What follows belongs to an exercise in optimizing a design on an open flow for a short achievable clock period and few clock cycles; a production flow would make more cautious choices.
In this exercise RTL edits were held to simulation tests only and were not proved equivalent to the original.
Some runs may be left out. An edit can pass the tests and still lose a function that they never use.

Fig. 1: run 1, routed clock nets over the placement
The bar under the picture is 200 µm long.
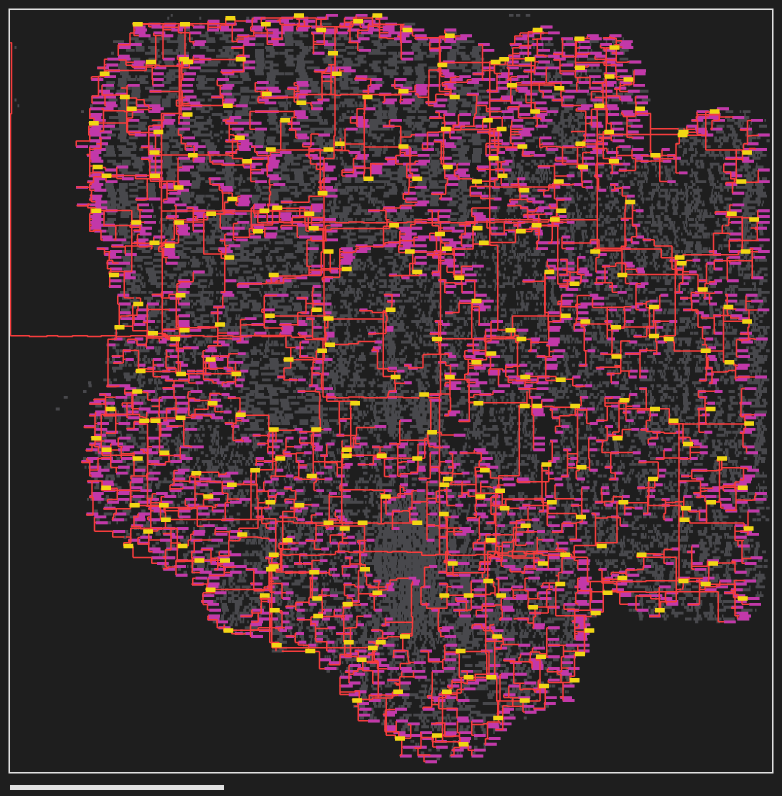
Fig. 2: run 1, wires after detailed routing
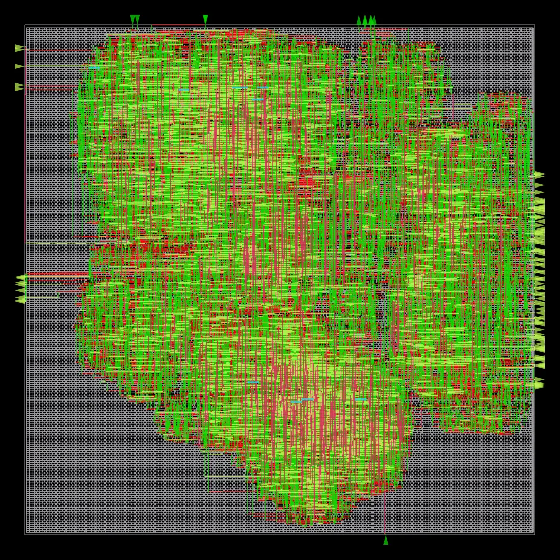
Fig. 3: run 1, CTS result over the die
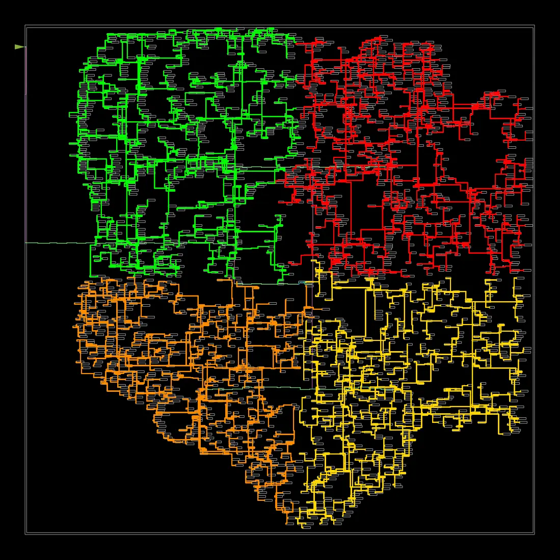
==> design/flow/run.sh <==
#!/bin/bash
# synth_recipe.tcl (not shown) runs the flow's synth.tcl, then flattens the netlist and writes it again
# the make line also repeats each setting of config.mk as NAME=value (left out here)
make -C /OpenROAD-flow-scripts/flow DESIGN_CONFIG=/design/flow/config.mk WORK_HOME=/design/flow/orfs CLKGATE_MAP_FILE= SYNTH_SCRIPT=/design/flow/synth_recipe.tcl finish
==> design/flow/design.v <==
module add12 (input [11:0] a, input [11:0] b, input cin, output [11:0] s);
    wire [11:0] p = a ^ b;
    reg [11:0] G, P;
    integer i, d;
    always @(*) begin
        G = a & b;
        P = p;
        G[0] = G[0] | (p[0] & cin);
        for (d = 1; d < 12; d = d * 2)
            for (i = 11; i >= d; i = i - 1) begin
                G[i] = G[i] | (P[i] & G[i-d]);
                P[i] = P[i] & P[i-d];
            end
    end
    assign s = p ^ {G[10:0], cin};
endmodule
module mulsel (input [11:0] a, input [11:0] r1, input [11:0] m3, input [11:0] m5,
               input [11:0] m7, output [11:0] t0, output [11:0] t1, output [11:0] t2,
               output [11:0] t3);
    function [11:0] msel(input [2:0] d, input [11:0] x1, input [11:0] x3,
                         input [11:0] x5, input [11:0] x7);
        case (d)
            3'd0: msel = 12'd0;
            3'd1: msel = x1;
            3'd2: msel = {x1[10:0], 1'b0};
            3'd3: msel = x3;
            3'd4: msel = {x1[9:0], 2'b0};
            3'd5: msel = x5;
            3'd6: msel = {x3[10:0], 1'b0};
            default: msel = x7;
        endcase
    endfunction
    assign t0 = msel(a[2:0], r1, m3, m5, m7);
    assign t1 = msel(a[5:3], r1, m3, m5, m7);
    assign t2 = msel(a[8:6], r1, m3, m5, m7);
    assign t3 = msel(a[11:9], r1, m3, m5, m7);
endmodule
module mulsum (input [11:0] t0, input [11:0] t1, input [11:0] t2, input [11:0] t3,
               input [11:0] c, output [11:0] p);
    wire [11:0] x0 = t0;
    wire [11:0] x1 = {t1[8:0], 3'b0};
    wire [11:0] x2 = {t2[5:0], 6'b0};
    wire [11:0] x3 = {t3[2:0], 9'b0};
    wire [11:0] s1 = x0 ^ x1 ^ x2;
    wire [11:0] c1 = {((x0[10:0] & x1[10:0]) | (x0[10:0] & x2[10:0]) | (x1[10:0] & x2[10:0])), 1'b0};
    wire [11:0] s2 = s1 ^ c1 ^ x3;
    wire [11:0] c2 = {((s1[10:0] & c1[10:0]) | (s1[10:0] & x3[10:0]) | (c1[10:0] & x3[10:0])), 1'b0};
    wire [11:0] s3 = s2 ^ c2 ^ c;
    wire [11:0] c3 = {((s2[10:0] & c2[10:0]) | (s2[10:0] & c[10:0]) | (c2[10:0] & c[10:0])), 1'b0};
    add12 fin (.a(s3), .b(c3), .cin(1'b0), .s(p));
endmodule
module boothpp (input [11:0] a, input [11:0] b, output [11:0] q0, output [11:0] q1,
                output [11:0] q2, output [11:0] q3, output [11:0] qn);
    function [11:0] pp(input [2:0] t, input [11:0] x);
        case (t)
            3'd1, 3'd2: pp = x;
            3'd3: pp = {x[10:0], 1'b0};
            3'd4: pp = ~{x[10:0], 1'b0};
            3'd5, 3'd6: pp = ~x;
            default: pp = 12'd0;
        endcase
    endfunction
    wire [12:0] ae = {a, 1'b0};
    wire [11:0] p0 = pp(ae[2:0], b);
    wire [11:0] p1 = {pp(ae[4:2], b), 2'b0};
    wire [11:0] p2 = {pp(ae[6:4], b), 4'b0};
    wire [11:0] p3 = {pp(ae[8:6], b), 6'b0};
    wire [11:0] p4 = {pp(ae[10:8], b), 8'b0};
    wire [11:0] p5 = {pp(ae[12:10], b), 10'b0};
    function ng(input [2:0] t); ng = t[2] & ~(t[1] & t[0]); endfunction
    assign qn = {1'b0, ng(ae[12:10]), 1'b0, ng(ae[10:8]), 1'b0, ng(ae[8:6]), 1'b0, ng(ae[6:4]),
                 1'b0, ng(ae[4:2]), 1'b0, ng(ae[2:0])};
    assign q0 = p0 ^ p1 ^ p2;
    assign q1 = {((p0[10:0] & p1[10:0]) | (p0[10:0] & p2[10:0]) | (p1[10:0] & p2[10:0])), 1'b0};
    assign q2 = p3 ^ p4 ^ p5;
    assign q3 = {((p3[10:0] & p4[10:0]) | (p3[10:0] & p5[10:0]) | (p4[10:0] & p5[10:0])), 1'b0};
endmodule
module boothsum (input [11:0] q0, input [11:0] q1, input [11:0] q2, input [11:0] q3,
                 input [11:0] qn, input [11:0] c, output [11:0] p);
    function [11:0] cs(input [11:0] x, input [11:0] y, input [11:0] z);
        cs = x ^ y ^ z;
    endfunction
    function [11:0] cc(input [11:0] x, input [11:0] y, input [11:0] z);
        cc = {((x[10:0] & y[10:0]) | (x[10:0] & z[10:0]) | (y[10:0] & z[10:0])), 1'b0};
    endfunction
    wire [11:0] s1 = cs(q0, q1, q2), c1 = cc(q0, q1, q2);
    wire [11:0] s2 = cs(q3, qn, c), c2 = cc(q3, qn, c);
    wire [11:0] s3 = cs(s1, c1, s2), c3 = cc(s1, c1, s2);
    wire [11:0] s4 = cs(s3, c3, c2), c4 = cc(s3, c3, c2);
    add12 fin (.a(s4), .b(c4), .cin(1'b0), .s(p));
endmodule
module ALU #(parameter WIDTH = 12) (ALUop, A, B, result);
input wire [2:0] ALUop;
input wire [WIDTH-1:0] A,B;
output reg [WIDTH-1:0] result;
localparam [2:0] 
clr  =  3'd0,    
pass =  3'd1,    
add  =  3'd2,    
sub  =  3'd3,    
mul  =  3'd4,    
inc  =  3'd5,    
idle =  3'd6;    
always @(*) begin
    case (ALUop)
        clr: result = {WIDTH{1'b0}};  
        pass: result = B;
        add: result = A + B;
        sub: result = A - B;
        mul: result = A * B;
        inc: result = A + 1'b1;  
        idle: result = {WIDTH{1'b0}};
        default: result = {WIDTH{1'b0}};
    endcase
end
endmodule
module Bus #(
    parameter MEM_WIDTH = 12,
    parameter INS_WIDTH = 8
) (
    input wire [3:0] selectIn,  
    input wire [MEM_WIDTH-1:0] DataMem, R, RL, RC, RP, RQ, R1, ACC,
    input wire [INS_WIDTH-1:0] IR,
    output reg [MEM_WIDTH-1:0] busOut
);
localparam  [3:0]
    DataMem_sel = 4'b0, 
    R_sel    = 4'd1,
    IR_sel   = 4'd2,
    RL_sel   = 4'd3,
    RC_sel   = 4'd4,
    RP_sel   = 4'd5,
    RQ_sel   = 4'd6,
    R1_sel   = 4'd7,
    ACC_sel   = 4'd8,
    idle     = 4'd9;
always @(*) begin
    case (selectIn)
        DataMem_sel: busOut = DataMem;
        R_sel:  busOut = R;
        IR_sel: busOut =  {{(MEM_WIDTH-INS_WIDTH){1'b0}},IR};  
        RL_sel: busOut =  RL;
        RC_sel: busOut =  RC;
        RP_sel: busOut =  RP;
        RQ_sel: busOut =  RQ;
        R1_sel: busOut =  R1;
        ACC_sel: busOut =  ACC;   
        default: busOut = {(MEM_WIDTH){1'b0}};
    endcase
end
endmodule
module Register #(
    parameter WIDTH = 12
) 
(
    input wire clock,
    input wire rst,
    input wire writeEn,
    input wire [WIDTH-1:0] dataIn,
    output wire [WIDTH-1:0] dataOut
);
reg [WIDTH-1:0] temp;
    always @(posedge clock) begin
        if (rst == 1) temp <= 0;
        else if (writeEn) temp <= dataIn;
    end
assign dataOut = temp;
endmodule
module incRegister 
#(parameter WIDTH = 12 )   
(
    input [WIDTH-1:0]dataIn,
    input writeEn,rst,clock,incEn,
    output [WIDTH-1:0]dataOut
);
reg [WIDTH-1:0]value;
always @(posedge clock) begin
    if (rst)
        value <= 0;
    else if (writeEn)
        value <= dataIn;
    else if (incEn)
        value <= value + 1'b1;
end
assign dataOut = value;
endmodule  
module isZeroReg 
#(parameter WIDTH = 12)
(
    input wire clock,
    input wire rst,
    input wire writeEn,
    input wire [WIDTH-1:0] dataIn,
    output wire dataOut
);
reg temp;
    always @(posedge clock) begin
        if (rst == 1) temp <= 1'b0;
        else if (writeEn == 1) begin
            if (dataIn == 0) temp <= 1;
            else temp <= 0;
        end
        else temp <= dataOut;
    end
assign dataOut = temp;
endmodule
module ControlUnit 
#(
    parameter INS_WIDTH = 8
)
(
    input clk,reset,start,Zout,
    input [INS_WIDTH-1:0]ins,
    output reg [2:0]aluOp,
    output reg [3:0]incReg,     
    output reg [9:0]wrEnReg,    
    output reg [3:0]busSel,
    output reg DataMemWrEn,ZWrEn,
    output done,ready
);
localparam  IDLE = 6'd0,   
            NOP1 = 6'd1,
            ENDOP1 = 6'd2,
            CLAC1 = 6'd3,
            FETCH_DELAY1 = 6'd37,      
            FETCH1 = 6'd4,
            FETCH2 = 6'd5,
            LDIAC_DELAY1 =  6'd38,      
            LDIAC1 = 6'd6,
            LDIAC2 = 6'd7,
            LDIAC_DELAY2 = 6'd39,        
            LDIAC3 = 6'd8,
            LDAC1 = 6'd9,
            LDAC_DELAY1 = 6'd40,        
            LDAC2 = 6'd10,
            STIR_DELAY1 = 6'd41,        
            STIR1 = 6'd11,
            STIR2 = 6'd12,
            STIR_DELAY2 = 6'd42,        
            STIR3 = 6'd13,
            STR1 = 6'd14,
            STR_DELAY1 = 6'd43,          
            STR2 = 6'd15,
            JUMP_DELAY1 = 6'd44,         
            JUMP1 = 6'd16,
            JUMP2 = 6'd17,
            JMPNZY_DILAY1 = 6'd45,       
            JMPNZY1 = 6'd18,
            JMPNZY2 = 6'd19,
            JMPNZN1 = 6'd20,
            JMPZY_DELAY1 = 6'd46,        
            JMPZY1 = 6'd21,
            JMPZY2 = 6'd22,
            JMPZN1 = 6'd23,
            MUL1 = 6'd24,
            ADD1 = 6'd25,
            SUB1 = 6'd26,
            INCAC1 = 6'd27,
            MV_RL_AC1 = 6'd28,
            MV_RP_AC1 = 6'd29,
            MV_RQ_AC1 = 6'd30,
            MV_RC_AC1 = 6'd31,
            MV_R_AC1 = 6'd32,
            MV_R1_AC1 = 6'd33,
            MV_AC_RP1 = 6'd34,
            MV_AC_RQ1 = 6'd35,
            MV_AC_RL1 = 6'd36;
localparam  clr_alu  =  3'd0,    
            pass_alu =  3'd1,
            add_alu  =  3'd2,
            sub_alu  =  3'd3,
            mul_alu  =  3'd4,
            inc_alu  =  3'd5,
            idle_alu =  3'd6;
localparam  DMem_bus = 4'b0,    
            R_bus    = 4'd1,
            IR_bus   = 4'd2,
            RL_bus   = 4'd3,
            RC_bus   = 4'd4,
            RP_bus   = 4'd5,
            RQ_bus   = 4'd6,
            R1_bus   = 4'd7,
            AC_bus   = 4'd8,
            idle_bus = 4'd9;
localparam    
            NOP	     =  8'd0,
            ENDOP    =	8'd1,
            CLAC     =	8'd2,
            LDIAC    =	8'd3,
            LDAC     =	8'd4,
            STR      =	8'd5,
            STIR     =	8'd6,
            JUMP     =	8'd7,
            JMPNZ    =	8'd8,
            JMPZ     =	8'd9,
            MUL	     =  8'd10,
            ADD	     =  8'd11,
            SUB	     =  8'd12,
            INCAC    =  8'd13,
            MV_RL_AC =	{4'd1,4'd15},
            MV_RP_AC =	{4'd2,4'd15},
            MV_RQ_AC =	{4'd3,4'd15},
            MV_RC_AC =	{4'd4,4'd15},
            MV_R_AC  =	{4'd5,4'd15},
            MV_R1_AC =	{4'd6,4'd15},
            MV_AC_RP =	{4'd7,4'd15},
            MV_AC_RQ =	{4'd8,4'd15},
            MV_AC_RL =	{4'd9,4'd15};
localparam [9:0]
    no_wrEn = 10'b0000000000,
    AR_wrEn = 10'b1000000000,
    R_wrEn  = 10'b0100000000,
    PC_wrEn = 10'b0010000000,
    IR_wrEn = 10'b0001000000,
    RL_wrEn = 10'b0000100000,
    RC_wrEn = 10'b0000010000,
    RP_wrEn = 10'b0000001000,
    RQ_wrEn = 10'b0000000100,
    R1_wrEn = 10'b0000000010,
    AC_wrEn = 10'b0000000001;
localparam [3:0]
    no_inc = 4'b0000,
    PC_inc = 4'b1000,
    RC_inc = 4'b0100,
    RP_inc = 4'b0010,
    RQ_inc = 4'b0001,
    RC_RP_RQ_inc = 4'b0111;
reg [5:0]currentState, nextState;
always @(posedge clk) begin
    if (reset) begin
        currentState <= IDLE;
    end
    else begin
        currentState <= nextState;
    end
end
always @(start, Zout, ins, currentState) begin
    case (currentState)    
        IDLE: begin
            aluOp <= idle_alu;
            incReg <= 4'd0;
            wrEnReg <= 10'd0;
            busSel <= idle_bus;
            DataMemWrEn <= 1'b0;
            ZWrEn <= 1'b0;
            if (start)
                nextState <= FETCH1;
            else
                nextState <= IDLE;
        end
        NOP1: begin
            aluOp <= idle_alu;
            incReg <= 4'd0;
            wrEnReg <= 10'd0;
            busSel <= idle_bus;
            DataMemWrEn <= 1'b0;
            ZWrEn <= 1'b0;
            nextState <= FETCH1;
        end
        ENDOP1: begin
            aluOp <= idle_alu;
            incReg <= 4'd0;
            wrEnReg <= 10'd0;
            busSel <= DMem_bus;
            DataMemWrEn <= 1'b0;
            ZWrEn <= 1'b0;
            nextState <= ENDOP1;
        end
        CLAC1: begin
            aluOp <= clr_alu;
            incReg <= 4'd0;
            wrEnReg <= 10'd1;
            busSel <= idle_bus;
            DataMemWrEn <= 1'b0;
            ZWrEn <= 1'b1;
            nextState <= FETCH1;
        end
        FETCH_DELAY1: begin
            aluOp <= idle_alu;
            incReg <= 4'd0;
            wrEnReg <= IR_wrEn;
            busSel <= idle_bus;
            DataMemWrEn <= 1'b0;
            ZWrEn <= 1'b0;
            nextState <= FETCH1;
        end
        FETCH1: begin
            aluOp <= idle_alu;
            incReg <= 4'd0;
            wrEnReg <= IR_wrEn;
            busSel <= idle_bus;
            DataMemWrEn <= 1'b0;
            ZWrEn <= 1'b0;
            nextState <= FETCH2;
        end
        FETCH2: begin
            aluOp <= idle_alu;
            incReg <= PC_inc;
            wrEnReg <= 10'd0;
            busSel <= 4'd0;
            DataMemWrEn <= 1'b0;
            ZWrEn <= 1'b0;
            case (ins)    
                NOP: nextState <= NOP1;
                ENDOP: nextState <= ENDOP1;
                CLAC: nextState <= CLAC1;
                LDIAC: nextState <= LDIAC_DELAY1; 
                LDAC: nextState <= LDAC1;
                STR: nextState <= STR1;
                STIR: nextState <= STIR_DELAY1;   
                JUMP: nextState <= JUMP_DELAY1;  
                JMPNZ: nextState <= (Zout == 0)? JMPNZY_DILAY1 : JMPNZN1; 
                JMPZ: nextState <= (Zout == 1)? JMPZY_DELAY1 : JMPZN1;  
                MUL: nextState <= MUL1;
                ADD: nextState <= ADD1;
                SUB: nextState <= SUB1;
                INCAC: nextState <= INCAC1;
                MV_RL_AC: nextState <= MV_RL_AC1;
                MV_RP_AC: nextState <= MV_RP_AC1;
                MV_RQ_AC: nextState <= MV_RQ_AC1;
                MV_RC_AC: nextState <= MV_RC_AC1;
                MV_R_AC: nextState <= MV_R_AC1;
                MV_R1_AC: nextState <= MV_R1_AC1;
                MV_AC_RP: nextState <= MV_AC_RP1;
                MV_AC_RQ: nextState <= MV_AC_RQ1;
                MV_AC_RL: nextState <= MV_AC_RL1;
                default : nextState <= IDLE;                    
            endcase
        end
        LDIAC_DELAY1: begin
            aluOp <= idle_alu;
            incReg <= 4'd0;
            wrEnReg <= IR_wrEn;
            busSel <= idle_bus;
            DataMemWrEn <= 1'b0;
            ZWrEn <= 1'b0;
            nextState <= LDIAC1;
        end
        LDIAC1: begin
            aluOp <= idle_alu;
            incReg <= 4'd0;
            wrEnReg <= IR_wrEn;
            busSel <= idle_bus;
            DataMemWrEn <= 1'b0;
            ZWrEn <= 1'b0;
            nextState <= LDIAC2;
        end
        LDIAC2: begin
            aluOp <= idle_alu;
            incReg <= PC_inc;
            wrEnReg <= AR_wrEn;
            busSel <= IR_bus;
            DataMemWrEn <= 1'b0;
            ZWrEn <= 1'b0;
            nextState <= LDIAC_DELAY2;
        end
        LDIAC_DELAY2: begin
            aluOp <= pass_alu;
            incReg <= no_inc;
            wrEnReg <= AC_wrEn;
            busSel <= DMem_bus;
            DataMemWrEn <= 1'b0;
            ZWrEn <= 1'b1;
            nextState <= LDIAC3;
        end
        LDIAC3: begin
            aluOp <= pass_alu;
            incReg <= no_inc;
            wrEnReg <= AC_wrEn;
            busSel <= DMem_bus;
            DataMemWrEn <= 1'b0;
            ZWrEn <= 1'b1;
            nextState <= FETCH_DELAY1;
        end
        LDAC1: begin
            aluOp <= idle_alu;
            incReg <= no_inc;
            wrEnReg <= AR_wrEn;
            busSel <= AC_bus;
            DataMemWrEn <= 1'b0;
            ZWrEn <= 1'b0;
            nextState <= LDAC_DELAY1;
        end
        LDAC_DELAY1: begin
            aluOp <= pass_alu;
            incReg <= no_inc;
            wrEnReg <= AC_wrEn;
            busSel <= DMem_bus;
            DataMemWrEn <= 1'b0;
            ZWrEn <= 1'b1;
            nextState <= LDAC2;
        end
        LDAC2: begin
            aluOp <= pass_alu;
            incReg <= no_inc;
            wrEnReg <= AC_wrEn;
            busSel <= DMem_bus;
            DataMemWrEn <= 1'b0;
            ZWrEn <= 1'b1;
            nextState <= FETCH_DELAY1;
        end
        STR1: begin
            aluOp <= idle_alu;
            incReg <= no_inc;
            wrEnReg <= AR_wrEn;
            busSel <= AC_bus;
            DataMemWrEn <= 1'b0;
            ZWrEn <= 1'b0;
            nextState <= STR_DELAY1;
        end
        STR_DELAY1: begin
            aluOp <= idle_alu;
            incReg <= no_inc;
            wrEnReg <= no_wrEn;
            busSel <= idle_bus;
            DataMemWrEn <= 1'b1;
            ZWrEn <= 1'b0;
            nextState <= STR2;
        end
        STR2: begin
            aluOp <= idle_alu;
            incReg <= no_inc;
            wrEnReg <= no_wrEn;
            busSel <= idle_bus;
            DataMemWrEn <= 1'b1;
            ZWrEn <= 1'b0;
            nextState <= FETCH1;
        end
        STIR_DELAY1: begin
            aluOp <= idle_alu;
            incReg <= no_inc;
            wrEnReg <= IR_wrEn;
            busSel <= idle_bus;
            DataMemWrEn <= 1'b0;
            ZWrEn <= 1'b0;
            nextState <= STIR1;
        end
        STIR1: begin
            aluOp <= idle_alu;
            incReg <= no_inc;
            wrEnReg <= IR_wrEn;
            busSel <= idle_bus;
            DataMemWrEn <= 1'b0;
            ZWrEn <= 1'b0;
            nextState <= STIR2;
        end
        STIR2: begin
            aluOp <= idle_alu;
            incReg <= PC_inc;
            wrEnReg <= AR_wrEn;
            busSel <= IR_bus;
            DataMemWrEn <= 1'b0;
            ZWrEn <= 1'b0;
            nextState <= STIR_DELAY2;
        end
        STIR_DELAY2: begin
            aluOp <= idle_alu;
            incReg <= no_inc;
            wrEnReg <= no_wrEn;
            busSel <= idle_bus;
            DataMemWrEn <= 1'b1;
            ZWrEn <= 1'b0;
            nextState <= STIR3;
        end
        STIR3: begin
            aluOp <= idle_alu;
            incReg <= no_inc;
            wrEnReg <= no_wrEn;
            busSel <= idle_bus;
            DataMemWrEn <= 1'b1;
            ZWrEn <= 1'b0;
            nextState <= FETCH_DELAY1;
        end
        JUMP_DELAY1: begin
            aluOp <= idle_alu;
            incReg <= 4'd0;
            wrEnReg <= IR_wrEn;
            busSel <= 4'd0;
            DataMemWrEn <= 1'b0;
            ZWrEn <= 1'b0;
            nextState <= JUMP1;
        end
        JUMP1: begin
            aluOp <= idle_alu;
            incReg <= 4'd0;
            wrEnReg <= IR_wrEn;
            busSel <= 4'd0;
            DataMemWrEn <= 1'b0;
            ZWrEn <= 1'b0;
            nextState <= JUMP2;
        end
        JUMP2: begin
            aluOp <= idle_alu;
            incReg <= 4'd0;
            wrEnReg <= PC_wrEn;
            busSel <= IR_bus;
            DataMemWrEn <= 1'b0;
            ZWrEn <= 1'b0;
            nextState <= FETCH_DELAY1;
        end
        JMPNZY_DILAY1: begin
            aluOp <= idle_alu;
            incReg <= 4'd0;
            wrEnReg <= IR_wrEn;
            busSel <= 4'd0;
            DataMemWrEn <= 1'b0;
            ZWrEn <= 1'b0;
            nextState <= JMPNZY1;
        end
        JMPNZY1: begin
            aluOp <= idle_alu;
            incReg <= 4'd0;
            wrEnReg <= IR_wrEn;
            busSel <= 4'd0;
            DataMemWrEn <= 1'b0;
            ZWrEn <= 1'b0;
            nextState <= JMPNZY2;
        end
        JMPNZY2: begin
            aluOp <= idle_alu;
            incReg <= 4'd0;
            wrEnReg <= PC_wrEn;
            busSel <= IR_bus;
            DataMemWrEn <= 1'b0;
            ZWrEn <= 1'b0;
            nextState <= FETCH_DELAY1;
        end
        JMPNZN1: begin
            aluOp <= idle_alu;
            incReg <= PC_inc;
            wrEnReg <= no_wrEn;
            busSel <= idle_bus;
            DataMemWrEn <= 1'b0;
            ZWrEn <= 1'b0;
            nextState <= FETCH_DELAY1;
        end
        JMPZY_DELAY1: begin
            aluOp <= idle_alu;
            incReg <= 4'd0;
            wrEnReg <= IR_wrEn;
            busSel <= 4'd0;
            DataMemWrEn <= 1'b0;
            ZWrEn <= 1'b0;
            nextState <= JMPZY1;
        end
        JMPZY1: begin
            aluOp <= idle_alu;
            incReg <= 4'd0;
            wrEnReg <= IR_wrEn;
            busSel <= 4'd0;
            DataMemWrEn <= 1'b0;
            ZWrEn <= 1'b0;
            nextState <= JMPZY2;
        end
        JMPZY2: begin
            aluOp <= idle_alu;
            incReg <= 4'd0;
            wrEnReg <= PC_wrEn;
            busSel <= IR_bus;
            DataMemWrEn <= 1'b0;
            ZWrEn <= 1'b0;
            nextState <= FETCH_DELAY1;
        end
        JMPZN1: begin
            aluOp <= idle_alu;
            incReg <= PC_inc;
            wrEnReg <= no_wrEn;
            busSel <= idle_bus;
            DataMemWrEn <= 1'b0;
            ZWrEn <= 1'b0;
            nextState <= FETCH_DELAY1;
        end
        MUL1: begin
            aluOp <= mul_alu;
            incReg <= RC_RP_RQ_inc;
            wrEnReg <= AC_wrEn;
            busSel <= R1_bus;
            DataMemWrEn <= 1'b0;
            ZWrEn <= 1'b1;
            nextState <= FETCH_DELAY1;
        end
        ADD1: begin
            aluOp <= add_alu;
            incReg <= no_inc;
            wrEnReg <= AC_wrEn;
            busSel <= R_bus;
            DataMemWrEn <= 1'b0;
            ZWrEn <= 1'b1;
            nextState <= FETCH_DELAY1;
        end
        SUB1: begin
            aluOp <= sub_alu;
            incReg <= no_inc;
            wrEnReg <= AC_wrEn;
            busSel <= RC_bus;
            DataMemWrEn <= 1'b0;
            ZWrEn <= 1'b1;
            nextState <= FETCH_DELAY1;
        end
        INCAC1: begin
            aluOp <= inc_alu;
            incReg <= no_inc;
            wrEnReg <= AC_wrEn;
            busSel <= idle_bus;
            DataMemWrEn <= 1'b0;
            ZWrEn <= 1'b1;
            nextState <= FETCH_DELAY1;
        end
        MV_RL_AC1: begin
            aluOp <= idle_alu;
            incReg <= no_inc;
            wrEnReg <= RL_wrEn;
            busSel <= AC_bus;
            DataMemWrEn <= 1'b0;
            ZWrEn <= 1'b0;
            nextState <= FETCH_DELAY1;
        end
        MV_RP_AC1: begin
            aluOp <= idle_alu;
            incReg <= no_inc;
            wrEnReg <= RP_wrEn;
            busSel <= AC_bus;
            DataMemWrEn <= 1'b0;
            ZWrEn <= 1'b0;
            nextState <= FETCH_DELAY1;
        end
        MV_RQ_AC1: begin
            aluOp <= idle_alu;
            incReg <= no_inc;
            wrEnReg <= RQ_wrEn;
            busSel <= AC_bus;
            DataMemWrEn <= 1'b0;
            ZWrEn <= 1'b0;
            nextState <= FETCH_DELAY1;
        end
        MV_RC_AC1: begin
            aluOp <= idle_alu;
            incReg <= no_inc;
            wrEnReg <= RC_wrEn;
            busSel <= AC_bus;
            DataMemWrEn <= 1'b0;
            ZWrEn <= 1'b0;
            nextState <= FETCH_DELAY1;
        end
        MV_R_AC1: begin
            aluOp <= idle_alu;
            incReg <= no_inc;
            wrEnReg <= R_wrEn;
            busSel <= AC_bus;
            DataMemWrEn <= 1'b0;
            ZWrEn <= 1'b0;
            nextState <= FETCH_DELAY1;
        end
        MV_R1_AC1: begin
            aluOp <= idle_alu;
            incReg <= no_inc;
            wrEnReg <= R1_wrEn;
            busSel <= AC_bus;
            DataMemWrEn <= 1'b0;
            ZWrEn <= 1'b0;
            nextState <= FETCH_DELAY1;
        end
        MV_AC_RP1: begin
            aluOp <= pass_alu;
            incReg <= no_inc;
            wrEnReg <= AC_wrEn;
            busSel <= RP_bus;
            DataMemWrEn <= 1'b0;
            ZWrEn <= 1'b1;
            nextState <= FETCH_DELAY1;
        end
        MV_AC_RQ1: begin
            aluOp <= pass_alu;
            incReg <= no_inc;
            wrEnReg <= AC_wrEn;
            busSel <= RQ_bus;
            DataMemWrEn <= 1'b0;
            ZWrEn <= 1'b1;
            nextState <= FETCH_DELAY1;
        end
        MV_AC_RL1: begin
            aluOp <= pass_alu;
            incReg <= no_inc;
            wrEnReg <= AC_wrEn;
            busSel <= RL_bus;
            DataMemWrEn <= 1'b0;
            ZWrEn <= 1'b1;
            nextState <= FETCH_DELAY1;
        end
        default : begin
            aluOp <= idle_alu;
            incReg <= 4'd0;
            wrEnReg <= 10'd0;
            busSel <= 4'd0;
            DataMemWrEn <= 1'b0;
            ZWrEn <= 1'b0;
            nextState <= IDLE;
        end            
    endcase
end
assign done = (currentState == ENDOP1)?1'b1:1'b0;
assign ready = (currentState == IDLE)? 1'b1:1'b0;
endmodule  
module Processor #(
    parameter MEM_WIDTH = 12,
    parameter INS_WIDTH = 8,
    parameter MEM_ADDR = 12,
    parameter INS_ADDR = 8
) (
    input wire clock,reset,start,
    input wire [MEM_WIDTH-1:0] fromDataMem,
    input wire [INS_WIDTH-1:0] fromInsMem,
    output wire [MEM_WIDTH-1:0] toDataMem,
    output wire [MEM_ADDR-1:0] MemAddr,
    output wire [INS_ADDR-1:0] InsAddr,
    output wire DataMemoryWriteEnable,
    output wire done,ready
);
wire [MEM_WIDTH-1:0] aluA, aluB, aluOUT;
wire [2:0] aluOP;
wire [3:0] busSel;
wire [MEM_WIDTH-1:0] busOut;
wire [INS_WIDTH-1:0] IRout;
wire [MEM_WIDTH-1:0] Rout, RLout, RCout, RPout, RQout, R1out, ACCout;
wire Zout, ZWrEn;
wire [3:0]  incReg;     
wire [9:0]  wrEnReg;    
ControlUnit #(.INS_WIDTH(INS_WIDTH)) controlUnit(
    .clk(clock), .reset(reset), .start(start), 
    .Zout(Zout), 
    .ins(IRout), 
    .aluOp(aluOP), 
    .incReg(incReg), 
    .wrEnReg(wrEnReg), 
    .busSel(busSel), 
    .DataMemWrEn(DataMemoryWriteEnable), 
    .ZWrEn(ZWrEn), 
    .done(done), .ready(ready)
    );
ALU #(.WIDTH(MEM_WIDTH)) alu(
    .A(aluA), .B(aluB), 
    .ALUop(aluOP), 
    .result(aluOUT)
    );
Bus #(.MEM_WIDTH(MEM_WIDTH), .INS_WIDTH(INS_WIDTH)) bus(
    .selectIn(busSel), 
    .DataMem(fromDataMem), 
    .R(Rout), .RL(RLout), .RC(RCout), .RP(RPout), .RQ(RQout), .R1(R1out), 
    .ACC(ACCout), .IR(IRout), 
    .busOut(busOut)
    );
Register #(.WIDTH(MEM_WIDTH)) AR(
    .dataIn(busOut), 
    .writeEn(wrEnReg[9]), .rst(reset), .clock(clock),
    .dataOut(MemAddr)
    );
Register #(.WIDTH(MEM_WIDTH)) R(
    .dataIn(busOut),
    .writeEn(wrEnReg[8]), .rst(reset), .clock(clock),
    .dataOut(Rout)
    );
incRegister #(.WIDTH(INS_WIDTH)) PC(
    .dataIn(IRout), 
    .writeEn(wrEnReg[7]), .rst(reset), .clock(clock), 
    .incEn(incReg[3]), 
    .dataOut(InsAddr)
    );
Register #(.WIDTH(INS_WIDTH)) IR(
    .dataIn(fromInsMem), 
    .writeEn(wrEnReg[6]), .rst(reset), .clock(clock),
    .dataOut(IRout)
    );    
Register #(.WIDTH(MEM_WIDTH)) RL(
    .dataIn(busOut), 
    .writeEn(wrEnReg[5]), .rst(reset), .clock(clock),
    .dataOut(RLout)
    );
incRegister #(.WIDTH(MEM_WIDTH)) RC(
    .dataIn(busOut), 
    .writeEn(wrEnReg[4]), .rst(reset), .clock(clock), 
    .incEn(incReg[2]), 
    .dataOut(RCout)
    );
incRegister #(.WIDTH(MEM_WIDTH)) RP(
    .dataIn(busOut), 
    .writeEn(wrEnReg[3]), .rst(reset), .clock(clock),
    .incEn(incReg[1]), 
    .dataOut(RPout)
    );
incRegister #(.WIDTH(MEM_WIDTH)) RQ(
    .dataIn(busOut), 
    .writeEn(wrEnReg[2]), .rst(reset), .clock(clock), 
    .incEn(incReg[0]), 
    .dataOut(RQout)
    );
Register #(.WIDTH(MEM_WIDTH)) R1(
    .dataIn(busOut), 
    .writeEn(wrEnReg[1]), .rst(reset), .clock(clock), 
    .dataOut(R1out)
    );
Register #(.WIDTH(MEM_WIDTH)) ACC(
    .dataIn(aluOUT), 
    .writeEn(wrEnReg[0]), .rst(reset), .clock(clock), 
    .dataOut(ACCout)
    );
isZeroReg #(.WIDTH(MEM_WIDTH)) Z(
    .dataIn(aluOUT), 
    .clock(clock), .rst(reset), .writeEn(ZWrEn), 
    .dataOut(Zout)
    );
assign toDataMem = Rout;
assign aluA = ACCout;
assign aluB = busOut;
endmodule
module MultiCore #(
    parameter CORE_COUNT = 3,
    parameter MEM_WIDTH = 12,
    parameter INS_WIDTH = 8,
    parameter MEM_ADDR = 11,
    parameter INS_ADDR = 8
)
(
    input clock,reset,start,
    input [MEM_WIDTH*CORE_COUNT-1:0] ProcessorDataIn,
    input [INS_WIDTH-1:0] InsMemOut,
    output [MEM_WIDTH*CORE_COUNT-1:0] ProcessorDataOut,
    output [INS_ADDR-1:0] InsAddr,
    output [MEM_ADDR-1:0] MemAddr,
    output DataMemoryWriteEnable, ready, done
);
localparam [7:0]
    NOP = 8'h00, ENDOP = 8'h01, CLAC = 8'h02, LDIAC = 8'h03, LDAC = 8'h04,
    STR = 8'h05, STIR = 8'h06, JUMP = 8'h07, JMPNZ = 8'h08, JMPZ = 8'h09,
    MUL = 8'h0a, ADD = 8'h0b, SUB = 8'h0c, INCAC = 8'h0d,
    MV_RL_AC = 8'h1f, MV_RP_AC = 8'h2f, MV_RQ_AC = 8'h3f, MV_RC_AC = 8'h4f,
    MV_R_AC = 8'h5f, MV_R1_AC = 8'h6f, MV_AC_RP = 8'h7f, MV_AC_RQ = 8'h8f,
    MV_AC_RL = 8'h9f;
function is2 (input [7:0] o); is2 = (o == LDIAC) | (o == STIR) | (o == JUMP) | (o == JMPNZ) | (o == JMPZ); endfunction
function isW (input [7:0] o); isW = (o == MV_RL_AC) | (o == MV_RP_AC) | (o == MV_RQ_AC) | (o == MV_RC_AC) | (o == MV_R_AC) | (o == MV_R1_AC); endfunction
function isA (input [7:0] o); isA = (o == CLAC) | (o == MV_AC_RP) | (o == MV_AC_RQ) | (o == MV_AC_RL); endfunction
function isF (input [7:0] o); isF = (o == MUL) | (o == ADD) | (o == SUB) | (o == INCAC); endfunction
function isL (input [7:0] o); isL = (o == LDIAC) | (o == LDAC); endfunction
function isS (input [7:0] o); isS = (o == STR) | (o == STIR); endfunction
function isCB(input [7:0] o); isCB = (o == JMPNZ) | (o == JMPZ); endfunction
function isN (input [7:0] o); isN = ~(is2(o) | isW(o) | isA(o) | isF(o) | isL(o) | isS(o) | (o == ENDOP)); endfunction
function slowL(input [7:0] o); slowL = (o == ADD) | (o == SUB) | (o == INCAC) | (o == LDAC) | (o == STR) | isCB(o); endfunction
function slowM(input [7:0] o); slowM = slowL(o) | (o == MUL); endfunction
function wconf(input [7:0] a, input [7:0] b);
    case (a)
        MV_RL_AC: wconf = (b == MV_AC_RL) | (b == MV_RL_AC);
        MV_RP_AC: wconf = (b == MUL) | (b == MV_AC_RP) | (b == MV_RP_AC);
        MV_RQ_AC: wconf = (b == MUL) | (b == MV_AC_RQ) | (b == MV_RQ_AC);
        MV_RC_AC: wconf = (b == MUL) | (b == SUB) | (b == MV_RC_AC);
        MV_R_AC:  wconf = (b == ADD) | (b == STR) | (b == STIR) | (b == MV_R_AC);
        default:  wconf = (b == MUL) | (b == MV_R1_AC);
    endcase
endfunction
function triple(input [7:0] a, input [7:0] b, input [7:0] c);
    triple = ~is2(a) & ~isL(a) & ~isS(a) & isA(b) & pairable(a, b) &
             ((c == LDAC) | ((c == STR) & (a != MV_R_AC)));
endfunction
function quad(input [7:0] a, input [7:0] b, input [7:0] c, input [7:0] d);
    quad = ~is2(a) & (isW(a) | isN(a)) & isA(b) & pairable(a, b) &
           ((c == ADD) | (c == SUB) | (c == INCAC)) & ~wconf(a, c) & isCB(d);
endfunction
function pairable(input [7:0] a, input [7:0] b);
    if (b == JUMP) pairable = ~((a == ENDOP) | isCB(a) | (a == JUMP));
    else if ((a == ENDOP) | isCB(a) | (a == JUMP) | isL(a)) pairable = 1'b0;
    else if (isW(a)) pairable = ~wconf(a, b);
    else if (isA(a)) pairable = (b != MUL);
    else if (isS(a)) pairable = ~(isL(b) | isS(b));
    else if (a == MUL) pairable = (b == ADD) | isN(b) | (b == STIR) | (b == ENDOP);
    else if (isF(a)) pairable = isN(b) | isW(b) | (b == ENDOP) | (b == STIR) | (b == LDIAC) | isA(b) | isCB(b);
    else pairable = 1'b1;    
endfunction
reg run, rdy, dn;
reg LP;               
reg zv;               
reg [7:0] icd [0:63];
reg [1:0] ict [0:63];
reg [63:0] icv;       
reg [63:0] icl;       
reg [63:0] icj;       
reg [63:0] icc;       
reg [63:0] icp;       
reg [63:0] ipl3, ipl4;    
reg [63:0] isj, isc;      
reg [63:0] icq, ics;  
reg [63:0] icr;       
reg [7:0] hA1, hA2, hA3, hA4, hB1, hB2, hB3, hB4;    
reg hv1, hv2, hv3, hv4;
reg [7:0] FP;         
reg [7:0] FA1;        
reg fv1;
reg [7:0] PC;
reg [7:0] P1, P2, P3, P4;     
reg [1:0] bht [0:15];
reg [3:0] lcnt [0:15];    
reg [3:0] ltrip [0:15];   
reg [15:0] ltv;           
reg [15:0] ptk;           
reg G0v, G1v;
reg GslowL, GslowM, Gmul, Gst, GsK, GsAC, GsRP, GsRQ, GsRL;
reg [7:0] Gk;
reg [5:0] X0W, X1W;           
reg [2:0] X0S, X1S;           
reg X0A, X1A, X0F, X1F, XMAC, XF1, XFA, XADD, XSUB, XINC;
reg XQ;                       
reg aF, aRP, aRQ, aRL, aN;    
reg oAC, oRP, oRQ, oRL;       
reg [5:0] wS0, wF, wA;        
reg Xld, Xend, Xr1, Xzv;
reg Xbr, Xbnz, Xbp;           
reg [7:0] Xtgt, Xft;         
reg [3:0] Xbpc;
reg [7:0] XZ;                 
wire [7:0] p1 = P1, p2 = P2, p3 = P3, p4 = P4, p5 = PC + 8'd5;
wire [7:0] p6 = PC + 8'd6, p7 = PC + 8'd7, p8 = PC + 8'd8, p9 = PC + 8'd9;
wire [5:0] i0 = PC[5:0], i1 = p1[5:0], i2 = p2[5:0], i3 = p3[5:0];
wire [5:0] i4 = p4[5:0];
wire [7:0] a_w0 = icd[i0], a_w1 = icd[i1], a_w2 = icd[i2], a_w3 = icd[i3], a_w4 = icd[i4];
wire v4 = icv[i4] & (ict[i4] == p4[7:6]);
wire v0 = icv[i0] & (ict[i0] == PC[7:6]);
wire v1 = icv[i1] & (ict[i1] == p1[7:6]);
wire v2 = icv[i2] & (ict[i2] == p2[7:6]);
wire v3 = icv[i3] & (ict[i3] == p3[7:6]);
wire a_l0 = icl[i0];
wire [7:0] a_op1 = a_l0 ? a_w2 : a_w1;
wire [7:0] a_k1 = a_l0 ? a_w3 : a_w2;
wire vop1 = a_l0 ? v2 : v1;
wire vk1 = a_l0 ? v3 : v2;
wire a_l1 = a_l0 ? icl[i2] : icl[i1];
wire a_j1 = a_l0 ? icj[i2] : icj[i1];
wire a_c1 = a_l0 ? icc[i2] : icc[i1];
wire ok0 = v0 & (~a_l0 | v1);
wire ok1 = ok0 & vop1 & (~a_l1 | vk1);
wire [7:0] a_pc1 = a_l0 ? p2 : p1;
wire [7:0] a_pc1n = a_l0 ? p4 : p3;           
wire a_pred0 = icj[i0] | (icc[i0] & ptk[PC[3:0]]);
wire bh1 = ptk[p1[3:0]], bh2 = ptk[p2[3:0]];    
wire pl3 = ipl3[i0], pl4 = ipl4[i0];
wire a_pred1 = isj[i0] | (isc[i0] & (a_l0 ? bh2 : bh1));
wire a_pair = icp[i0];                       
wire a_tq = icq[i0], a_ts = ics[i0];           
wire a_trip = a_tq | a_ts;
wire a_qd = icr[i0];                         
wire a_pred3 = ptk[p3[3:0]];
wire a_issue = v0 & (~a_l0 | v1) & (~a_pair | (v1 & (~(pl3 | pl4) | v2) & (~pl4 | v3))) &
               (~a_trip | v2) & (~a_qd | (v2 & v3 & v4));
wire a_pr2 = a_pair & ~a_trip & ~a_qd;             
wire ngw1 = a_pred0, ngp1 = ~a_pred0 & ~a_pair & ~a_l0;
wire ngp2 = (~a_pred0 & ~a_pair & a_l0) | (a_pr2 & ~a_pred1 & ~pl3 & ~pl4);
wire ngp3 = (a_pair & a_trip) | (a_pr2 & ~a_pred1 & pl3);
wire ngp4 = a_pr2 & ~a_pred1 & pl4;
wire ngp5 = a_pair & a_qd & ~a_pred3, ngw4 = a_pair & a_qd & a_pred3, ngk1 = a_pr2 & a_pred1;
function [7:0] ngd(input [7:0] q1, input [7:0] q2, input [7:0] q3, input [7:0] q4,
                   input [7:0] q5, input [7:0] x1, input [7:0] x4, input [7:0] xk);
    ngd = ({8{ngw1}} & x1) | ({8{ngp1}} & q1) | ({8{ngp2}} & q2) | ({8{ngp3}} & q3) |
          ({8{ngp4}} & q4) | ({8{ngp5}} & q5) | ({8{ngw4}} & x4) | ({8{ngk1}} & xk);
endfunction
wire [7:0] ng  = ngd(p1, p2, p3, p4, p5, a_w1, a_w4, a_k1);
wire [7:0] ng1 = ngd(p2, p3, p4, p5, p6, a_w1 + 8'd1, a_w4 + 8'd1, a_k1 + 8'd1);
wire [7:0] ng2 = ngd(p3, p4, p5, p6, p7, a_w1 + 8'd2, a_w4 + 8'd2, a_k1 + 8'd2);
wire [7:0] ng3 = ngd(p4, p5, p6, p7, p8, a_w1 + 8'd3, a_w4 + 8'd3, a_k1 + 8'd3);
wire [7:0] ng4 = ngd(p5, p6, p7, p8, p9, a_w1 + 8'd4, a_w4 + 8'd4, a_k1 + 8'd4);
reg Dv;
reg [7:0] Dw0, Dw1, Dw2, Dw3, Dw4, DPC;
reg Dl0, Dpair, Dtq, Dts, Dqd, Dp0, Dp1, Dp3;
wire [7:0] w0 = Dw0, w1 = Dw1, w2 = Dw2, w3 = Dw3, w4 = Dw4;
wire l0 = Dl0, pair = Dpair, tq = Dtq, ts = Dts, trip = Dtq | Dts, qd = Dqd;
wire pred0 = Dp0, pred1 = Dp1, pred3 = Dp3;
wire [7:0] k1 = l0 ? w3 : w2;
wire [7:0] dp1 = DPC + 8'd1, dp2 = DPC + 8'd2, dp3 = DPC + 8'd3, dp4 = DPC + 8'd4, dp5 = DPC + 8'd5;
wire [7:0] pc1 = l0 ? dp2 : dp1;
wire [7:0] pc1n = l0 ? dp4 : dp3;           
wire fm1 = pair & ((l0 ? isL(w2) : isL(w1)) | (l0 ? isS(w2) : isS(w1)));      
wire fsK = fm1 ? (l0 ? ((w2 == LDIAC) | (w2 == STIR)) : ((w1 == LDIAC) | (w1 == STIR))) :
                  ((w0 == LDIAC) | (w0 == STIR));
wire fa0 = fm1 & isA(w0);
wire fslowL = slowL(w0) | (pair & ~isA(w0) & (w0 != MUL) & (l0 ? slowL(w2) : slowL(w1)));
wire fslowM = slowM(w0) | (pair & ~isA(w0) & (w0 != MUL) & (l0 ? slowM(w2) : slowM(w1)));
wire fmul = (w0 == MUL) | (pair & (l0 ? (w2 == MUL) : (w1 == MUL)));
wire fst = isS(w0) | (pair & (l0 ? isS(w2) : isS(w1))) | ts;
function [5:0] wsel(input [7:0] o);
    wsel = {o == MV_RL_AC, o == MV_R_AC, o == MV_R1_AC, o == MV_RC_AC, o == MV_RP_AC, o == MV_RQ_AC};
endfunction
function [2:0] ssel(input [7:0] o);
    ssel = {o == MV_AC_RP, o == MV_AC_RQ, o == MV_AC_RL};
endfunction
wire s1 = pair;                           
wire fmac = s1 & (w0 == MUL) & (l0 ? (w2 == ADD) : (w1 == ADD));
wire ff1 = s1 & (l0 ? isF(w2) : isF(w1));
wire fbr1 = s1 & (l0 ? isCB(w2) : isCB(w1));
wire fx1A = s1 & (l0 ? isA(w2) : isA(w1));
wire fx1F = s1 & (l0 ? isF(w2) : isF(w1)) & (l0 ? (w2 != MUL) : (w1 != MUL)) & ~fmac;
wire fx0A = isA(w0);
wire fx0F = isF(w0) & (w0 != MUL);
wire faF = qd | fx1F | (fx0F & ~fx1A);
wire faS1 = fx1A & ~qd;
wire faS0 = fx0A & ~fx1A & ~fx1F & ~qd;
wire ffa = ff1 & isA(w0);
wire [5:0] fwv1 = {6{s1}} & (l0 ? wsel(w2) : wsel(w1));
wire [5:0] fwv0 = wsel(w0) & ~fwv1;
reg [7:0] fZ;
always @(*) begin
    fZ = 8'b00000001;
    if (fbr1) case (w0)
        CLAC: fZ = 8'b00000010;
        MV_AC_RP: fZ = 8'b00000100;
        MV_AC_RQ: fZ = 8'b00001000;
        MV_AC_RL: fZ = 8'b00010000;
        ADD: fZ = 8'b00100000;
        SUB: fZ = 8'b01000000;
        INCAC: fZ = 8'b10000000;
        default: fZ = 8'b00000001;
    endcase
end
wire miss = run & ~(v0 & v1 & v2 & v3);
wire [7:0] M = ~v0 ? PC : ~v1 ? p1 : ~v2 ? p2 : p3;
reg missq;
reg [7:0] Mq, FA2;
reg fv2;
wire redirect_fp = missq & ~(fv1 & (FA1 == Mq)) & ~(fv2 & (FA2 == Mq)) & (FP != Mq);
wire [7:0] fdist = FP - PC;
wire fp_adv = redirect_fp | (fdist < 8'd16);
wire g0 = run & G0v;
wire g1 = run & G1v;
wire a0A = X0A;
reg macp;             
wire hazard = run & G0v & ((LP & GslowL) | (macp & GslowM));
wire ex = run & ~hazard;
wire e0 = ex & G0v;
wire e1 = ex & G1v;
wire [11:0] AC0, RP0, RQ0, RL0, R0, RC0, AA0;
wire Zbase = zv & (AC0 == 12'd0);
wire Zb = (XZ[0] & Zbase) | XZ[1] | (XZ[2] & (RP0 == 12'd0)) | (XZ[3] & (RQ0 == 12'd0)) |
          (XZ[4] & (RL0 == 12'd0)) | (XZ[5] & ((AA0 ^ R0) == {AA0[10:0] | R0[10:0], 1'b0})) |
          (XZ[6] & (AA0 == RC0)) | (XZ[7] & (AA0 == 12'hfff));
wire bex = e0 & Xbr;
wire bact = Xbnz ? ~Zb : Zb;
wire bpred = Xbp;
wire mis = bex & (bact != bpred);
wire [7:0] balt = Xbp ? Xft : Xtgt;
wire [3:0] bpc = Xbpc;
wire [1:0] obht = bht[bpc];
wire [3:0] ocnt = lcnt[bpc];
wire [1:0] nbht = bact ? ((obht == 2'b11) ? 2'b11 : obht + 2'd1) : ((obht == 2'b00) ? 2'b00 : obht - 2'd1);
wire [3:0] ncnt = bact ? ((ocnt == 4'hf) ? 4'hf : ocnt + 4'd1) : 4'd0;
wire [3:0] ntrip = bact ? ltrip[bpc] : ocnt;
wire ntv = bact ? (ltv[bpc] & (ocnt != 4'hf)) : (ocnt != 4'hf);
wire endx = e0 & Xend;
wire ldx = e0 & Xld;
wire stx = run & G0v & Gst & ~hazard;
reg WEq;
wire we_next = run & ~endx & ~mis &
               (hazard ? (G0v & Gst) :
                         (Dv & fst & ~(ldx & fslowL) & ~(e0 & Gmul & fslowM)));
wire mac = XMAC;
wire fa = XFA;                                
integer bi;
always @(posedge clock) begin
    if (reset) begin
        run <= 1'b0; rdy <= 1'b1; dn <= 1'b0; LP <= 1'b0; WEq <= 1'b0; zv <= 1'b0; macp <= 1'b0;
        icv <= 64'd0; icp <= 64'd0; icq <= 64'd0; ics <= 64'd0; icr <= 64'd0; hv4 <= 1'b0; hv1 <= 1'b0; hv2 <= 1'b0; hv3 <= 1'b0; FP <= 8'd0; FA1 <= 8'd0; fv1 <= 1'b0; missq <= 1'b0; Mq <= 8'd0; FA2 <= 8'd0; fv2 <= 1'b0;
        PC <= 8'd0; P1 <= 8'd1; P2 <= 8'd2; P3 <= 8'd3; P4 <= 8'd4;
        G0v <= 1'b0; G1v <= 1'b0; Dv <= 1'b0;
        GslowL <= 1'b0; GslowM <= 1'b0; Gmul <= 1'b0; Gst <= 1'b0; GsK <= 1'b0; GsAC <= 1'b0; GsRP <= 1'b0;
        GsRQ <= 1'b0; GsRL <= 1'b0; Gk <= 8'd0; 
        for (bi = 0; bi < 16; bi = bi + 1) begin bht[bi] <= 2'b10; lcnt[bi] <= 4'd0; ltrip[bi] <= 4'd0; end
        ltv <= 16'd0; ptk <= 16'hffff;
    end else begin
        if (fv1) begin
            icd[FA1[5:0]] <= InsMemOut; ict[FA1[5:0]] <= FA1[7:6]; icv[FA1[5:0]] <= 1'b1;
            icl[FA1[5:0]] <= is2(InsMemOut); icj[FA1[5:0]] <= (InsMemOut == JUMP); icc[FA1[5:0]] <= isCB(InsMemOut);
            hA1 <= FA1; hB1 <= InsMemOut; hA2 <= hA1; hB2 <= hB1; hA3 <= hA2; hB3 <= hB2; hA4 <= hA3; hB4 <= hB3;
        end
        hv1 <= fv1; hv2 <= hv1 & fv1; hv3 <= hv2 & fv1; hv4 <= hv3 & fv1;
        if (hv1 & hv2 & hv3 & hv4 & (hA2 == hA1 - 8'd1) & (hA3 == hA1 - 8'd2) & (hA4 == hA1 - 8'd3))
            icr[hA4[5:0]] <= quad(hB4, hB3, hB2, hB1);
        if (hv1 & hv2 & (hA2 == hA1 - 8'd1) & ~is2(hB2)) begin
            icp[hA2[5:0]] <= pairable(hB2, hB1);
            ipl3[hA2[5:0]] <= is2(hB1); ipl4[hA2[5:0]] <= 1'b0;
            isj[hA2[5:0]] <= (hB1 == JUMP); isc[hA2[5:0]] <= isCB(hB1);
        end
        if (hv1 & hv2 & hv3 & (hA2 == hA1 - 8'd1) & (hA3 == hA1 - 8'd2) & is2(hB3)) begin
            icp[hA3[5:0]] <= pairable(hB3, hB1);
            ipl3[hA3[5:0]] <= ~is2(hB1); ipl4[hA3[5:0]] <= is2(hB1);
            isj[hA3[5:0]] <= (hB1 == JUMP); isc[hA3[5:0]] <= isCB(hB1);
        end
        if (hv1 & hv2 & hv3 & (hA2 == hA1 - 8'd1) & (hA3 == hA1 - 8'd2)) begin
            icq[hA3[5:0]] <= triple(hB3, hB2, hB1) & (hB1 == LDAC);
            ics[hA3[5:0]] <= triple(hB3, hB2, hB1) & (hB1 == STR);
        end
        if (fv1) begin icp[FA1[5:0]] <= 1'b0; icq[FA1[5:0]] <= 1'b0; ics[FA1[5:0]] <= 1'b0; icr[FA1[5:0]] <= 1'b0; end
        FA1 <= FP;
        fv1 <= 1'b1;
        if (fp_adv) FP <= redirect_fp ? Mq : FP + 8'd1;
        missq <= miss; Mq <= M; FA2 <= FA1; fv2 <= fv1;
        if (rdy & start) begin rdy <= 1'b0; run <= 1'b1; end
        if (endx) begin run <= 1'b0; dn <= 1'b1; end
        LP <= ldx;
        WEq <= we_next;
        macp <= e0 & Gmul;
        if (LP | (e0 & Xzv)) zv <= 1'b1;
        if (bex) begin
            bht[bpc] <= nbht;
            lcnt[bpc] <= ncnt;
            ltrip[bpc] <= ntrip;
            ltv[bpc] <= ntv;
            ptk[bpc] <= nbht[1] & ~(ntv & (ncnt == ntrip));
        end
        if (run) begin
            if (mis) begin
                PC <= balt; P1 <= balt + 8'd1; P2 <= balt + 8'd2; P3 <= balt + 8'd3; P4 <= balt + 8'd4;
                G0v <= 1'b0; G1v <= 1'b0; Dv <= 1'b0;
            end else if (!hazard) begin
                G0v <= Dv & ~endx;
                G1v <= Dv & pair & ~pred0 & ~endx;
                Dv <= a_issue & ~endx;
                if (a_issue) begin PC <= ng; P1 <= ng1; P2 <= ng2; P3 <= ng3; P4 <= ng4; end
            end
            if (!hazard) begin
                Dw0 <= a_w0; Dw1 <= a_w1; Dw2 <= a_w2; Dw3 <= a_w3; Dw4 <= a_w4; DPC <= PC;
                Dl0 <= a_l0; Dpair <= a_pair; Dtq <= a_tq; Dts <= a_ts; Dqd <= a_qd;
                Dp0 <= a_pred0; Dp1 <= a_pred1; Dp3 <= a_pred3;
                GslowL <= fslowL; GslowM <= fslowM; Gmul <= fmul; Gst <= fst;
                GsK <= fsK & ~trip; GsAC <= ~fsK & ~fa0 & ~trip;
                GsRP <= trip ? (l0 ? (w2 == MV_AC_RP) : (w1 == MV_AC_RP)) : (~fsK & fa0 & (w0 == MV_AC_RP));
                GsRQ <= trip ? (l0 ? (w2 == MV_AC_RQ) : (w1 == MV_AC_RQ)) : (~fsK & fa0 & (w0 == MV_AC_RQ));
                GsRL <= trip ? (l0 ? (w2 == MV_AC_RL) : (w1 == MV_AC_RL)) : (~fsK & fa0 & (w0 == MV_AC_RL));
                Gk <= fm1 ? k1 : w1;
                X0W <= wsel(w0); X1W <= (l0 ? wsel(w2) : wsel(w1)); X0S <= ssel(w0); X1S <= (l0 ? ssel(w2) : ssel(w1));
                X0A <= isA(w0); X1A <= (l0 ? isA(w2) : isA(w1));
                X0F <= isF(w0) & (w0 != MUL); X1F <= (l0 ? isF(w2) : isF(w1)) & (l0 ? (w2 != MUL) : (w1 != MUL)) & ~fmac;
                XMAC <= fmac; XF1 <= ff1; XFA <= ff1 & isA(w0); XQ <= qd;
                aF <= faF;
                aRP <= (faS1 & (l0 ? (w2 == MV_AC_RP) : (w1 == MV_AC_RP))) | (faS0 & (w0 == MV_AC_RP));
                aRQ <= (faS1 & (l0 ? (w2 == MV_AC_RQ) : (w1 == MV_AC_RQ))) | (faS0 & (w0 == MV_AC_RQ));
                aRL <= (faS1 & (l0 ? (w2 == MV_AC_RL) : (w1 == MV_AC_RL))) | (faS0 & (w0 == MV_AC_RL));
                aN <= ~(faF | faS1 | faS0);
                oAC <= ~ffa & ~qd;
                oRP <= (ffa & (w0 == MV_AC_RP)) | (qd & (l0 ? (w2 == MV_AC_RP) : (w1 == MV_AC_RP)));
                oRQ <= (ffa & (w0 == MV_AC_RQ)) | (qd & (l0 ? (w2 == MV_AC_RQ) : (w1 == MV_AC_RQ)));
                oRL <= (ffa & (w0 == MV_AC_RL)) | (qd & (l0 ? (w2 == MV_AC_RL) : (w1 == MV_AC_RL)));
                wS0 <= fwv1 & {6{fx0A}};
                wF <= fwv1 & {6{fx0F}};
                wA <= (fwv1 & {6{~fx0A & ~fx0F}}) | fwv0;
                XADD <= qd ? (w2 == ADD) : ff1 ? (l0 ? (w2 == ADD) : (w1 == ADD)) : (w0 == ADD);
                XSUB <= qd ? (w2 == SUB) : ff1 ? (l0 ? (w2 == SUB) : (w1 == SUB)) : (w0 == SUB);
                XINC <= qd ? (w2 == INCAC) : ff1 ? (l0 ? (w2 == INCAC) : (w1 == INCAC)) : (w0 == INCAC);
                Xld <= isL(w0) | (s1 & (l0 ? isL(w2) : isL(w1))) | tq;
                Xend <= (w0 == ENDOP) | (s1 & (l0 ? (w2 == ENDOP) : (w1 == ENDOP)));
                Xr1 <= (w0 == MV_R1_AC) | (s1 & (l0 ? (w2 == MV_R1_AC) : (w1 == MV_R1_AC)));
                Xzv <= isA(w0) | isF(w0) | (s1 & ((l0 ? isA(w2) : isA(w1)) | (l0 ? isF(w2) : isF(w1))));
                Xbr <= isCB(w0) | fbr1 | qd;
                Xbnz <= qd ? (w3 == JMPNZ) : fbr1 ? (l0 ? (w2 == JMPNZ) : (w1 == JMPNZ)) : (w0 == JMPNZ);
                Xbp <= qd ? pred3 : fbr1 ? pred1 : pred0;
                Xtgt <= qd ? w4 : fbr1 ? k1 : w1;
                Xft <= qd ? dp5 : fbr1 ? pc1n : dp2;
                Xbpc <= qd ? dp3[3:0] : fbr1 ? pc1[3:0] : DPC[3:0];
                XZ <= qd ? ((w2 == ADD) ? 8'b00100000 : (w2 == SUB) ? 8'b01000000 : 8'b10000000) : fZ;
            end
        end
    end
end
genvar i;
generate
    for (i = 0; i < CORE_COUNT; i = i + 1) begin : lane
        reg [11:0] AC, R, RL, RC, RP, RQ, R1;
        wire [11:0] DI = ProcessorDataIn[12*i +: 12];
        wire [11:0] macres;
        wire [11:0] ACc = ({12{LP}} & DI) | ({12{macp & ~LP}} & macres) | ({12{~LP & ~macp}} & AC);
        wire [11:0] src0 = ({12{X0S[2]}} & RP) | ({12{X0S[1]}} & RQ) | ({12{X0S[0]}} & RL);
        wire [11:0] aa = ({12{oAC}} & AC) | ({12{oRP}} & RP) | ({12{oRQ}} & RQ) | ({12{oRL}} & RL);
        wire [11:0] sum, dif, inc;
        wire [11:0] t0n, t1n, t2n, t3n, tnn;
        reg [11:0] T0, T1, T2, T3, TN, TC;
        wire [11:0] ACm = LP ? DI : AC;
        boothpp ms (.a(ACm), .b(R1), .q0(t0n), .q1(t1n), .q2(t2n), .q3(t3n), .qn(tnn));
        boothsum mm (.q0(T0), .q1(T1), .q2(T2), .q3(T3), .qn(TN), .c(TC), .p(macres));
        add12 aa_ (.a(aa), .b(R), .cin(1'b0), .s(sum));
        add12 as_ (.a(aa), .b(~RC), .cin(1'b1), .s(dif));
        add12 ai_ (.a(aa), .b(12'd0), .cin(1'b1), .s(inc));
        wire [11:0] fres = ({12{XADD}} & sum) | ({12{XSUB}} & dif) | ({12{XINC}} & inc);
        wire incr = e0 & Gmul;
        wire [11:0] acn = ({12{e0 & aF}} & fres) | ({12{e0 & aRP}} & RP) | ({12{e0 & aRQ}} & RQ) |
                          ({12{e0 & aRL}} & RL) | ({12{~e0 | aN}} & ACc);
        function [11:0] wn(input [11:0] x, input s0, input f, input a, input inc1);
            wn = ({12{e0 & s0}} & src0) | ({12{e0 & f}} & fres) | ({12{e0 & a}} & ACc) |
                 ({12{inc1 & ~(e0 & (s0 | f | a))}} & (x + 12'd1)) |
                 ({12{~(e0 & (s0 | f | a)) & ~inc1}} & x);
        endfunction
        always @(posedge clock) begin
            if (incr) begin
                T0 <= t0n; T1 <= t1n; T2 <= t2n; T3 <= t3n; TN <= tnn; TC <= mac ? R : 12'd0;
            end
            if (reset) begin
                AC <= 12'd0; R <= 12'd0; RL <= 12'd0; RC <= 12'd0;
                RP <= 12'd0; RQ <= 12'd0; R1 <= 12'd0;
            end else begin
                AC <= acn;
                RL <= wn(RL, wS0[5], wF[5], wA[5], 1'b0);
                R  <= wn(R,  wS0[4], wF[4], wA[4], 1'b0);
                R1 <= wn(R1, wS0[3], wF[3], wA[3], 1'b0);
                RC <= wn(RC, wS0[2], wF[2], wA[2], incr);
                RP <= wn(RP, wS0[1], wF[1], wA[1], incr);
                RQ <= wn(RQ, wS0[0], wF[0], wA[0], incr);
            end
        end
        assign ProcessorDataOut[12*i +: 12] = R;
    end
endgenerate
assign AC0 = lane[0].AC;
assign RP0 = lane[0].RP;
assign RQ0 = lane[0].RQ;
assign RL0 = lane[0].RL;
assign R0 = lane[0].R;
assign RC0 = lane[0].RC;
assign AA0 = lane[0].aa;
assign MemAddr = ({11{GsK}} & {3'd0, Gk}) | ({11{GsAC}} & AC0[10:0]) | ({11{GsRP}} & RP0[10:0]) |
                 ({11{GsRQ}} & RQ0[10:0]) | ({11{GsRL}} & RL0[10:0]);
assign DataMemoryWriteEnable = WEq;
assign InsAddr = FP;
assign ready = rdy;
assign done = dn;
endmodule
==> design/flow/constraint.sdc <==
create_clock -name core_clock -period 9.0 [get_ports {clock}]
set_input_delay 1.8000 -clock core_clock [delete_from_list [all_inputs] [get_ports {clock}]]
set_output_delay 1.8000 -clock core_clock [all_outputs]
set_load 0.01 [all_outputs]
==> design/flow/config.mk <==
export PLATFORM = sky130hd
export DESIGN_NAME = MultiCore
export DESIGN_NICKNAME = MultiCore
export VERILOG_FILES = /design/flow/design.v
export SDC_FILE = /design/flow/constraint.sdc
export NUM_CORES = 4
export LEC_CHECK = 0
export CAP_MARGIN = 20
export CORE_MARGIN = 2
export CORE_UTILIZATION = 30
export PLACE_DENSITY = 0.45
export SETUP_SLACK_MARGIN = 5
export SLEW_MARGIN = 20
==> summary.md, run 1 <==
| Metric | Value |
|---|---|
| M2 GR Usage | `between 40 and 50%` |
| Xor and xnor area share after synthesis | `around 2.8%` |
| Hold wc startpoint | `hv2` |
| Area leader, netlist | `edfxtp_1` |
| GRT busiest layer | `met2` |
| Max FFs per register | `512` |
| Register area share after synthesis | `approximately two fifths` |
| Cells after synthesis | `~13000` |
| Top_reg_cell synth | `edfxtp_1` |
| Syn_nets | `roughly 14000` |
| P&R area growth vs syn | `24.2%` |
| Inverters | `340` |
| ClkCell Share | `~5.2%` |
| Yosys warning count | `4` |
| Finished Cell Area | `between 150000 and 200000 µm²` |
| Final Hold Viols | `0` |
| Final Cycle Share | `a little over half` |
| Number of global-route vias before repair | `~120k` |
| Commonest cells in the netlist | `1579 x edfxtp_1, 1470 x nand2_1, 1219 x mux4_2, 1116 x nor2_1, 837 x o21ai_0` |
| Antenna Nets Post-Route | `0` |
| CLK BUF | `approximately 400` |
| F_max | `around 210 MHz` |
| Sequential cell area share | `33.5%` |
| Compound-Gate Fraction of Synth Area | `roughly 15%` |
| Count leader, synth | `edfxtp_1` |
| Final Util | `37.4%` |
| Setup TNS Final | `0 ps` |
| Antenna cells | `13` |
| Die area | `slightly above 500000 µm²` |
| M1 GR Usage | `37.2%` |
| Worst-path clk slew | `roughly 60 ps` |
| Post-CTS Hold Buffers | `0` |
| Slew @ Worst Pin | `~1400 ps` |
| Layout cells sized above 1 | `around a third` |
| DP HPWL | `483000 µm` |
| Htree depth | `5` |
| Worst hold slack | `around 450 ps` |
| Clock buffer depth | `4` |
| Leading cell type in the layout, fill and taps excluded | `edfxtp_1` |
| Post-DP Area | `between 150000 and 200000 µm²` |
| Hold EP | `hv3` |
| Die width | `a little over 700 µm` |
| Mux contribution to synthesized area | `around 22%` |
| Hold crit path type | `register to register` |
| Register bit total from synthesis | `~2300` |
| Synth cell types | `around 100` |
| CP bufs+invs | `3` |
| Async SR Flop Fraction | `0%` |
| Mapped Avg Cell Area | `11.2 µm²` |
| Flip-flop and latch count | `2321` |
| Register area | `62400 µm²` |
| Worst-path fanout max | `8` |
| Met3 Usage GRT | `roughly 6.7%` |
| Multi-In Gates | `roughly 9700` |
| Vias per cell | `~6.3` |
| Num tapcells | `between 6000 and 7000` |
| Max Cap Viol | `0` |
| Critical path depth | `14` |
| First-pass DRT Iterations | `9` |
| Setup Viol. Count Final | `0` |
| FF-to-FF setup slack | `approximately 4200 ps` |
| Row cnt | `259` |
| CP max-delay cell | `nor2_1` |
| Final Wtd Congestion | `slightly below 1` |
| Crit path DAT | `roughly 5700 ps` |
| Final non-clock buffer share | `under 10%` |
| Status | `no timing/DRC/antenna violations` |
| Multi-input logic portion of the cell area | `around half` |
Testbench counts for the RTL of run 1, summed over its fixed seeds: cycles 21,337.
## Picture notes: Fig. 1
[yellow] cells driving clock nets | count: 290
[magenta] flip-flops | count: 2321
[red] clock wires | length: 38.7 mm
routed clock nets	291
worst-case clock skew: 95.4 ps
later-pin clock latency in the skew report: 1020 ps

## Picture notes: Fig. 2
final WL: 734000 µm
met2 routed WL: 317000 µm
via count: 131000
Met1 Routed Length: 290000 µm
DR top layer: met5

## Picture notes: Fig. 3
clk sink count: 2321
Num CTS Buffers: 290

Fig. 4: run 1, nets reached from selected ports
The bar under the picture is 200 µm long.
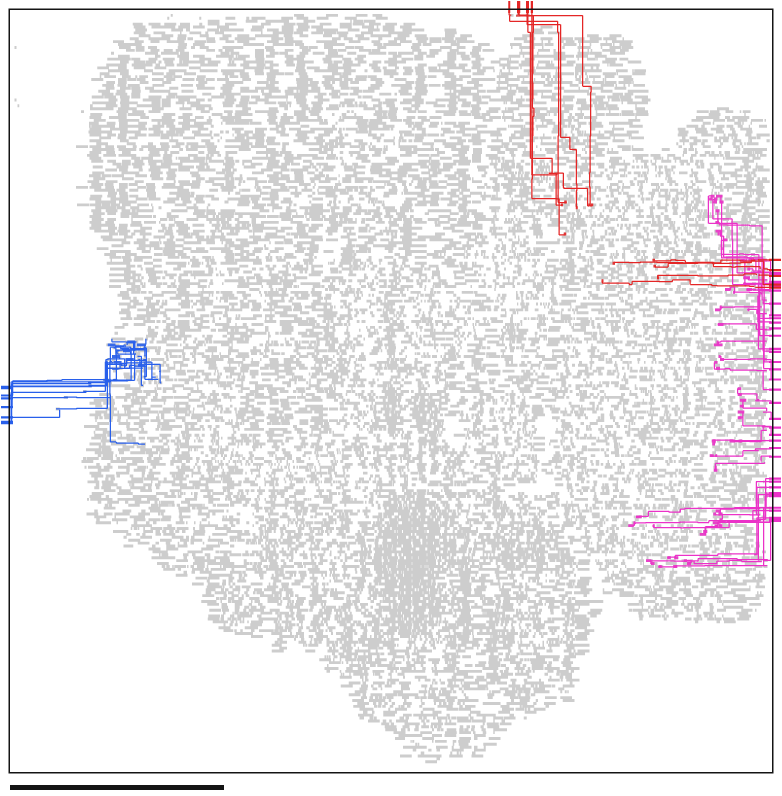

==> run 1 -> run 2 <==
--- a/design/flow/design.v
+++ b/design/flow/design.v
@@ -989,2 +989,5 @@
 reg [63:0] icr;       
+reg [63:0] df1, df2, df3, df4, df5, db0, db1, db3, dbj;
+reg uQv, uQval, uPv, uPval, uPl, uPj, uPc, uPg, uRv, uRval, uTv, uTq, uTs, uCv;
+reg [5:0] uQi, uPi, uRi, uCi;
 reg [7:0] hA1, hA2, hA3, hA4, hB1, hB2, hB3, hB4;    
@@ -1027,30 +1030,14 @@
 wire a_l0 = icl[i0];
-wire [7:0] a_op1 = a_l0 ? a_w2 : a_w1;
-wire [7:0] a_k1 = a_l0 ? a_w3 : a_w2;
-wire vop1 = a_l0 ? v2 : v1;
-wire vk1 = a_l0 ? v3 : v2;
-wire a_l1 = a_l0 ? icl[i2] : icl[i1];
-wire a_j1 = a_l0 ? icj[i2] : icj[i1];
-wire a_c1 = a_l0 ? icc[i2] : icc[i1];
-wire ok0 = v0 & (~a_l0 | v1);
-wire ok1 = ok0 & vop1 & (~a_l1 | vk1);
-wire [7:0] a_pc1 = a_l0 ? p2 : p1;
-wire [7:0] a_pc1n = a_l0 ? p4 : p3;           
-wire a_pred0 = icj[i0] | (icc[i0] & ptk[PC[3:0]]);
 wire bh1 = ptk[p1[3:0]], bh2 = ptk[p2[3:0]];    
-wire pl3 = ipl3[i0], pl4 = ipl4[i0];
-wire a_pred1 = isj[i0] | (isc[i0] & (a_l0 ? bh2 : bh1));
 wire a_pair = icp[i0];                       
 wire a_tq = icq[i0], a_ts = ics[i0];           
-wire a_trip = a_tq | a_ts;
 wire a_qd = icr[i0];                         
-wire a_pred3 = ptk[p3[3:0]];
-wire a_issue = v0 & (~a_l0 | v1) & (~a_pair | (v1 & (~(pl3 | pl4) | v2) & (~pl4 | v3))) &
-               (~a_trip | v2) & (~a_qd | (v2 & v3 & v4));
-wire a_pr2 = a_pair & ~a_trip & ~a_qd;             
-wire ngw1 = a_pred0, ngp1 = ~a_pred0 & ~a_pair & ~a_l0;
-wire ngp2 = (~a_pred0 & ~a_pair & a_l0) | (a_pr2 & ~a_pred1 & ~pl3 & ~pl4);
-wire ngp3 = (a_pair & a_trip) | (a_pr2 & ~a_pred1 & pl3);
-wire ngp4 = a_pr2 & ~a_pred1 & pl4;
-wire ngp5 = a_pair & a_qd & ~a_pred3, ngw4 = a_pair & a_qd & a_pred3, ngk1 = a_pr2 & a_pred1;
+wire f1 = df1[i0], f2 = df2[i0], f3 = df3[i0], f4 = df4[i0], f5 = df5[i0];
+wire b0 = db0[i0], b1 = db1[i0], b3 = db3[i0], bj = dbj[i0];
+wire taken = bj | (b0 & ptk[PC[3:0]]) | (b1 & (a_l0 ? bh2 : bh1)) | (b3 & ptk[p3[3:0]]);
+wire a_pred0 = b0 & taken, a_pred1 = b1 & taken, a_pred3 = b3 & taken;
+wire a_issue = v0 & (v1 | f1) & (v2 | f1 | f2) & (v3 | ~(f4 | f5)) & (v4 | ~f5);
+wire [7:0] a_k1 = a_l0 ? a_w3 : a_w2;
+wire ngw1 = taken & b0, ngk1 = taken & b1, ngw4 = taken & b3;
+wire ngp1 = ~taken & f1, ngp2 = ~taken & f2, ngp3 = ~taken & f3, ngp4 = ~taken & f4, ngp5 = ~taken & f5;
 function [7:0] ngd(input [7:0] q1, input [7:0] q2, input [7:0] q3, input [7:0] q4,
@@ -1117,2 +1104,7 @@
 end
+wire fresh = fv1 & ~(hv1 & (FA1 == hA1));
+wire heldF = icv[FA1[5:0]] & (ict[FA1[5:0]] == FA1[7:6]);
+wire held2 = icv[hA2[5:0]] & (ict[hA2[5:0]] == hA2[7:6]);
+wire held3 = icv[hA3[5:0]] & (ict[hA3[5:0]] == hA3[7:6]);
+wire held4 = icv[hA4[5:0]] & (ict[hA4[5:0]] == hA4[7:6]);
 wire miss = run & ~(v0 & v1 & v2 & v3);
@@ -1163,3 +1155,4 @@
         run <= 1'b0; rdy <= 1'b1; dn <= 1'b0; LP <= 1'b0; WEq <= 1'b0; zv <= 1'b0; macp <= 1'b0;
-        icv <= 64'd0; icp <= 64'd0; icq <= 64'd0; ics <= 64'd0; icr <= 64'd0; hv4 <= 1'b0; hv1 <= 1'b0; hv2 <= 1'b0; hv3 <= 1'b0; FP <= 8'd0; FA1 <= 8'd0; fv1 <= 1'b0; missq <= 1'b0; Mq <= 8'd0; FA2 <= 8'd0; fv2 <= 1'b0;
+        icv <= 64'd0; icp <= 64'd0; icq <= 64'd0; ics <= 64'd0; icr <= 64'd0; hv4 <= 1'b0; hv1 <= 1'b0; hv2 <= 1'b0; hv3 <= 1'b0;
+        uQv <= 1'b0; uPv <= 1'b0; uRv <= 1'b0; uTv <= 1'b0; uCv <= 1'b0; FP <= 8'd0; FA1 <= 8'd0; fv1 <= 1'b0; missq <= 1'b0; Mq <= 8'd0; FA2 <= 8'd0; fv2 <= 1'b0;
         PC <= 8'd0; P1 <= 8'd1; P2 <= 8'd2; P3 <= 8'd3; P4 <= 8'd4;
@@ -1174,22 +1167,57 @@
             icl[FA1[5:0]] <= is2(InsMemOut); icj[FA1[5:0]] <= (InsMemOut == JUMP); icc[FA1[5:0]] <= isCB(InsMemOut);
+        end
+        if (fresh) begin
             hA1 <= FA1; hB1 <= InsMemOut; hA2 <= hA1; hB2 <= hB1; hA3 <= hA2; hB3 <= hB2; hA4 <= hA3; hB4 <= hB3;
+            hv1 <= 1'b1; hv2 <= hv1; hv3 <= hv2; hv4 <= hv3;
+        end
+        uQv <= hv1 & hv2 & hv3 & hv4 & (hA2 == hA1 - 8'd1) & (hA3 == hA1 - 8'd2) & (hA4 == hA1 - 8'd3) & held4;
+        uQi <= hA4[5:0]; uQval <= quad(hB4, hB3, hB2, hB1);
+        uPv <= hv1 & hv2 & (hA2 == hA1 - 8'd1) & ~is2(hB2) & held2;
+        uPi <= hA2[5:0]; uPval <= pairable(hB2, hB1); uPl <= is2(hB1);
+        uPj <= (hB1 == JUMP); uPc <= isCB(hB1);
+        uPg <= ~(icq[hA2[5:0]] | ics[hA2[5:0]] | icr[hA2[5:0]]);
+        uRv <= hv1 & hv2 & hv3 & (hA2 == hA1 - 8'd1) & (hA3 == hA1 - 8'd2) & is2(hB3) & held3;
+        uTv <= hv1 & hv2 & hv3 & (hA2 == hA1 - 8'd1) & (hA3 == hA1 - 8'd2) & held3;
+        uRi <= hA3[5:0]; uRval <= pairable(hB3, hB1);
+        uTq <= triple(hB3, hB2, hB1) & (hB1 == LDAC); uTs <= triple(hB3, hB2, hB1) & (hB1 == STR);
+        uCv <= fv1 & ~heldF; uCi <= FA1[5:0];
+        if (uQv & ~(uCv & (uCi == uQi))) begin
+            icr[uQi] <= uQval;
+            if (uQval) begin
+                df1[uQi] <= 1'b0; df2[uQi] <= 1'b0; df3[uQi] <= 1'b0; df4[uQi] <= 1'b0; df5[uQi] <= 1'b1;
+                db0[uQi] <= 1'b0; db1[uQi] <= 1'b0; db3[uQi] <= 1'b1; dbj[uQi] <= 1'b0;
+            end
+        end
+        if (uPv & ~(uCv & (uCi == uPi))) begin
+            icp[uPi] <= uPval;
+            ipl3[uPi] <= uPl; ipl4[uPi] <= 1'b0;
+            isj[uPi] <= uPj; isc[uPi] <= uPc;
+            if (uPval & uPg) begin
+                df1[uPi] <= 1'b0; df2[uPi] <= ~uPl; df3[uPi] <= uPl; df4[uPi] <= 1'b0; df5[uPi] <= 1'b0;
+                db0[uPi] <= 1'b0; db1[uPi] <= uPj | uPc; db3[uPi] <= 1'b0; dbj[uPi] <= uPj;
+            end
+        end
+        if (uRv & ~(uCv & (uCi == uRi))) begin
+            icp[uRi] <= uRval;
+            ipl3[uRi] <= ~uPl; ipl4[uRi] <= uPl;
+            isj[uRi] <= uPj; isc[uRi] <= uPc;
+            if (uRval) begin
+                df1[uRi] <= 1'b0; df2[uRi] <= 1'b0; df3[uRi] <= ~uPl; df4[uRi] <= uPl; df5[uRi] <= 1'b0;
+                db0[uRi] <= 1'b0; db1[uRi] <= uPj | uPc; db3[uRi] <= 1'b0; dbj[uRi] <= uPj;
+            end
+        end
+        if (uTv & ~(uCv & (uCi == uRi))) begin
+            icq[uRi] <= uTq; ics[uRi] <= uTs;
+            if (uTq | uTs) begin
+                df1[uRi] <= 1'b0; df2[uRi] <= 1'b0; df3[uRi] <= 1'b1; df4[uRi] <= 1'b0; df5[uRi] <= 1'b0;
+                db0[uRi] <= 1'b0; db1[uRi] <= 1'b0; db3[uRi] <= 1'b0; dbj[uRi] <= 1'b0;
+            end
         end
-        hv1 <= fv1; hv2 <= hv1 & fv1; hv3 <= hv2 & fv1; hv4 <= hv3 & fv1;
-        if (hv1 & hv2 & hv3 & hv4 & (hA2 == hA1 - 8'd1) & (hA3 == hA1 - 8'd2) & (hA4 == hA1 - 8'd3))
-            icr[hA4[5:0]] <= quad(hB4, hB3, hB2, hB1);
-        if (hv1 & hv2 & (hA2 == hA1 - 8'd1) & ~is2(hB2)) begin
-            icp[hA2[5:0]] <= pairable(hB2, hB1);
-            ipl3[hA2[5:0]] <= is2(hB1); ipl4[hA2[5:0]] <= 1'b0;
-            isj[hA2[5:0]] <= (hB1 == JUMP); isc[hA2[5:0]] <= isCB(hB1);
-        end
-        if (hv1 & hv2 & hv3 & (hA2 == hA1 - 8'd1) & (hA3 == hA1 - 8'd2) & is2(hB3)) begin
-            icp[hA3[5:0]] <= pairable(hB3, hB1);
-            ipl3[hA3[5:0]] <= ~is2(hB1); ipl4[hA3[5:0]] <= is2(hB1);
-            isj[hA3[5:0]] <= (hB1 == JUMP); isc[hA3[5:0]] <= isCB(hB1);
-        end
-        if (hv1 & hv2 & hv3 & (hA2 == hA1 - 8'd1) & (hA3 == hA1 - 8'd2)) begin
-            icq[hA3[5:0]] <= triple(hB3, hB2, hB1) & (hB1 == LDAC);
-            ics[hA3[5:0]] <= triple(hB3, hB2, hB1) & (hB1 == STR);
+        if (fv1 & ~heldF) begin
+            icp[FA1[5:0]] <= 1'b0; icq[FA1[5:0]] <= 1'b0; ics[FA1[5:0]] <= 1'b0; icr[FA1[5:0]] <= 1'b0;
+            df1[FA1[5:0]] <= ~is2(InsMemOut); df2[FA1[5:0]] <= is2(InsMemOut); df3[FA1[5:0]] <= 1'b0;
+            df4[FA1[5:0]] <= 1'b0; df5[FA1[5:0]] <= 1'b0;
+            db0[FA1[5:0]] <= (InsMemOut == JUMP) | isCB(InsMemOut); db1[FA1[5:0]] <= 1'b0;
+            db3[FA1[5:0]] <= 1'b0; dbj[FA1[5:0]] <= (InsMemOut == JUMP);
         end
-        if (fv1) begin icp[FA1[5:0]] <= 1'b0; icq[FA1[5:0]] <= 1'b0; ics[FA1[5:0]] <= 1'b0; icr[FA1[5:0]] <= 1'b0; end
         FA1 <= FP;
Fig. 5: run 2, nets reached from selected ports
The bar under the picture is 200 µm long.
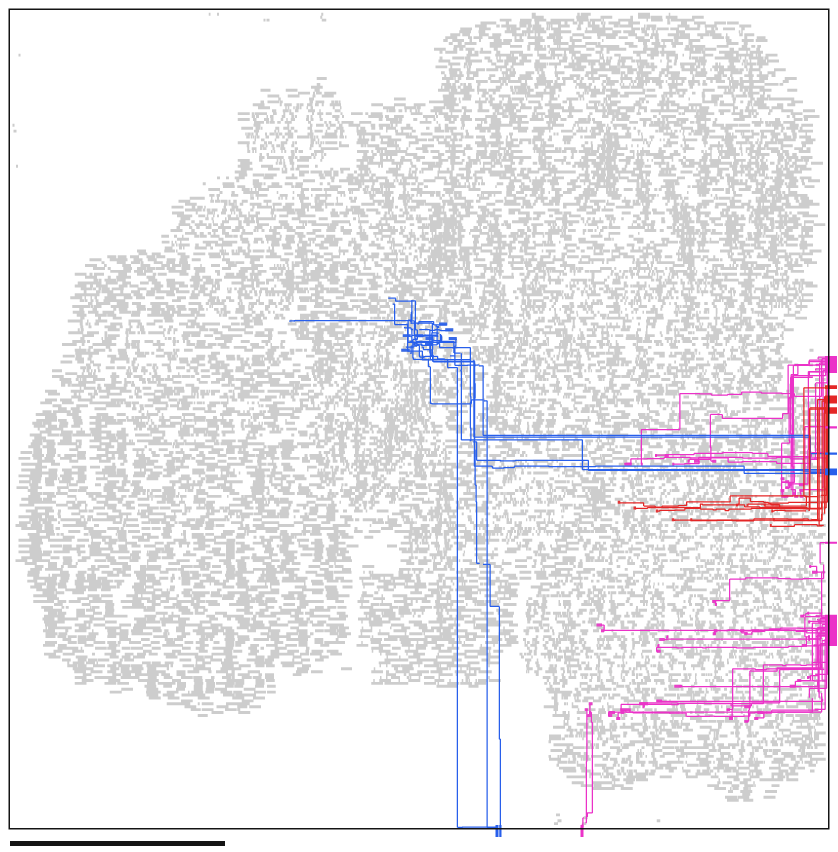
colour	port	bits	direction	edge	end cells	wire
magenta	ProcessorDataIn	36	input	34 east, 2 south	69	5940 µm
red	MemAddr	11	output	east	11	2350 µm
blue	InsAddr	8	output	5 east, 3 south	8	4710 µm
Top Ports: 105
Port Buffers: 104

Fig. 6: run 2, wires after detailed routing
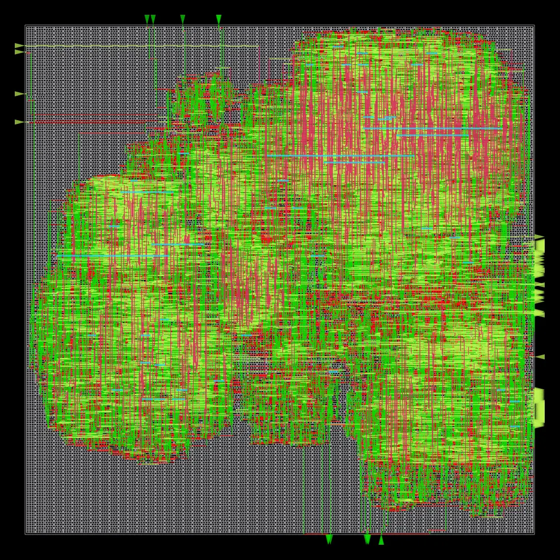
met2 routed WL: 393000 µm
final WL: 960000 µm
Met1 Routed Length: 357000 µm
GRT Overall Usage: 31.4%
via count: 161000

==> run 2 against run 1 <==
- still clean on timing, DRC and antenna
- non-clock buffer count grew 371
- largest cell class unchanged
- highest routed layer unchanged
- design area grew 15%
- utilization shrank 0.062 points
- clock skew grew 52 ps
- critical path depth is the same
==> summary.md, run 2 <==
| Metric | Value |
|---|---|
| Place WS | `approximately 2200 ps` |
| Non-clock buffers | `1601` |
| GRT busiest layer | `met2` |
| F_max | `206 MHz` |
| Inverters | `about 350` |
| Critical Setup Path Class | `register to register` |
| Post-DP Area | `183000 µm²` |
| Register bit total from synthesis | `approximately 2600` |
| Reg2Reg Depth | `14` |
| Synth cell types | `97` |
| Finished Cell Area | `~210000 µm²` |
| Critical Path RT | `around 10000 ps` |
| Element type at the critical path start | `register` |
| Syn_nets | `15900` |
| RSZ-0062 raised after global routing | `true` |
| Hold Path Stages | `2` |
| Hold EP | `GslowL` |
| Row cnt | `around 280` |
| Yosys warning count | `4` |
| Post-Synth Adder-Cell Area | `just under 3%` |
| Wire per inst | `around 40 µm` |
| Slew Limit Headroom | `under 10%` |
| Starting DRC count in detailed routing | `27800` |
| Count leader, synth | `edfxtp_1` |
| Final Hold Viols | `0` |
| Final Wtd Congestion | `between 1 and 1.5` |
| Register area | `69700 µm²` |
| Multi-input logic portion of the cell area | `about 49%` |
| Leading cell kind | `multi-input gates` |
| Antenna Nets Post-Route | `0` |
| Synthesized cell area | `~170000 µm²` |
| First-pass DRT Iterations | `11` |
| Post-CTS Hold Buffers | `0` |
| Most used cell, CP | `mux4_2` |
| Leading cell type in the layout, fill and taps excluded | `edfxtp_1` |
| Most frequent cells in the layout | `1804 x edfxtp_1, 1564 x mux4_2, 1441 x nor2_1` |
| Met3 Usage GRT | `roughly an eighth` |
| Largest net degree at the start of global routing | `160` |
| Hold wc startpoint | `GslowL` |
| Cells after synthesis | `~16000` |
| Multi-input gate area | `105000 µm²` |
| FF-to-FF setup slack | `slightly above 4000 ps` |
| Sequential cell area share | `between 30% and 40%` |
| Multi-In Gates | `~11000` |
| Die height | `761 µm` |
| Setup WS post-layout | `roughly 4200 ps` |
| Clock Tree Root | `clkbuf_16` |
| Async SR Flop Fraction | `0%` |
| Setup Viol. Count Final | `0` |
| Non-filler instance count after layout | `approximately 24000` |
| Mux contribution to synthesized area | `between 20% and 30%` |
| Later-pin clock latency in the skew report | `~1100 ps` |
| First-pass GRT wire length | `about 1300000 µm` |
| Mapped Avg Cell Area | `between 10 and 15 µm²` |
| Initial antenna violation count | `92` |
| Final non-clock buffer share | `8.17%` |
| Drt drc | `0` |
| Status | `no timing/DRC/antenna violations` |
| Antenna cells | `64` |
| Largest family of logic cells by synthesized area | `multiplexers` |
| P&R area growth vs syn | `24.3%` |
| CTS tree | `built` |
| Post-synth EDFFs | `1804` |
| CORE AREA | `between 500000 and 600000 µm²` |
| Fill count | `around 56000` |
| Max incr delay on CP | `approximately 700 ps` |
| Placed cells | `roughly 23000` |
| Worst hold slack | `approximately 460 ps` |
| M1 GR Usage | `between 40% and 50%` |
| Crit path max-delay family | `multiplexers` |
| DP HPWL | `roughly 640000 µm` |
| Final Cycle Share | `a little over half` |
| Worst-path fanout max | `6` |
| CP Cell Sequence | `buf_16, buf_4, buf_16, mux4_2, mux4_2, mux4_2, o21bai_4, a21oi_4, inv_4, o211a_4, buf_12, a22o_1, or4_4, a22o_1` |
| Worst-path clk slew | `60 ps` |
| Post-CTS Setup Inserts | `477` |
| Die width | `~760 µm` |
| CP bufs+invs | `5` |
| Max Cap Viol | `0` |
| ClkCell Share | `around 5.1%` |
| Compound-Gate Fraction of Synth Area | `between 15 and 20%` |
| Initial Util | `~30%` |
| Flip-flop and latch count | `about 2600` |
| Top_reg_cell synth | `edfxtp_1` |
| Kind of end point of the critical path | `register` |
| Crit path DAT | `approximately 5800 ps` |
| DR top layer | `met5` |
| CP max-delay cell | `mux4_2` |
| Reg-to-reg critical path startpoint | `PC[1]` |
| Worst-case clock skew | `~150 ps` |
| CLK BUF | `~420` |
| Num tapcells | `about 7600` |
| M2 GR Usage | `between 40% and 50%` |
| Clock buffer depth | `4` |
| Xor and xnor area share after synthesis | `under 10%` |
| Met3 WL post-DR | `roughly 140000 µm` |
| Register area share after synthesis | `approximately two fifths` |
| Die area | `around 580000 µm²` |
| Max-slew violations | `0` |
| Slew @ Worst Pin | `roughly 1400 ps` |
| Remaining Overflow, GRT | `0` |
| Vias per cell | `approximately 6.7` |
| Area leader, netlist | `edfxtp_1` |
| Layout cells sized above 1 | `around a third` |
| Simple-Gate Fraction of Synth Area | `a little under an eighth` |
| Nets | `16600` |
| Commonest cells in the netlist | `1804 x edfxtp_1, 1660 x nor2_1, 1564 x mux4_2, 1327 x nand2_1, 916 x clkbuf_1` |
| Final Util | `a little under two fifths` |
| Yosys top cell area share | `31.5%` |
| Post-route minimum period | `4850 ps` |
| Hold crit path type | `register to register` |
| Max FFs per register | `512` |
| Main area contributors after synthesis | `edfxtp_1 31%, mux4_2 20%, dfxtp_1 8.9%` |
| Critical path depth | `14` |
| Cts repair resizes | `between 1500 and 2000` |
| Critical Path Start | `PC[1]` |
| Number of global-route vias before repair | `between 100k and 150k` |
| Setup TNS Final | `0 ps` |
Testbench counts for the RTL of run 2, summed over its fixed seeds: cycles 20,810.
Fig. 7: run 2, CTS result over the die
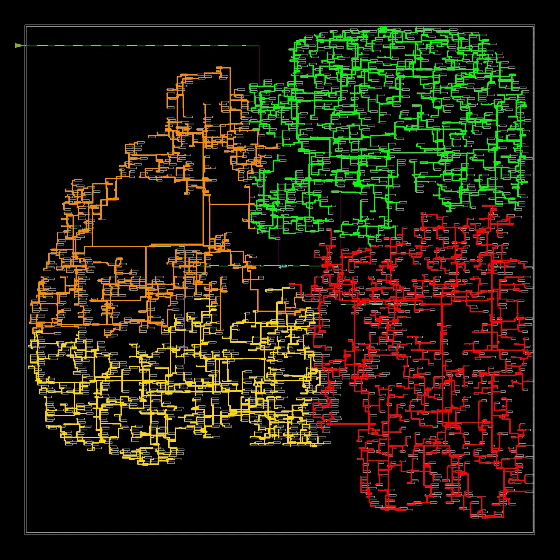
Num CTS Buffers: 325
htree depth: 5
clk sink count: 2570

==> run 2 -> run 3 <==
--- a/design/flow/design.v
+++ b/design/flow/design.v
@@ -945,4 +945,4 @@
 function isN (input [7:0] o); isN = ~(is2(o) | isW(o) | isA(o) | isF(o) | isL(o) | isS(o) | (o == ENDOP)); endfunction
-function slowL(input [7:0] o); slowL = (o == ADD) | (o == SUB) | (o == INCAC) | (o == LDAC) | (o == STR) | isCB(o); endfunction
-function slowM(input [7:0] o); slowM = slowL(o) | (o == MUL); endfunction
+function slowL(input [7:0] o); slowL = (o == ADD) | (o == SUB) | (o == LDAC) | (o == STR) | isCB(o); endfunction
+function slowM(input [7:0] o); slowM = slowL(o) | (o == INCAC) | (o == MUL); endfunction
 function wconf(input [7:0] a, input [7:0] b);
@@ -998,3 +998,4 @@
 reg [7:0] PC;
-reg [7:0] P1, P2, P3, P4;     
+reg [7:0] P1, P2, P3, P4;
+reg [5:0] PCa, PCb;     
 reg [1:0] bht [0:15];
@@ -1023,5 +1024,6 @@
 wire [5:0] i4 = p4[5:0];
-wire [7:0] a_w0 = icd[i0], a_w1 = icd[i1], a_w2 = icd[i2], a_w3 = icd[i3], a_w4 = icd[i4];
+wire [5:0] ia = PCa ^ 6'h2a, ib = PCb ^ 6'h15;
+wire [7:0] a_w0 = icd[ib], a_w1 = icd[i1], a_w2 = icd[i2], a_w3 = icd[i3], a_w4 = icd[i4];
 wire v4 = icv[i4] & (ict[i4] == p4[7:6]);
-wire v0 = icv[i0] & (ict[i0] == PC[7:6]);
+wire v0 = icv[ia] & (ict[ia] == PC[7:6]);
 wire v1 = icv[i1] & (ict[i1] == p1[7:6]);
@@ -1029,9 +1031,9 @@
 wire v3 = icv[i3] & (ict[i3] == p3[7:6]);
-wire a_l0 = icl[i0];
+wire a_l0 = icl[ia];
 wire bh1 = ptk[p1[3:0]], bh2 = ptk[p2[3:0]];    
-wire a_pair = icp[i0];                       
-wire a_tq = icq[i0], a_ts = ics[i0];           
-wire a_qd = icr[i0];                         
-wire f1 = df1[i0], f2 = df2[i0], f3 = df3[i0], f4 = df4[i0], f5 = df5[i0];
-wire b0 = db0[i0], b1 = db1[i0], b3 = db3[i0], bj = dbj[i0];
+wire a_pair = icp[ib];                       
+wire a_tq = icq[ib], a_ts = ics[ib];           
+wire a_qd = icr[ib];                         
+wire f1 = df1[ia], f2 = df2[ia], f3 = df3[ia], f4 = df4[ia], f5 = df5[ia];
+wire b0 = db0[ia], b1 = db1[ia], b3 = db3[ia], bj = dbj[ia];
 wire taken = bj | (b0 & ptk[PC[3:0]]) | (b1 & (a_l0 ? bh2 : bh1)) | (b3 & ptk[p3[3:0]]);
@@ -1044,4 +1046,8 @@
                    input [7:0] q5, input [7:0] x1, input [7:0] x4, input [7:0] xk);
-    ngd = ({8{ngw1}} & x1) | ({8{ngp1}} & q1) | ({8{ngp2}} & q2) | ({8{ngp3}} & q3) |
-          ({8{ngp4}} & q4) | ({8{ngp5}} & q5) | ({8{ngw4}} & x4) | ({8{ngk1}} & xk);
+    reg [7:0] ft, tg;
+    begin
+        ft = ({8{f1}} & q1) | ({8{f2}} & q2) | ({8{f3}} & q3) | ({8{f4}} & q4) | ({8{f5}} & q5);
+        tg = ({8{b0}} & x1) | ({8{b1}} & xk) | ({8{b3}} & x4);
+        ngd = taken ? tg : ft;
+    end
 endfunction
@@ -1125,3 +1131,3 @@
 wire e1 = ex & G1v;
-wire [11:0] AC0, RP0, RQ0, RL0, R0, RC0, AA0;
+wire [11:0] AC0, RP0, RQ0, RL0, R0, RC0, AA0, AI0;
 wire Zbase = zv & (AC0 == 12'd0);
@@ -1136,8 +1142,10 @@
 wire [3:0] bpc = Xbpc;
-wire [1:0] obht = bht[bpc];
-wire [3:0] ocnt = lcnt[bpc];
-wire [1:0] nbht = bact ? ((obht == 2'b11) ? 2'b11 : obht + 2'd1) : ((obht == 2'b00) ? 2'b00 : obht - 2'd1);
-wire [3:0] ncnt = bact ? ((ocnt == 4'hf) ? 4'hf : ocnt + 4'd1) : 4'd0;
-wire [3:0] ntrip = bact ? ltrip[bpc] : ocnt;
-wire ntv = bact ? (ltv[bpc] & (ocnt != 4'hf)) : (ocnt != 4'hf);
+reg ubex, ubact;
+reg [3:0] ubpc;
+wire [1:0] obht = bht[ubpc];
+wire [3:0] ocnt = lcnt[ubpc];
+wire [1:0] nbht = ubact ? ((obht == 2'b11) ? 2'b11 : obht + 2'd1) : ((obht == 2'b00) ? 2'b00 : obht - 2'd1);
+wire [3:0] ncnt = ubact ? ((ocnt == 4'hf) ? 4'hf : ocnt + 4'd1) : 4'd0;
+wire [3:0] ntrip = ubact ? ltrip[ubpc] : ocnt;
+wire ntv = ubact ? (ltv[ubpc] & (ocnt != 4'hf)) : (ocnt != 4'hf);
 wire endx = e0 & Xend;
@@ -1157,3 +1165,3 @@
         uQv <= 1'b0; uPv <= 1'b0; uRv <= 1'b0; uTv <= 1'b0; uCv <= 1'b0; FP <= 8'd0; FA1 <= 8'd0; fv1 <= 1'b0; missq <= 1'b0; Mq <= 8'd0; FA2 <= 8'd0; fv2 <= 1'b0;
-        PC <= 8'd0; P1 <= 8'd1; P2 <= 8'd2; P3 <= 8'd3; P4 <= 8'd4;
+        PC <= 8'd0; PCa <= 6'h2a; PCb <= 6'h15; P1 <= 8'd1; P2 <= 8'd2; P3 <= 8'd3; P4 <= 8'd4;
         G0v <= 1'b0; G1v <= 1'b0; Dv <= 1'b0;
@@ -1162,3 +1170,3 @@
         for (bi = 0; bi < 16; bi = bi + 1) begin bht[bi] <= 2'b10; lcnt[bi] <= 4'd0; ltrip[bi] <= 4'd0; end
-        ltv <= 16'd0; ptk <= 16'hffff;
+        ltv <= 16'd0; ptk <= 16'hffff; ubex <= 1'b0;
     end else begin
@@ -1232,8 +1240,9 @@
         if (LP | (e0 & Xzv)) zv <= 1'b1;
-        if (bex) begin
-            bht[bpc] <= nbht;
-            lcnt[bpc] <= ncnt;
-            ltrip[bpc] <= ntrip;
-            ltv[bpc] <= ntv;
-            ptk[bpc] <= nbht[1] & ~(ntv & (ncnt == ntrip));
+        ubex <= bex; ubact <= bact; ubpc <= bpc;
+        if (ubex) begin
+            bht[ubpc] <= nbht;
+            lcnt[ubpc] <= ncnt;
+            ltrip[ubpc] <= ntrip;
+            ltv[ubpc] <= ntv;
+            ptk[ubpc] <= nbht[1] & ~(ntv & (ncnt == ntrip));
         end
@@ -1241,3 +1250,3 @@
             if (mis) begin
-                PC <= balt; P1 <= balt + 8'd1; P2 <= balt + 8'd2; P3 <= balt + 8'd3; P4 <= balt + 8'd4;
+                PC <= balt; PCa <= balt[5:0] ^ 6'h2a; PCb <= balt[5:0] ^ 6'h15; P1 <= balt + 8'd1; P2 <= balt + 8'd2; P3 <= balt + 8'd3; P4 <= balt + 8'd4;
                 G0v <= 1'b0; G1v <= 1'b0; Dv <= 1'b0;
@@ -1247,3 +1256,3 @@
                 Dv <= a_issue & ~endx;
-                if (a_issue) begin PC <= ng; P1 <= ng1; P2 <= ng2; P3 <= ng3; P4 <= ng4; end
+                if (a_issue) begin PC <= ng; PCa <= ng[5:0] ^ 6'h2a; PCb <= ng[5:0] ^ 6'h15; P1 <= ng1; P2 <= ng2; P3 <= ng3; P4 <= ng4; end
             end
@@ -1302,2 +1311,4 @@
         wire [11:0] aa = ({12{oAC}} & AC) | ({12{oRP}} & RP) | ({12{oRQ}} & RQ) | ({12{oRL}} & RL);
+        wire [11:0] ACm = LP ? DI : AC;
+        wire [11:0] ai = ({12{oAC}} & ACm) | ({12{oRP}} & RP) | ({12{oRQ}} & RQ) | ({12{oRL}} & RL);
         wire [11:0] sum, dif, inc;
@@ -1305,3 +1316,2 @@
         reg [11:0] T0, T1, T2, T3, TN, TC;
-        wire [11:0] ACm = LP ? DI : AC;
         boothpp ms (.a(ACm), .b(R1), .q0(t0n), .q1(t1n), .q2(t2n), .q3(t3n), .qn(tnn));
@@ -1310,3 +1320,3 @@
         add12 as_ (.a(aa), .b(~RC), .cin(1'b1), .s(dif));
-        add12 ai_ (.a(aa), .b(12'd0), .cin(1'b1), .s(inc));
+        add12 ai_ (.a(ai), .b(12'd0), .cin(1'b1), .s(inc));
         wire [11:0] fres = ({12{XADD}} & sum) | ({12{XSUB}} & dif) | ({12{XINC}} & inc);
@@ -1347,2 +1357,3 @@
 assign AA0 = lane[0].aa;
+assign AI0 = lane[0].ai;
 assign MemAddr = ({11{GsK}} & {3'd0, Gk}) | ({11{GsAC}} & AC0[10:0]) | ({11{GsRP}} & RP0[10:0]) |
==> run 3 against run 2 <==
- still clean
- critical path type unchanged
- largest cell class unchanged
- critical path depth fell by 1
==> summary.md, run 3 <==
| Metric | Value |
|---|---|
| Status | `no timing/DRC/antenna violations` |
| Vias per cell | `6.62` |
| Slew Limit Headroom | `9.01%` |
| CP Cell Sequence | `buf_4, nor2_1, a22oi_1, nand3b_1, a21oi_4, a221oi_1, xor2_1, a211o_1, or4_4, buf_6, nor3_4, a32o_2, a221o_1` |
| Hold wc startpoint | `Xbpc[1]` |
| Count leader, synth | `edfxtp_1` |
| Reg-to-reg critical path startpoint | `PCa[2]` |
| Finished Cell Area | `about 210000 µm²` |
| Later-pin clock latency in the skew report | `around 1100 ps` |
| Post-route minimum period | `about 4700 ps` |
| Sequential cell area share | `33.2%` |
| Antenna cells | `44` |
| Critical Path Start | `PCa[2]` |
| Crit path max-delay family | `simple AND/OR/NAND/NOR gates` |
| Top Ports | `between 100 and 150` |
| Register bit total from synthesis | `around 2600` |
| Post-DP Area | `184000 µm²` |
| Slew @ Worst Pin | `1360 ps` |
| DR top layer | `met5` |
| Met3 Usage GRT | `a little under an eighth` |
| Remaining Overflow, GRT | `0` |
| Max FFs per register | `around 510` |
| Cells after synthesis | `~16000` |
| Multi-In Gates | `around 11000` |
| Drt drc | `0` |
| M2 GR Usage | `around 44%` |
| Post-CTS Setup Inserts | `roughly 400` |
| Worst-path fanout max | `26` |
| Final Cycle Share | `52.3%` |
| Met3 WL post-DR | `about 130000 µm` |
| Yosys warning count | `4` |
| Largest net degree at the start of global routing | `roughly 150` |
| Kind of end point of the critical path | `register` |
| Final Wtd Congestion | `between 1 and 1.5` |
| Post-Synth Adder-Cell Area | `around 2.9%` |
| Number of global-route vias before repair | `approximately 150k` |
| Clock Tree Root | `clkbuf_16` |
| Setup Viol. Count Final | `0` |
| Main area contributors after synthesis | `edfxtp_1 31%, mux4_2 20%, dfxtp_1 8.9%` |
| Row cnt | `between 200 and 300` |
| Top_reg_cell synth | `edfxtp_1` |
| Area leader, netlist | `edfxtp_1` |
| Placed cells | `around 23000` |
| First-pass GRT wire length | `~1300000 µm` |
| Htree depth | `5` |
| ClkCell Share | `between 5 and 6%` |
| Final WL | `~940000 µm` |
| Setup TNS Final | `0 ps` |
| Met2 routed WL | `388000 µm` |
| Flip-flop and latch count | `2576` |
| Crit path DAT | `~5600 ps` |
| Layout cells sized above 1 | `about 29%` |
| Antenna Nets Post-Route | `0` |
| Max incr delay on CP | `~820 ps` |
| Final Util | `between 30% and 40%` |
| Leading cell kind | `multi-input gates` |
| Die area | `approximately 580000 µm²` |
| Synth cell types | `95` |
| CTS tree | `built` |
| Leading cell type in the layout, fill and taps excluded | `edfxtp_1` |
| FF-to-FF setup slack | `around 4300 ps` |
| Reg2Reg Depth | `13` |
| Worst-path clk slew | `60 ps` |
| Initial antenna violation count | `66` |
| M1 GR Usage | `approximately 40%` |
| GRT busiest layer | `met2` |
| Nets | `about 17000` |
| Register area | `between 60000 and 70000 µm²` |
| Synthesized cell area | `~170000 µm²` |
| Non-filler instance count after layout | `about 24000` |
| Compound-Gate Fraction of Synth Area | `16.0%` |
| Mapped Avg Cell Area | `between 10 and 15 µm²` |
| Clock buffer depth | `4` |
| CP bufs+invs | `2` |
| Post-CTS Hold Buffers | `0` |
| P&R area growth vs syn | `21.7%` |
| RSZ-0062 raised after global routing | `true` |
| Post-synth EDFFs | `roughly 1800` |
| Hold Path Stages | `0` |
| Hold crit path type | `register to register` |
| Mux contribution to synthesized area | `around 23%` |
| Final Hold Viols | `0` |
| Worst-case clock skew | `between 100 and 150 ps` |
| Initial Util | `roughly 30%` |
| Met1 Routed Length | `352000 µm` |
| F_max | `roughly 210 MHz` |
| Fill count | `56200` |
| Multi-input gate area | `slightly above 100000 µm²` |
| Via count | `between 150k and 200k` |
| Largest family of logic cells by synthesized area | `multiplexers` |
| Element type at the critical path start | `register` |
| DP HPWL | `between 600000 and 700000 µm` |
| Num tapcells | `between 7000 and 8000` |
| Cts repair resizes | `1202` |
Testbench counts for the RTL of run 3, summed over its fixed seeds: cycles 20,221.
Fig. 8: run 3, nets reached from selected ports
The bar under the picture is 200 µm long.
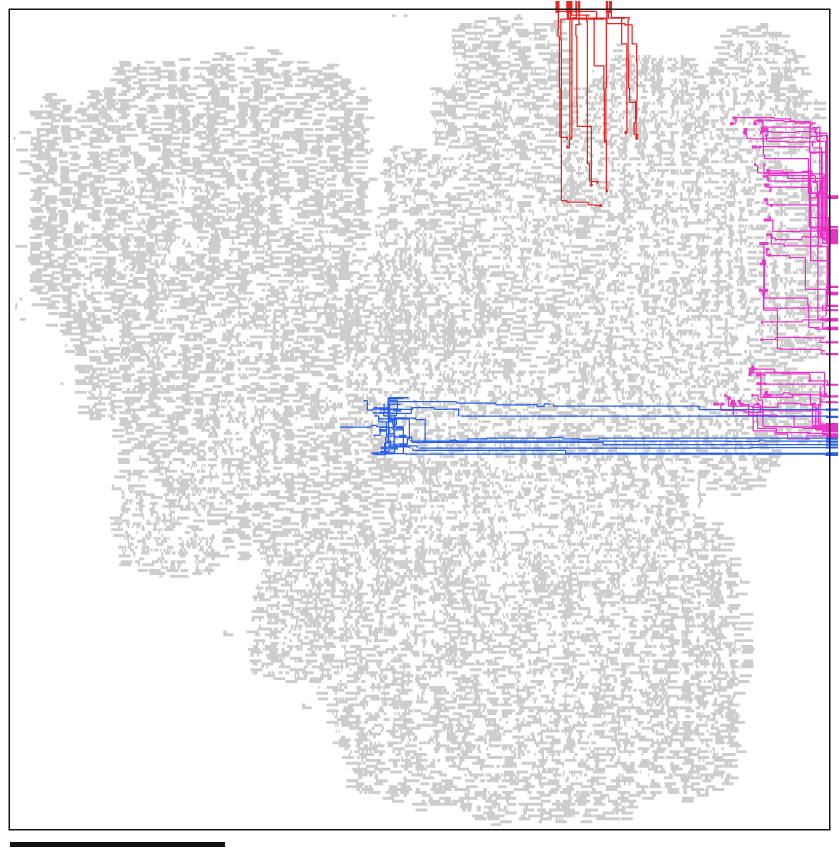
colour	port	bits	direction	edge	end cells	wire
magenta	ProcessorDataIn	36	input	east	59	4730 µm
blue	InsAddr	8	output	east	8	4010 µm
red	MemAddr	11	output	north	11	1840 µm

Fig. 9: run 3, where the registers sit
Other sequential cells in the stronger grey, the rest of the logic in the fainter grey.
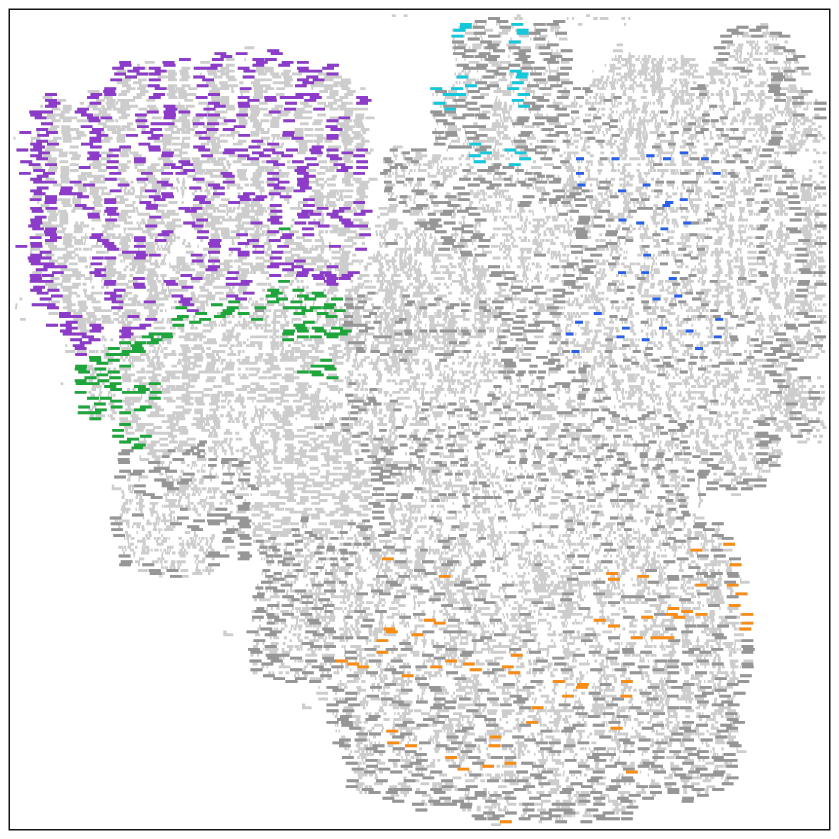
colour	netlist name	placed flops
orange	df4	64
green	ict	128
purple	icd	512
cyan	bht	32
blue	lane.RP	36
not coloured	1804

Fig. 10: run 3, PDN straps and rails
Pins as bars on the die edge.
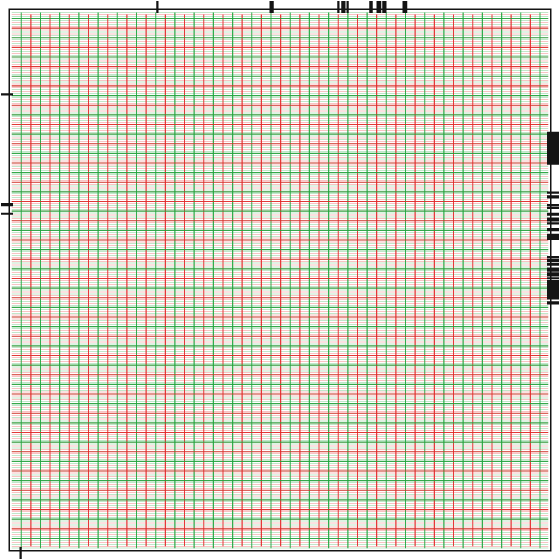
colour	net
red	VDD
green	VSS
met4 straps	55
signal pins	105
met5 straps	55
met1 rails	279
die width: 763 µm
CORE AREA: 573000 µm²
die height: 763 µm

==> run 3 -> run 4 <==
--- a/design/flow/config.mk
+++ b/design/flow/config.mk
@@ -7,3 +7,3 @@
 export LEC_CHECK = 0
-export CAP_MARGIN = 20
+export CAP_MARGIN = 40
 export CORE_MARGIN = 2
@@ -12,2 +12,2 @@
 export SETUP_SLACK_MARGIN = 5
-export SLEW_MARGIN = 20
+export SLEW_MARGIN = 40
==> run 4 against run 3 <==
- still clean on timing, DRC and antenna
- flip-flop and latch count unchanged
- clock skew is 46 ps lower
- synthesized cell count did not move
- routed wire length up 0.17%
- synthesized area stayed put
- critical path type unchanged
- cell count is essentially flat
==> summary.md, run 4 <==
| Metric | Value |
|---|---|
| Status | `no timing/DRC/antenna violations` |
| Mapped Avg Cell Area | `about 11 µm²` |
| Num tapcells | `around 7600` |
| Main area contributors after synthesis | `edfxtp_1 31%, mux4_2 20%, dfxtp_1 8.9%` |
| Slew Limit Headroom | `32.1%` |
| Crit path max-delay family | `compound AO/OA/AOI/OAI gates` |
| Antenna Nets Post-Route | `0` |
| Element type at the critical path start | `register` |
| Register bit total from synthesis | `between 2000 and 3000` |
| CLK BUF | `around 420` |
| Largest net degree at the start of global routing | `roughly 150` |
| CTS tree | `built` |
| Setup Viol. Count Final | `0` |
| Top Ports | `105` |
| Initial Util | `30.1%` |
| Non-filler instance count after layout | `24000` |
| Final Cycle Share | `a little over half` |
| M2 GR Usage | `roughly 44%` |
| Starting DRC count in detailed routing | `roughly 26000` |
| FF-to-FF setup slack | `between 4000 and 5000 ps` |
| Xor and xnor area share after synthesis | `approximately 2.5%` |
| Leading cell type in the layout, fill and taps excluded | `edfxtp_1` |
| Post-Synth Adder-Cell Area | `2.89%` |
| Commonest cells in the netlist | `1809 x edfxtp_1, 1785 x nor2_1, 1563 x mux4_2, 1379 x nand2_1, 894 x clkbuf_1` |
| Row cnt | `~280` |
| Synth cell types | `95` |
| Worst-path clk slew | `around 60 ps` |
| First-pass DRT Iterations | `14` |
| Reg2Reg Depth | `14` |
| Placed cells | `around 23000` |
| Hold EP | `ubpc[2]` |
| Final non-clock buffer share | `7.36%` |
| DR top layer | `met5` |
| RSZ-0062 raised after global routing | `true` |
| Compound-Gate Fraction of Synth Area | `around 16%` |
| Reg-to-reg endpoint | `PCa[0]` |
| Yosys warning count | `4` |
| Max Cap Viol | `0` |
| Inverters | `between 300 and 400` |
| Antenna cells | `between 50 and 60` |
| Critical Setup Path Class | `register to register` |
| Initial antenna violation count | `70` |
| Post-DP Area | `approximately 190000 µm²` |
| Register area share after synthesis | `approximately two fifths` |
| Critical Path RT | `around 9900 ps` |
| Cells after synthesis | `15600` |
| Die height | `approximately 760 µm` |
| Port Buffers | `around 100` |
| Slew @ Worst Pin | `between 1000 and 1500 ps` |
| Post-route minimum period | `4710 ps` |
| Cts repair resizes | `1194` |
| Area leader, netlist | `edfxtp_1` |
| Drt drc | `0` |
| Most frequent cells in the layout | `1809 x edfxtp_1, 1571 x nor2_1, 1563 x mux4_2` |
| Die area | `~580000 µm²` |
| Met3 Usage GRT | `approximately an eighth` |
| Top_reg_cell synth | `edfxtp_1` |
| Worst hold slack | `449 ps` |
| CP Cell Sequence | `buf_12, buf_16, mux4_2, mux4_2, a22o_4, a221o_4, buf_12, nor2_4, o21ai_4, or4_4, buf_6, nor3_4, a32o_2, a221o_1` |
| Final WL | `approximately 940000 µm` |
| Max FFs per register | `512` |
| Count leader, synth | `edfxtp_1` |
| Vias per cell | `approximately 6.6` |
| Hold wc startpoint | `Xbpc[2]` |
| Finished Cell Area | `roughly 210000 µm²` |
| Non-clock buffers | `1470` |
| M1 GR Usage | `~40%` |
| Place WS | `between 2000 and 3000 ps` |
| Async SR Flop Fraction | `0%` |
| Setup TNS Final | `0 ps` |
| Multi-input gate area | `~100000 µm²` |
| CP max-delay cell | `mux4_2` |
| Wire per inst | `39.0 µm` |
| Multi-In Gates | `around 11000` |
| Clock buffer depth | `4` |
| Syn_nets | `between 15000 and 20000` |
| F_max | `212 MHz` |
| Remaining Overflow, GRT | `0` |
| Synthesized cell area | `around 170000 µm²` |
| Critical path depth | `14` |
| Setup WS post-layout | `4290 ps` |
| Post-CTS Setup Inserts | `about 410` |
| CP bufs+invs | `4` |
| GRT busiest layer | `met2` |
| Max-slew violations | `0` |
| Critical Path Start | `PCa[0]` |
| Leading cell kind | `multi-input gates` |
| Largest family of logic cells by synthesized area | `multiplexers` |
| First-pass GRT wire length | `1260000 µm` |
| Flip-flop and latch count | `between 2000 and 3000` |
| Reg-to-reg critical path startpoint | `PCa[0]` |
| Max incr delay on CP | `about 670 ps` |
| Post-CTS Hold Buffers | `0` |
| Simple-Gate Fraction of Synth Area | `between 10 and 15%` |
| Die width | `between 700 and 800 µm` |
| Htree depth | `5` |
| Yosys top cell area share | `between 30% and 40%` |
| Crit path DAT | `between 5000 and 6000 ps` |
| Number of global-route vias before repair | `148000` |
| Worst-path fanout max | `8` |
| Final Hold Viols | `0` |
| ClkCell Share | `roughly 5.2%` |
| Layout cells sized above 1 | `around 30%` |
| Hold Path Stages | `0` |
| Worst-case clock skew | `roughly 75 ps` |
| Final Wtd Congestion | `roughly 1.0` |
| Multi-input logic portion of the cell area | `approximately half` |
| CORE AREA | `approximately 570000 µm²` |
| Hold crit path type | `register to register` |
| DP HPWL | `641000 µm` |
| Kind of end point of the critical path | `register` |
| P&R area growth vs syn | `21.9%` |
| Critical Path Sink | `PCa[0]` |
| Post-synth EDFFs | `1809` |
| Fill count | `approximately 56000` |
| Later-pin clock latency in the skew report | `~1000 ps` |
| Nets | `~17000` |
| Mux contribution to synthesized area | `between 20% and 30%` |
Fig. 11: run 4, wires after detailed routing
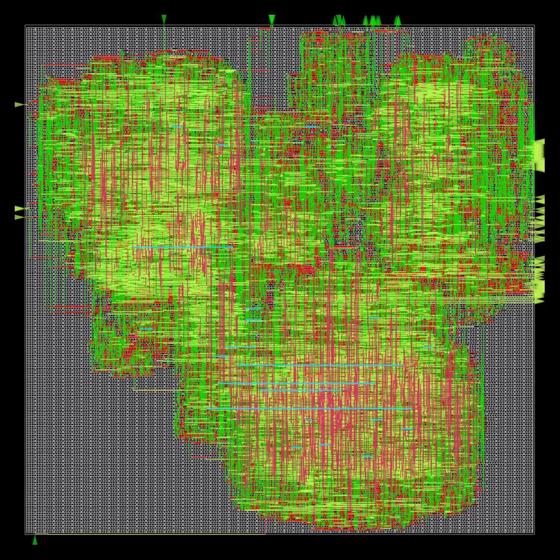
met3 WL post-DR: 133000 µm
via count: 159000
GRT Overall Usage: 30.8%
Met1 Routed Length: 353000 µm
met2 routed WL: 387000 µm

Fig. 12: run 4, CTS result over the die
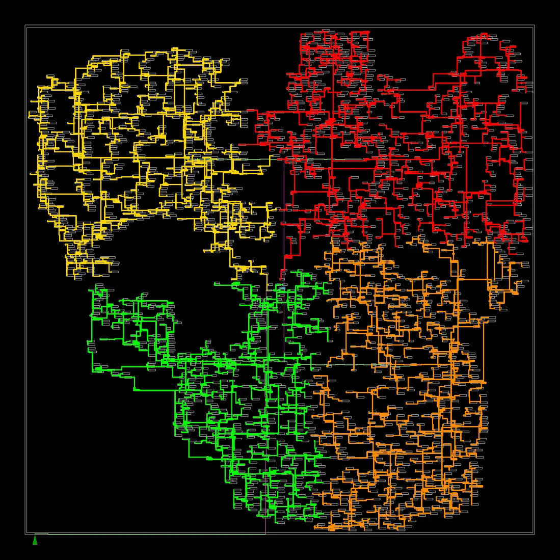
Clock Tree Root: clkbuf_16
Num CTS Buffers: 326
clk sink count: 2576

Fig. 13: run 4, where the registers sit
Other sequential cells in the stronger grey, the rest of the logic in the fainter grey.
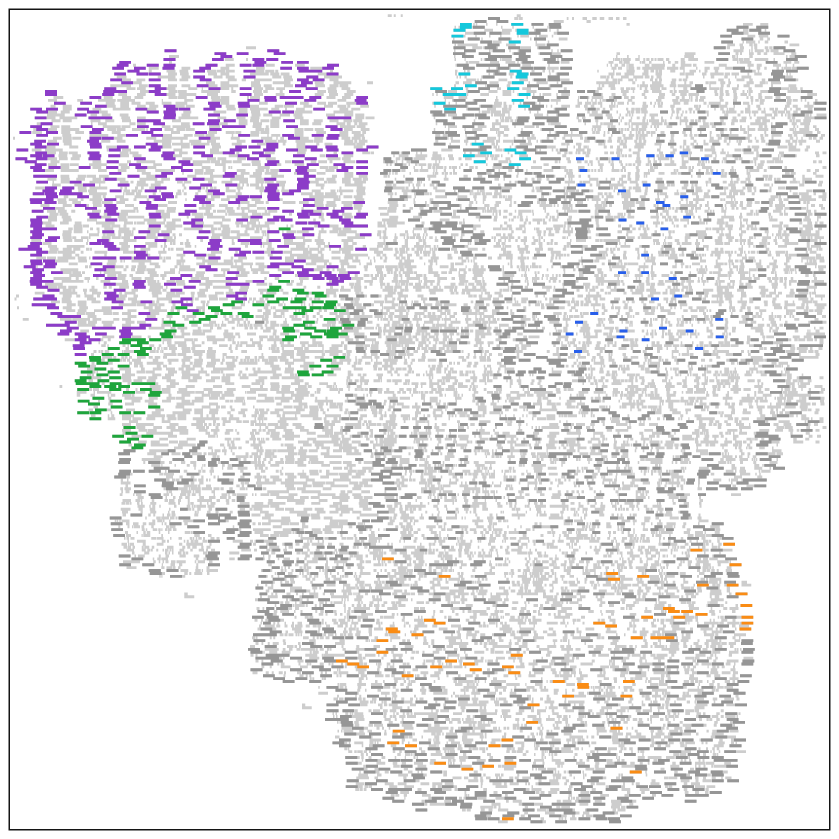
colour	netlist name	placed flops
cyan	bht	32
green	ict	128
purple	icd	512
blue	lane.RP	36
orange	df4	64
not coloured	1804
register area: 69900 µm²
sequential cell area share: 33.2%
Final Util: 36.7%

-- what the ideal ports hide --
The results above use ideal ports. As a check the final layouts listed here were re-extracted and re-timed, cells and wires unchanged. Step 1, drivers: a clkbuf_16 drives clock and a buf_2 each remaining input, both assumed. Step 2 times the ports against the registers' clock, not the clock port: input delays grow and output delays shrink by t, the midpoint of the rising clock arrivals with the driver on. a / b / c = ideal / step 1 / step 2; a / b = the first two.
run	shift t [ns]	slack for setup (ns)	worst hold slack (ns)	slew at the worst register clock pin (ns)
run 1	1.099	4.174 / 4.174 / 3.962	0.446 / 0.446 / 0.446	0.07 / 0.07
run 2	1.160	4.151 / 4.151 / 3.804	0.458 / 0.458 / 0.458	0.07 / 0.07
run 3	1.130	4.295 / 4.295 / 3.925	0.450 / 0.450 / 0.450	0.07 / 0.07
run 4	1.126	4.290 / 4.290 / 3.901	0.449 / 0.449 / 0.449	0.07 / 0.07
After both steps setup and hold are still met in every run listed. The setup slack of run 4, which loses most, moves by 0.000 ns with the drivers and by -0.389 ns with both steps.
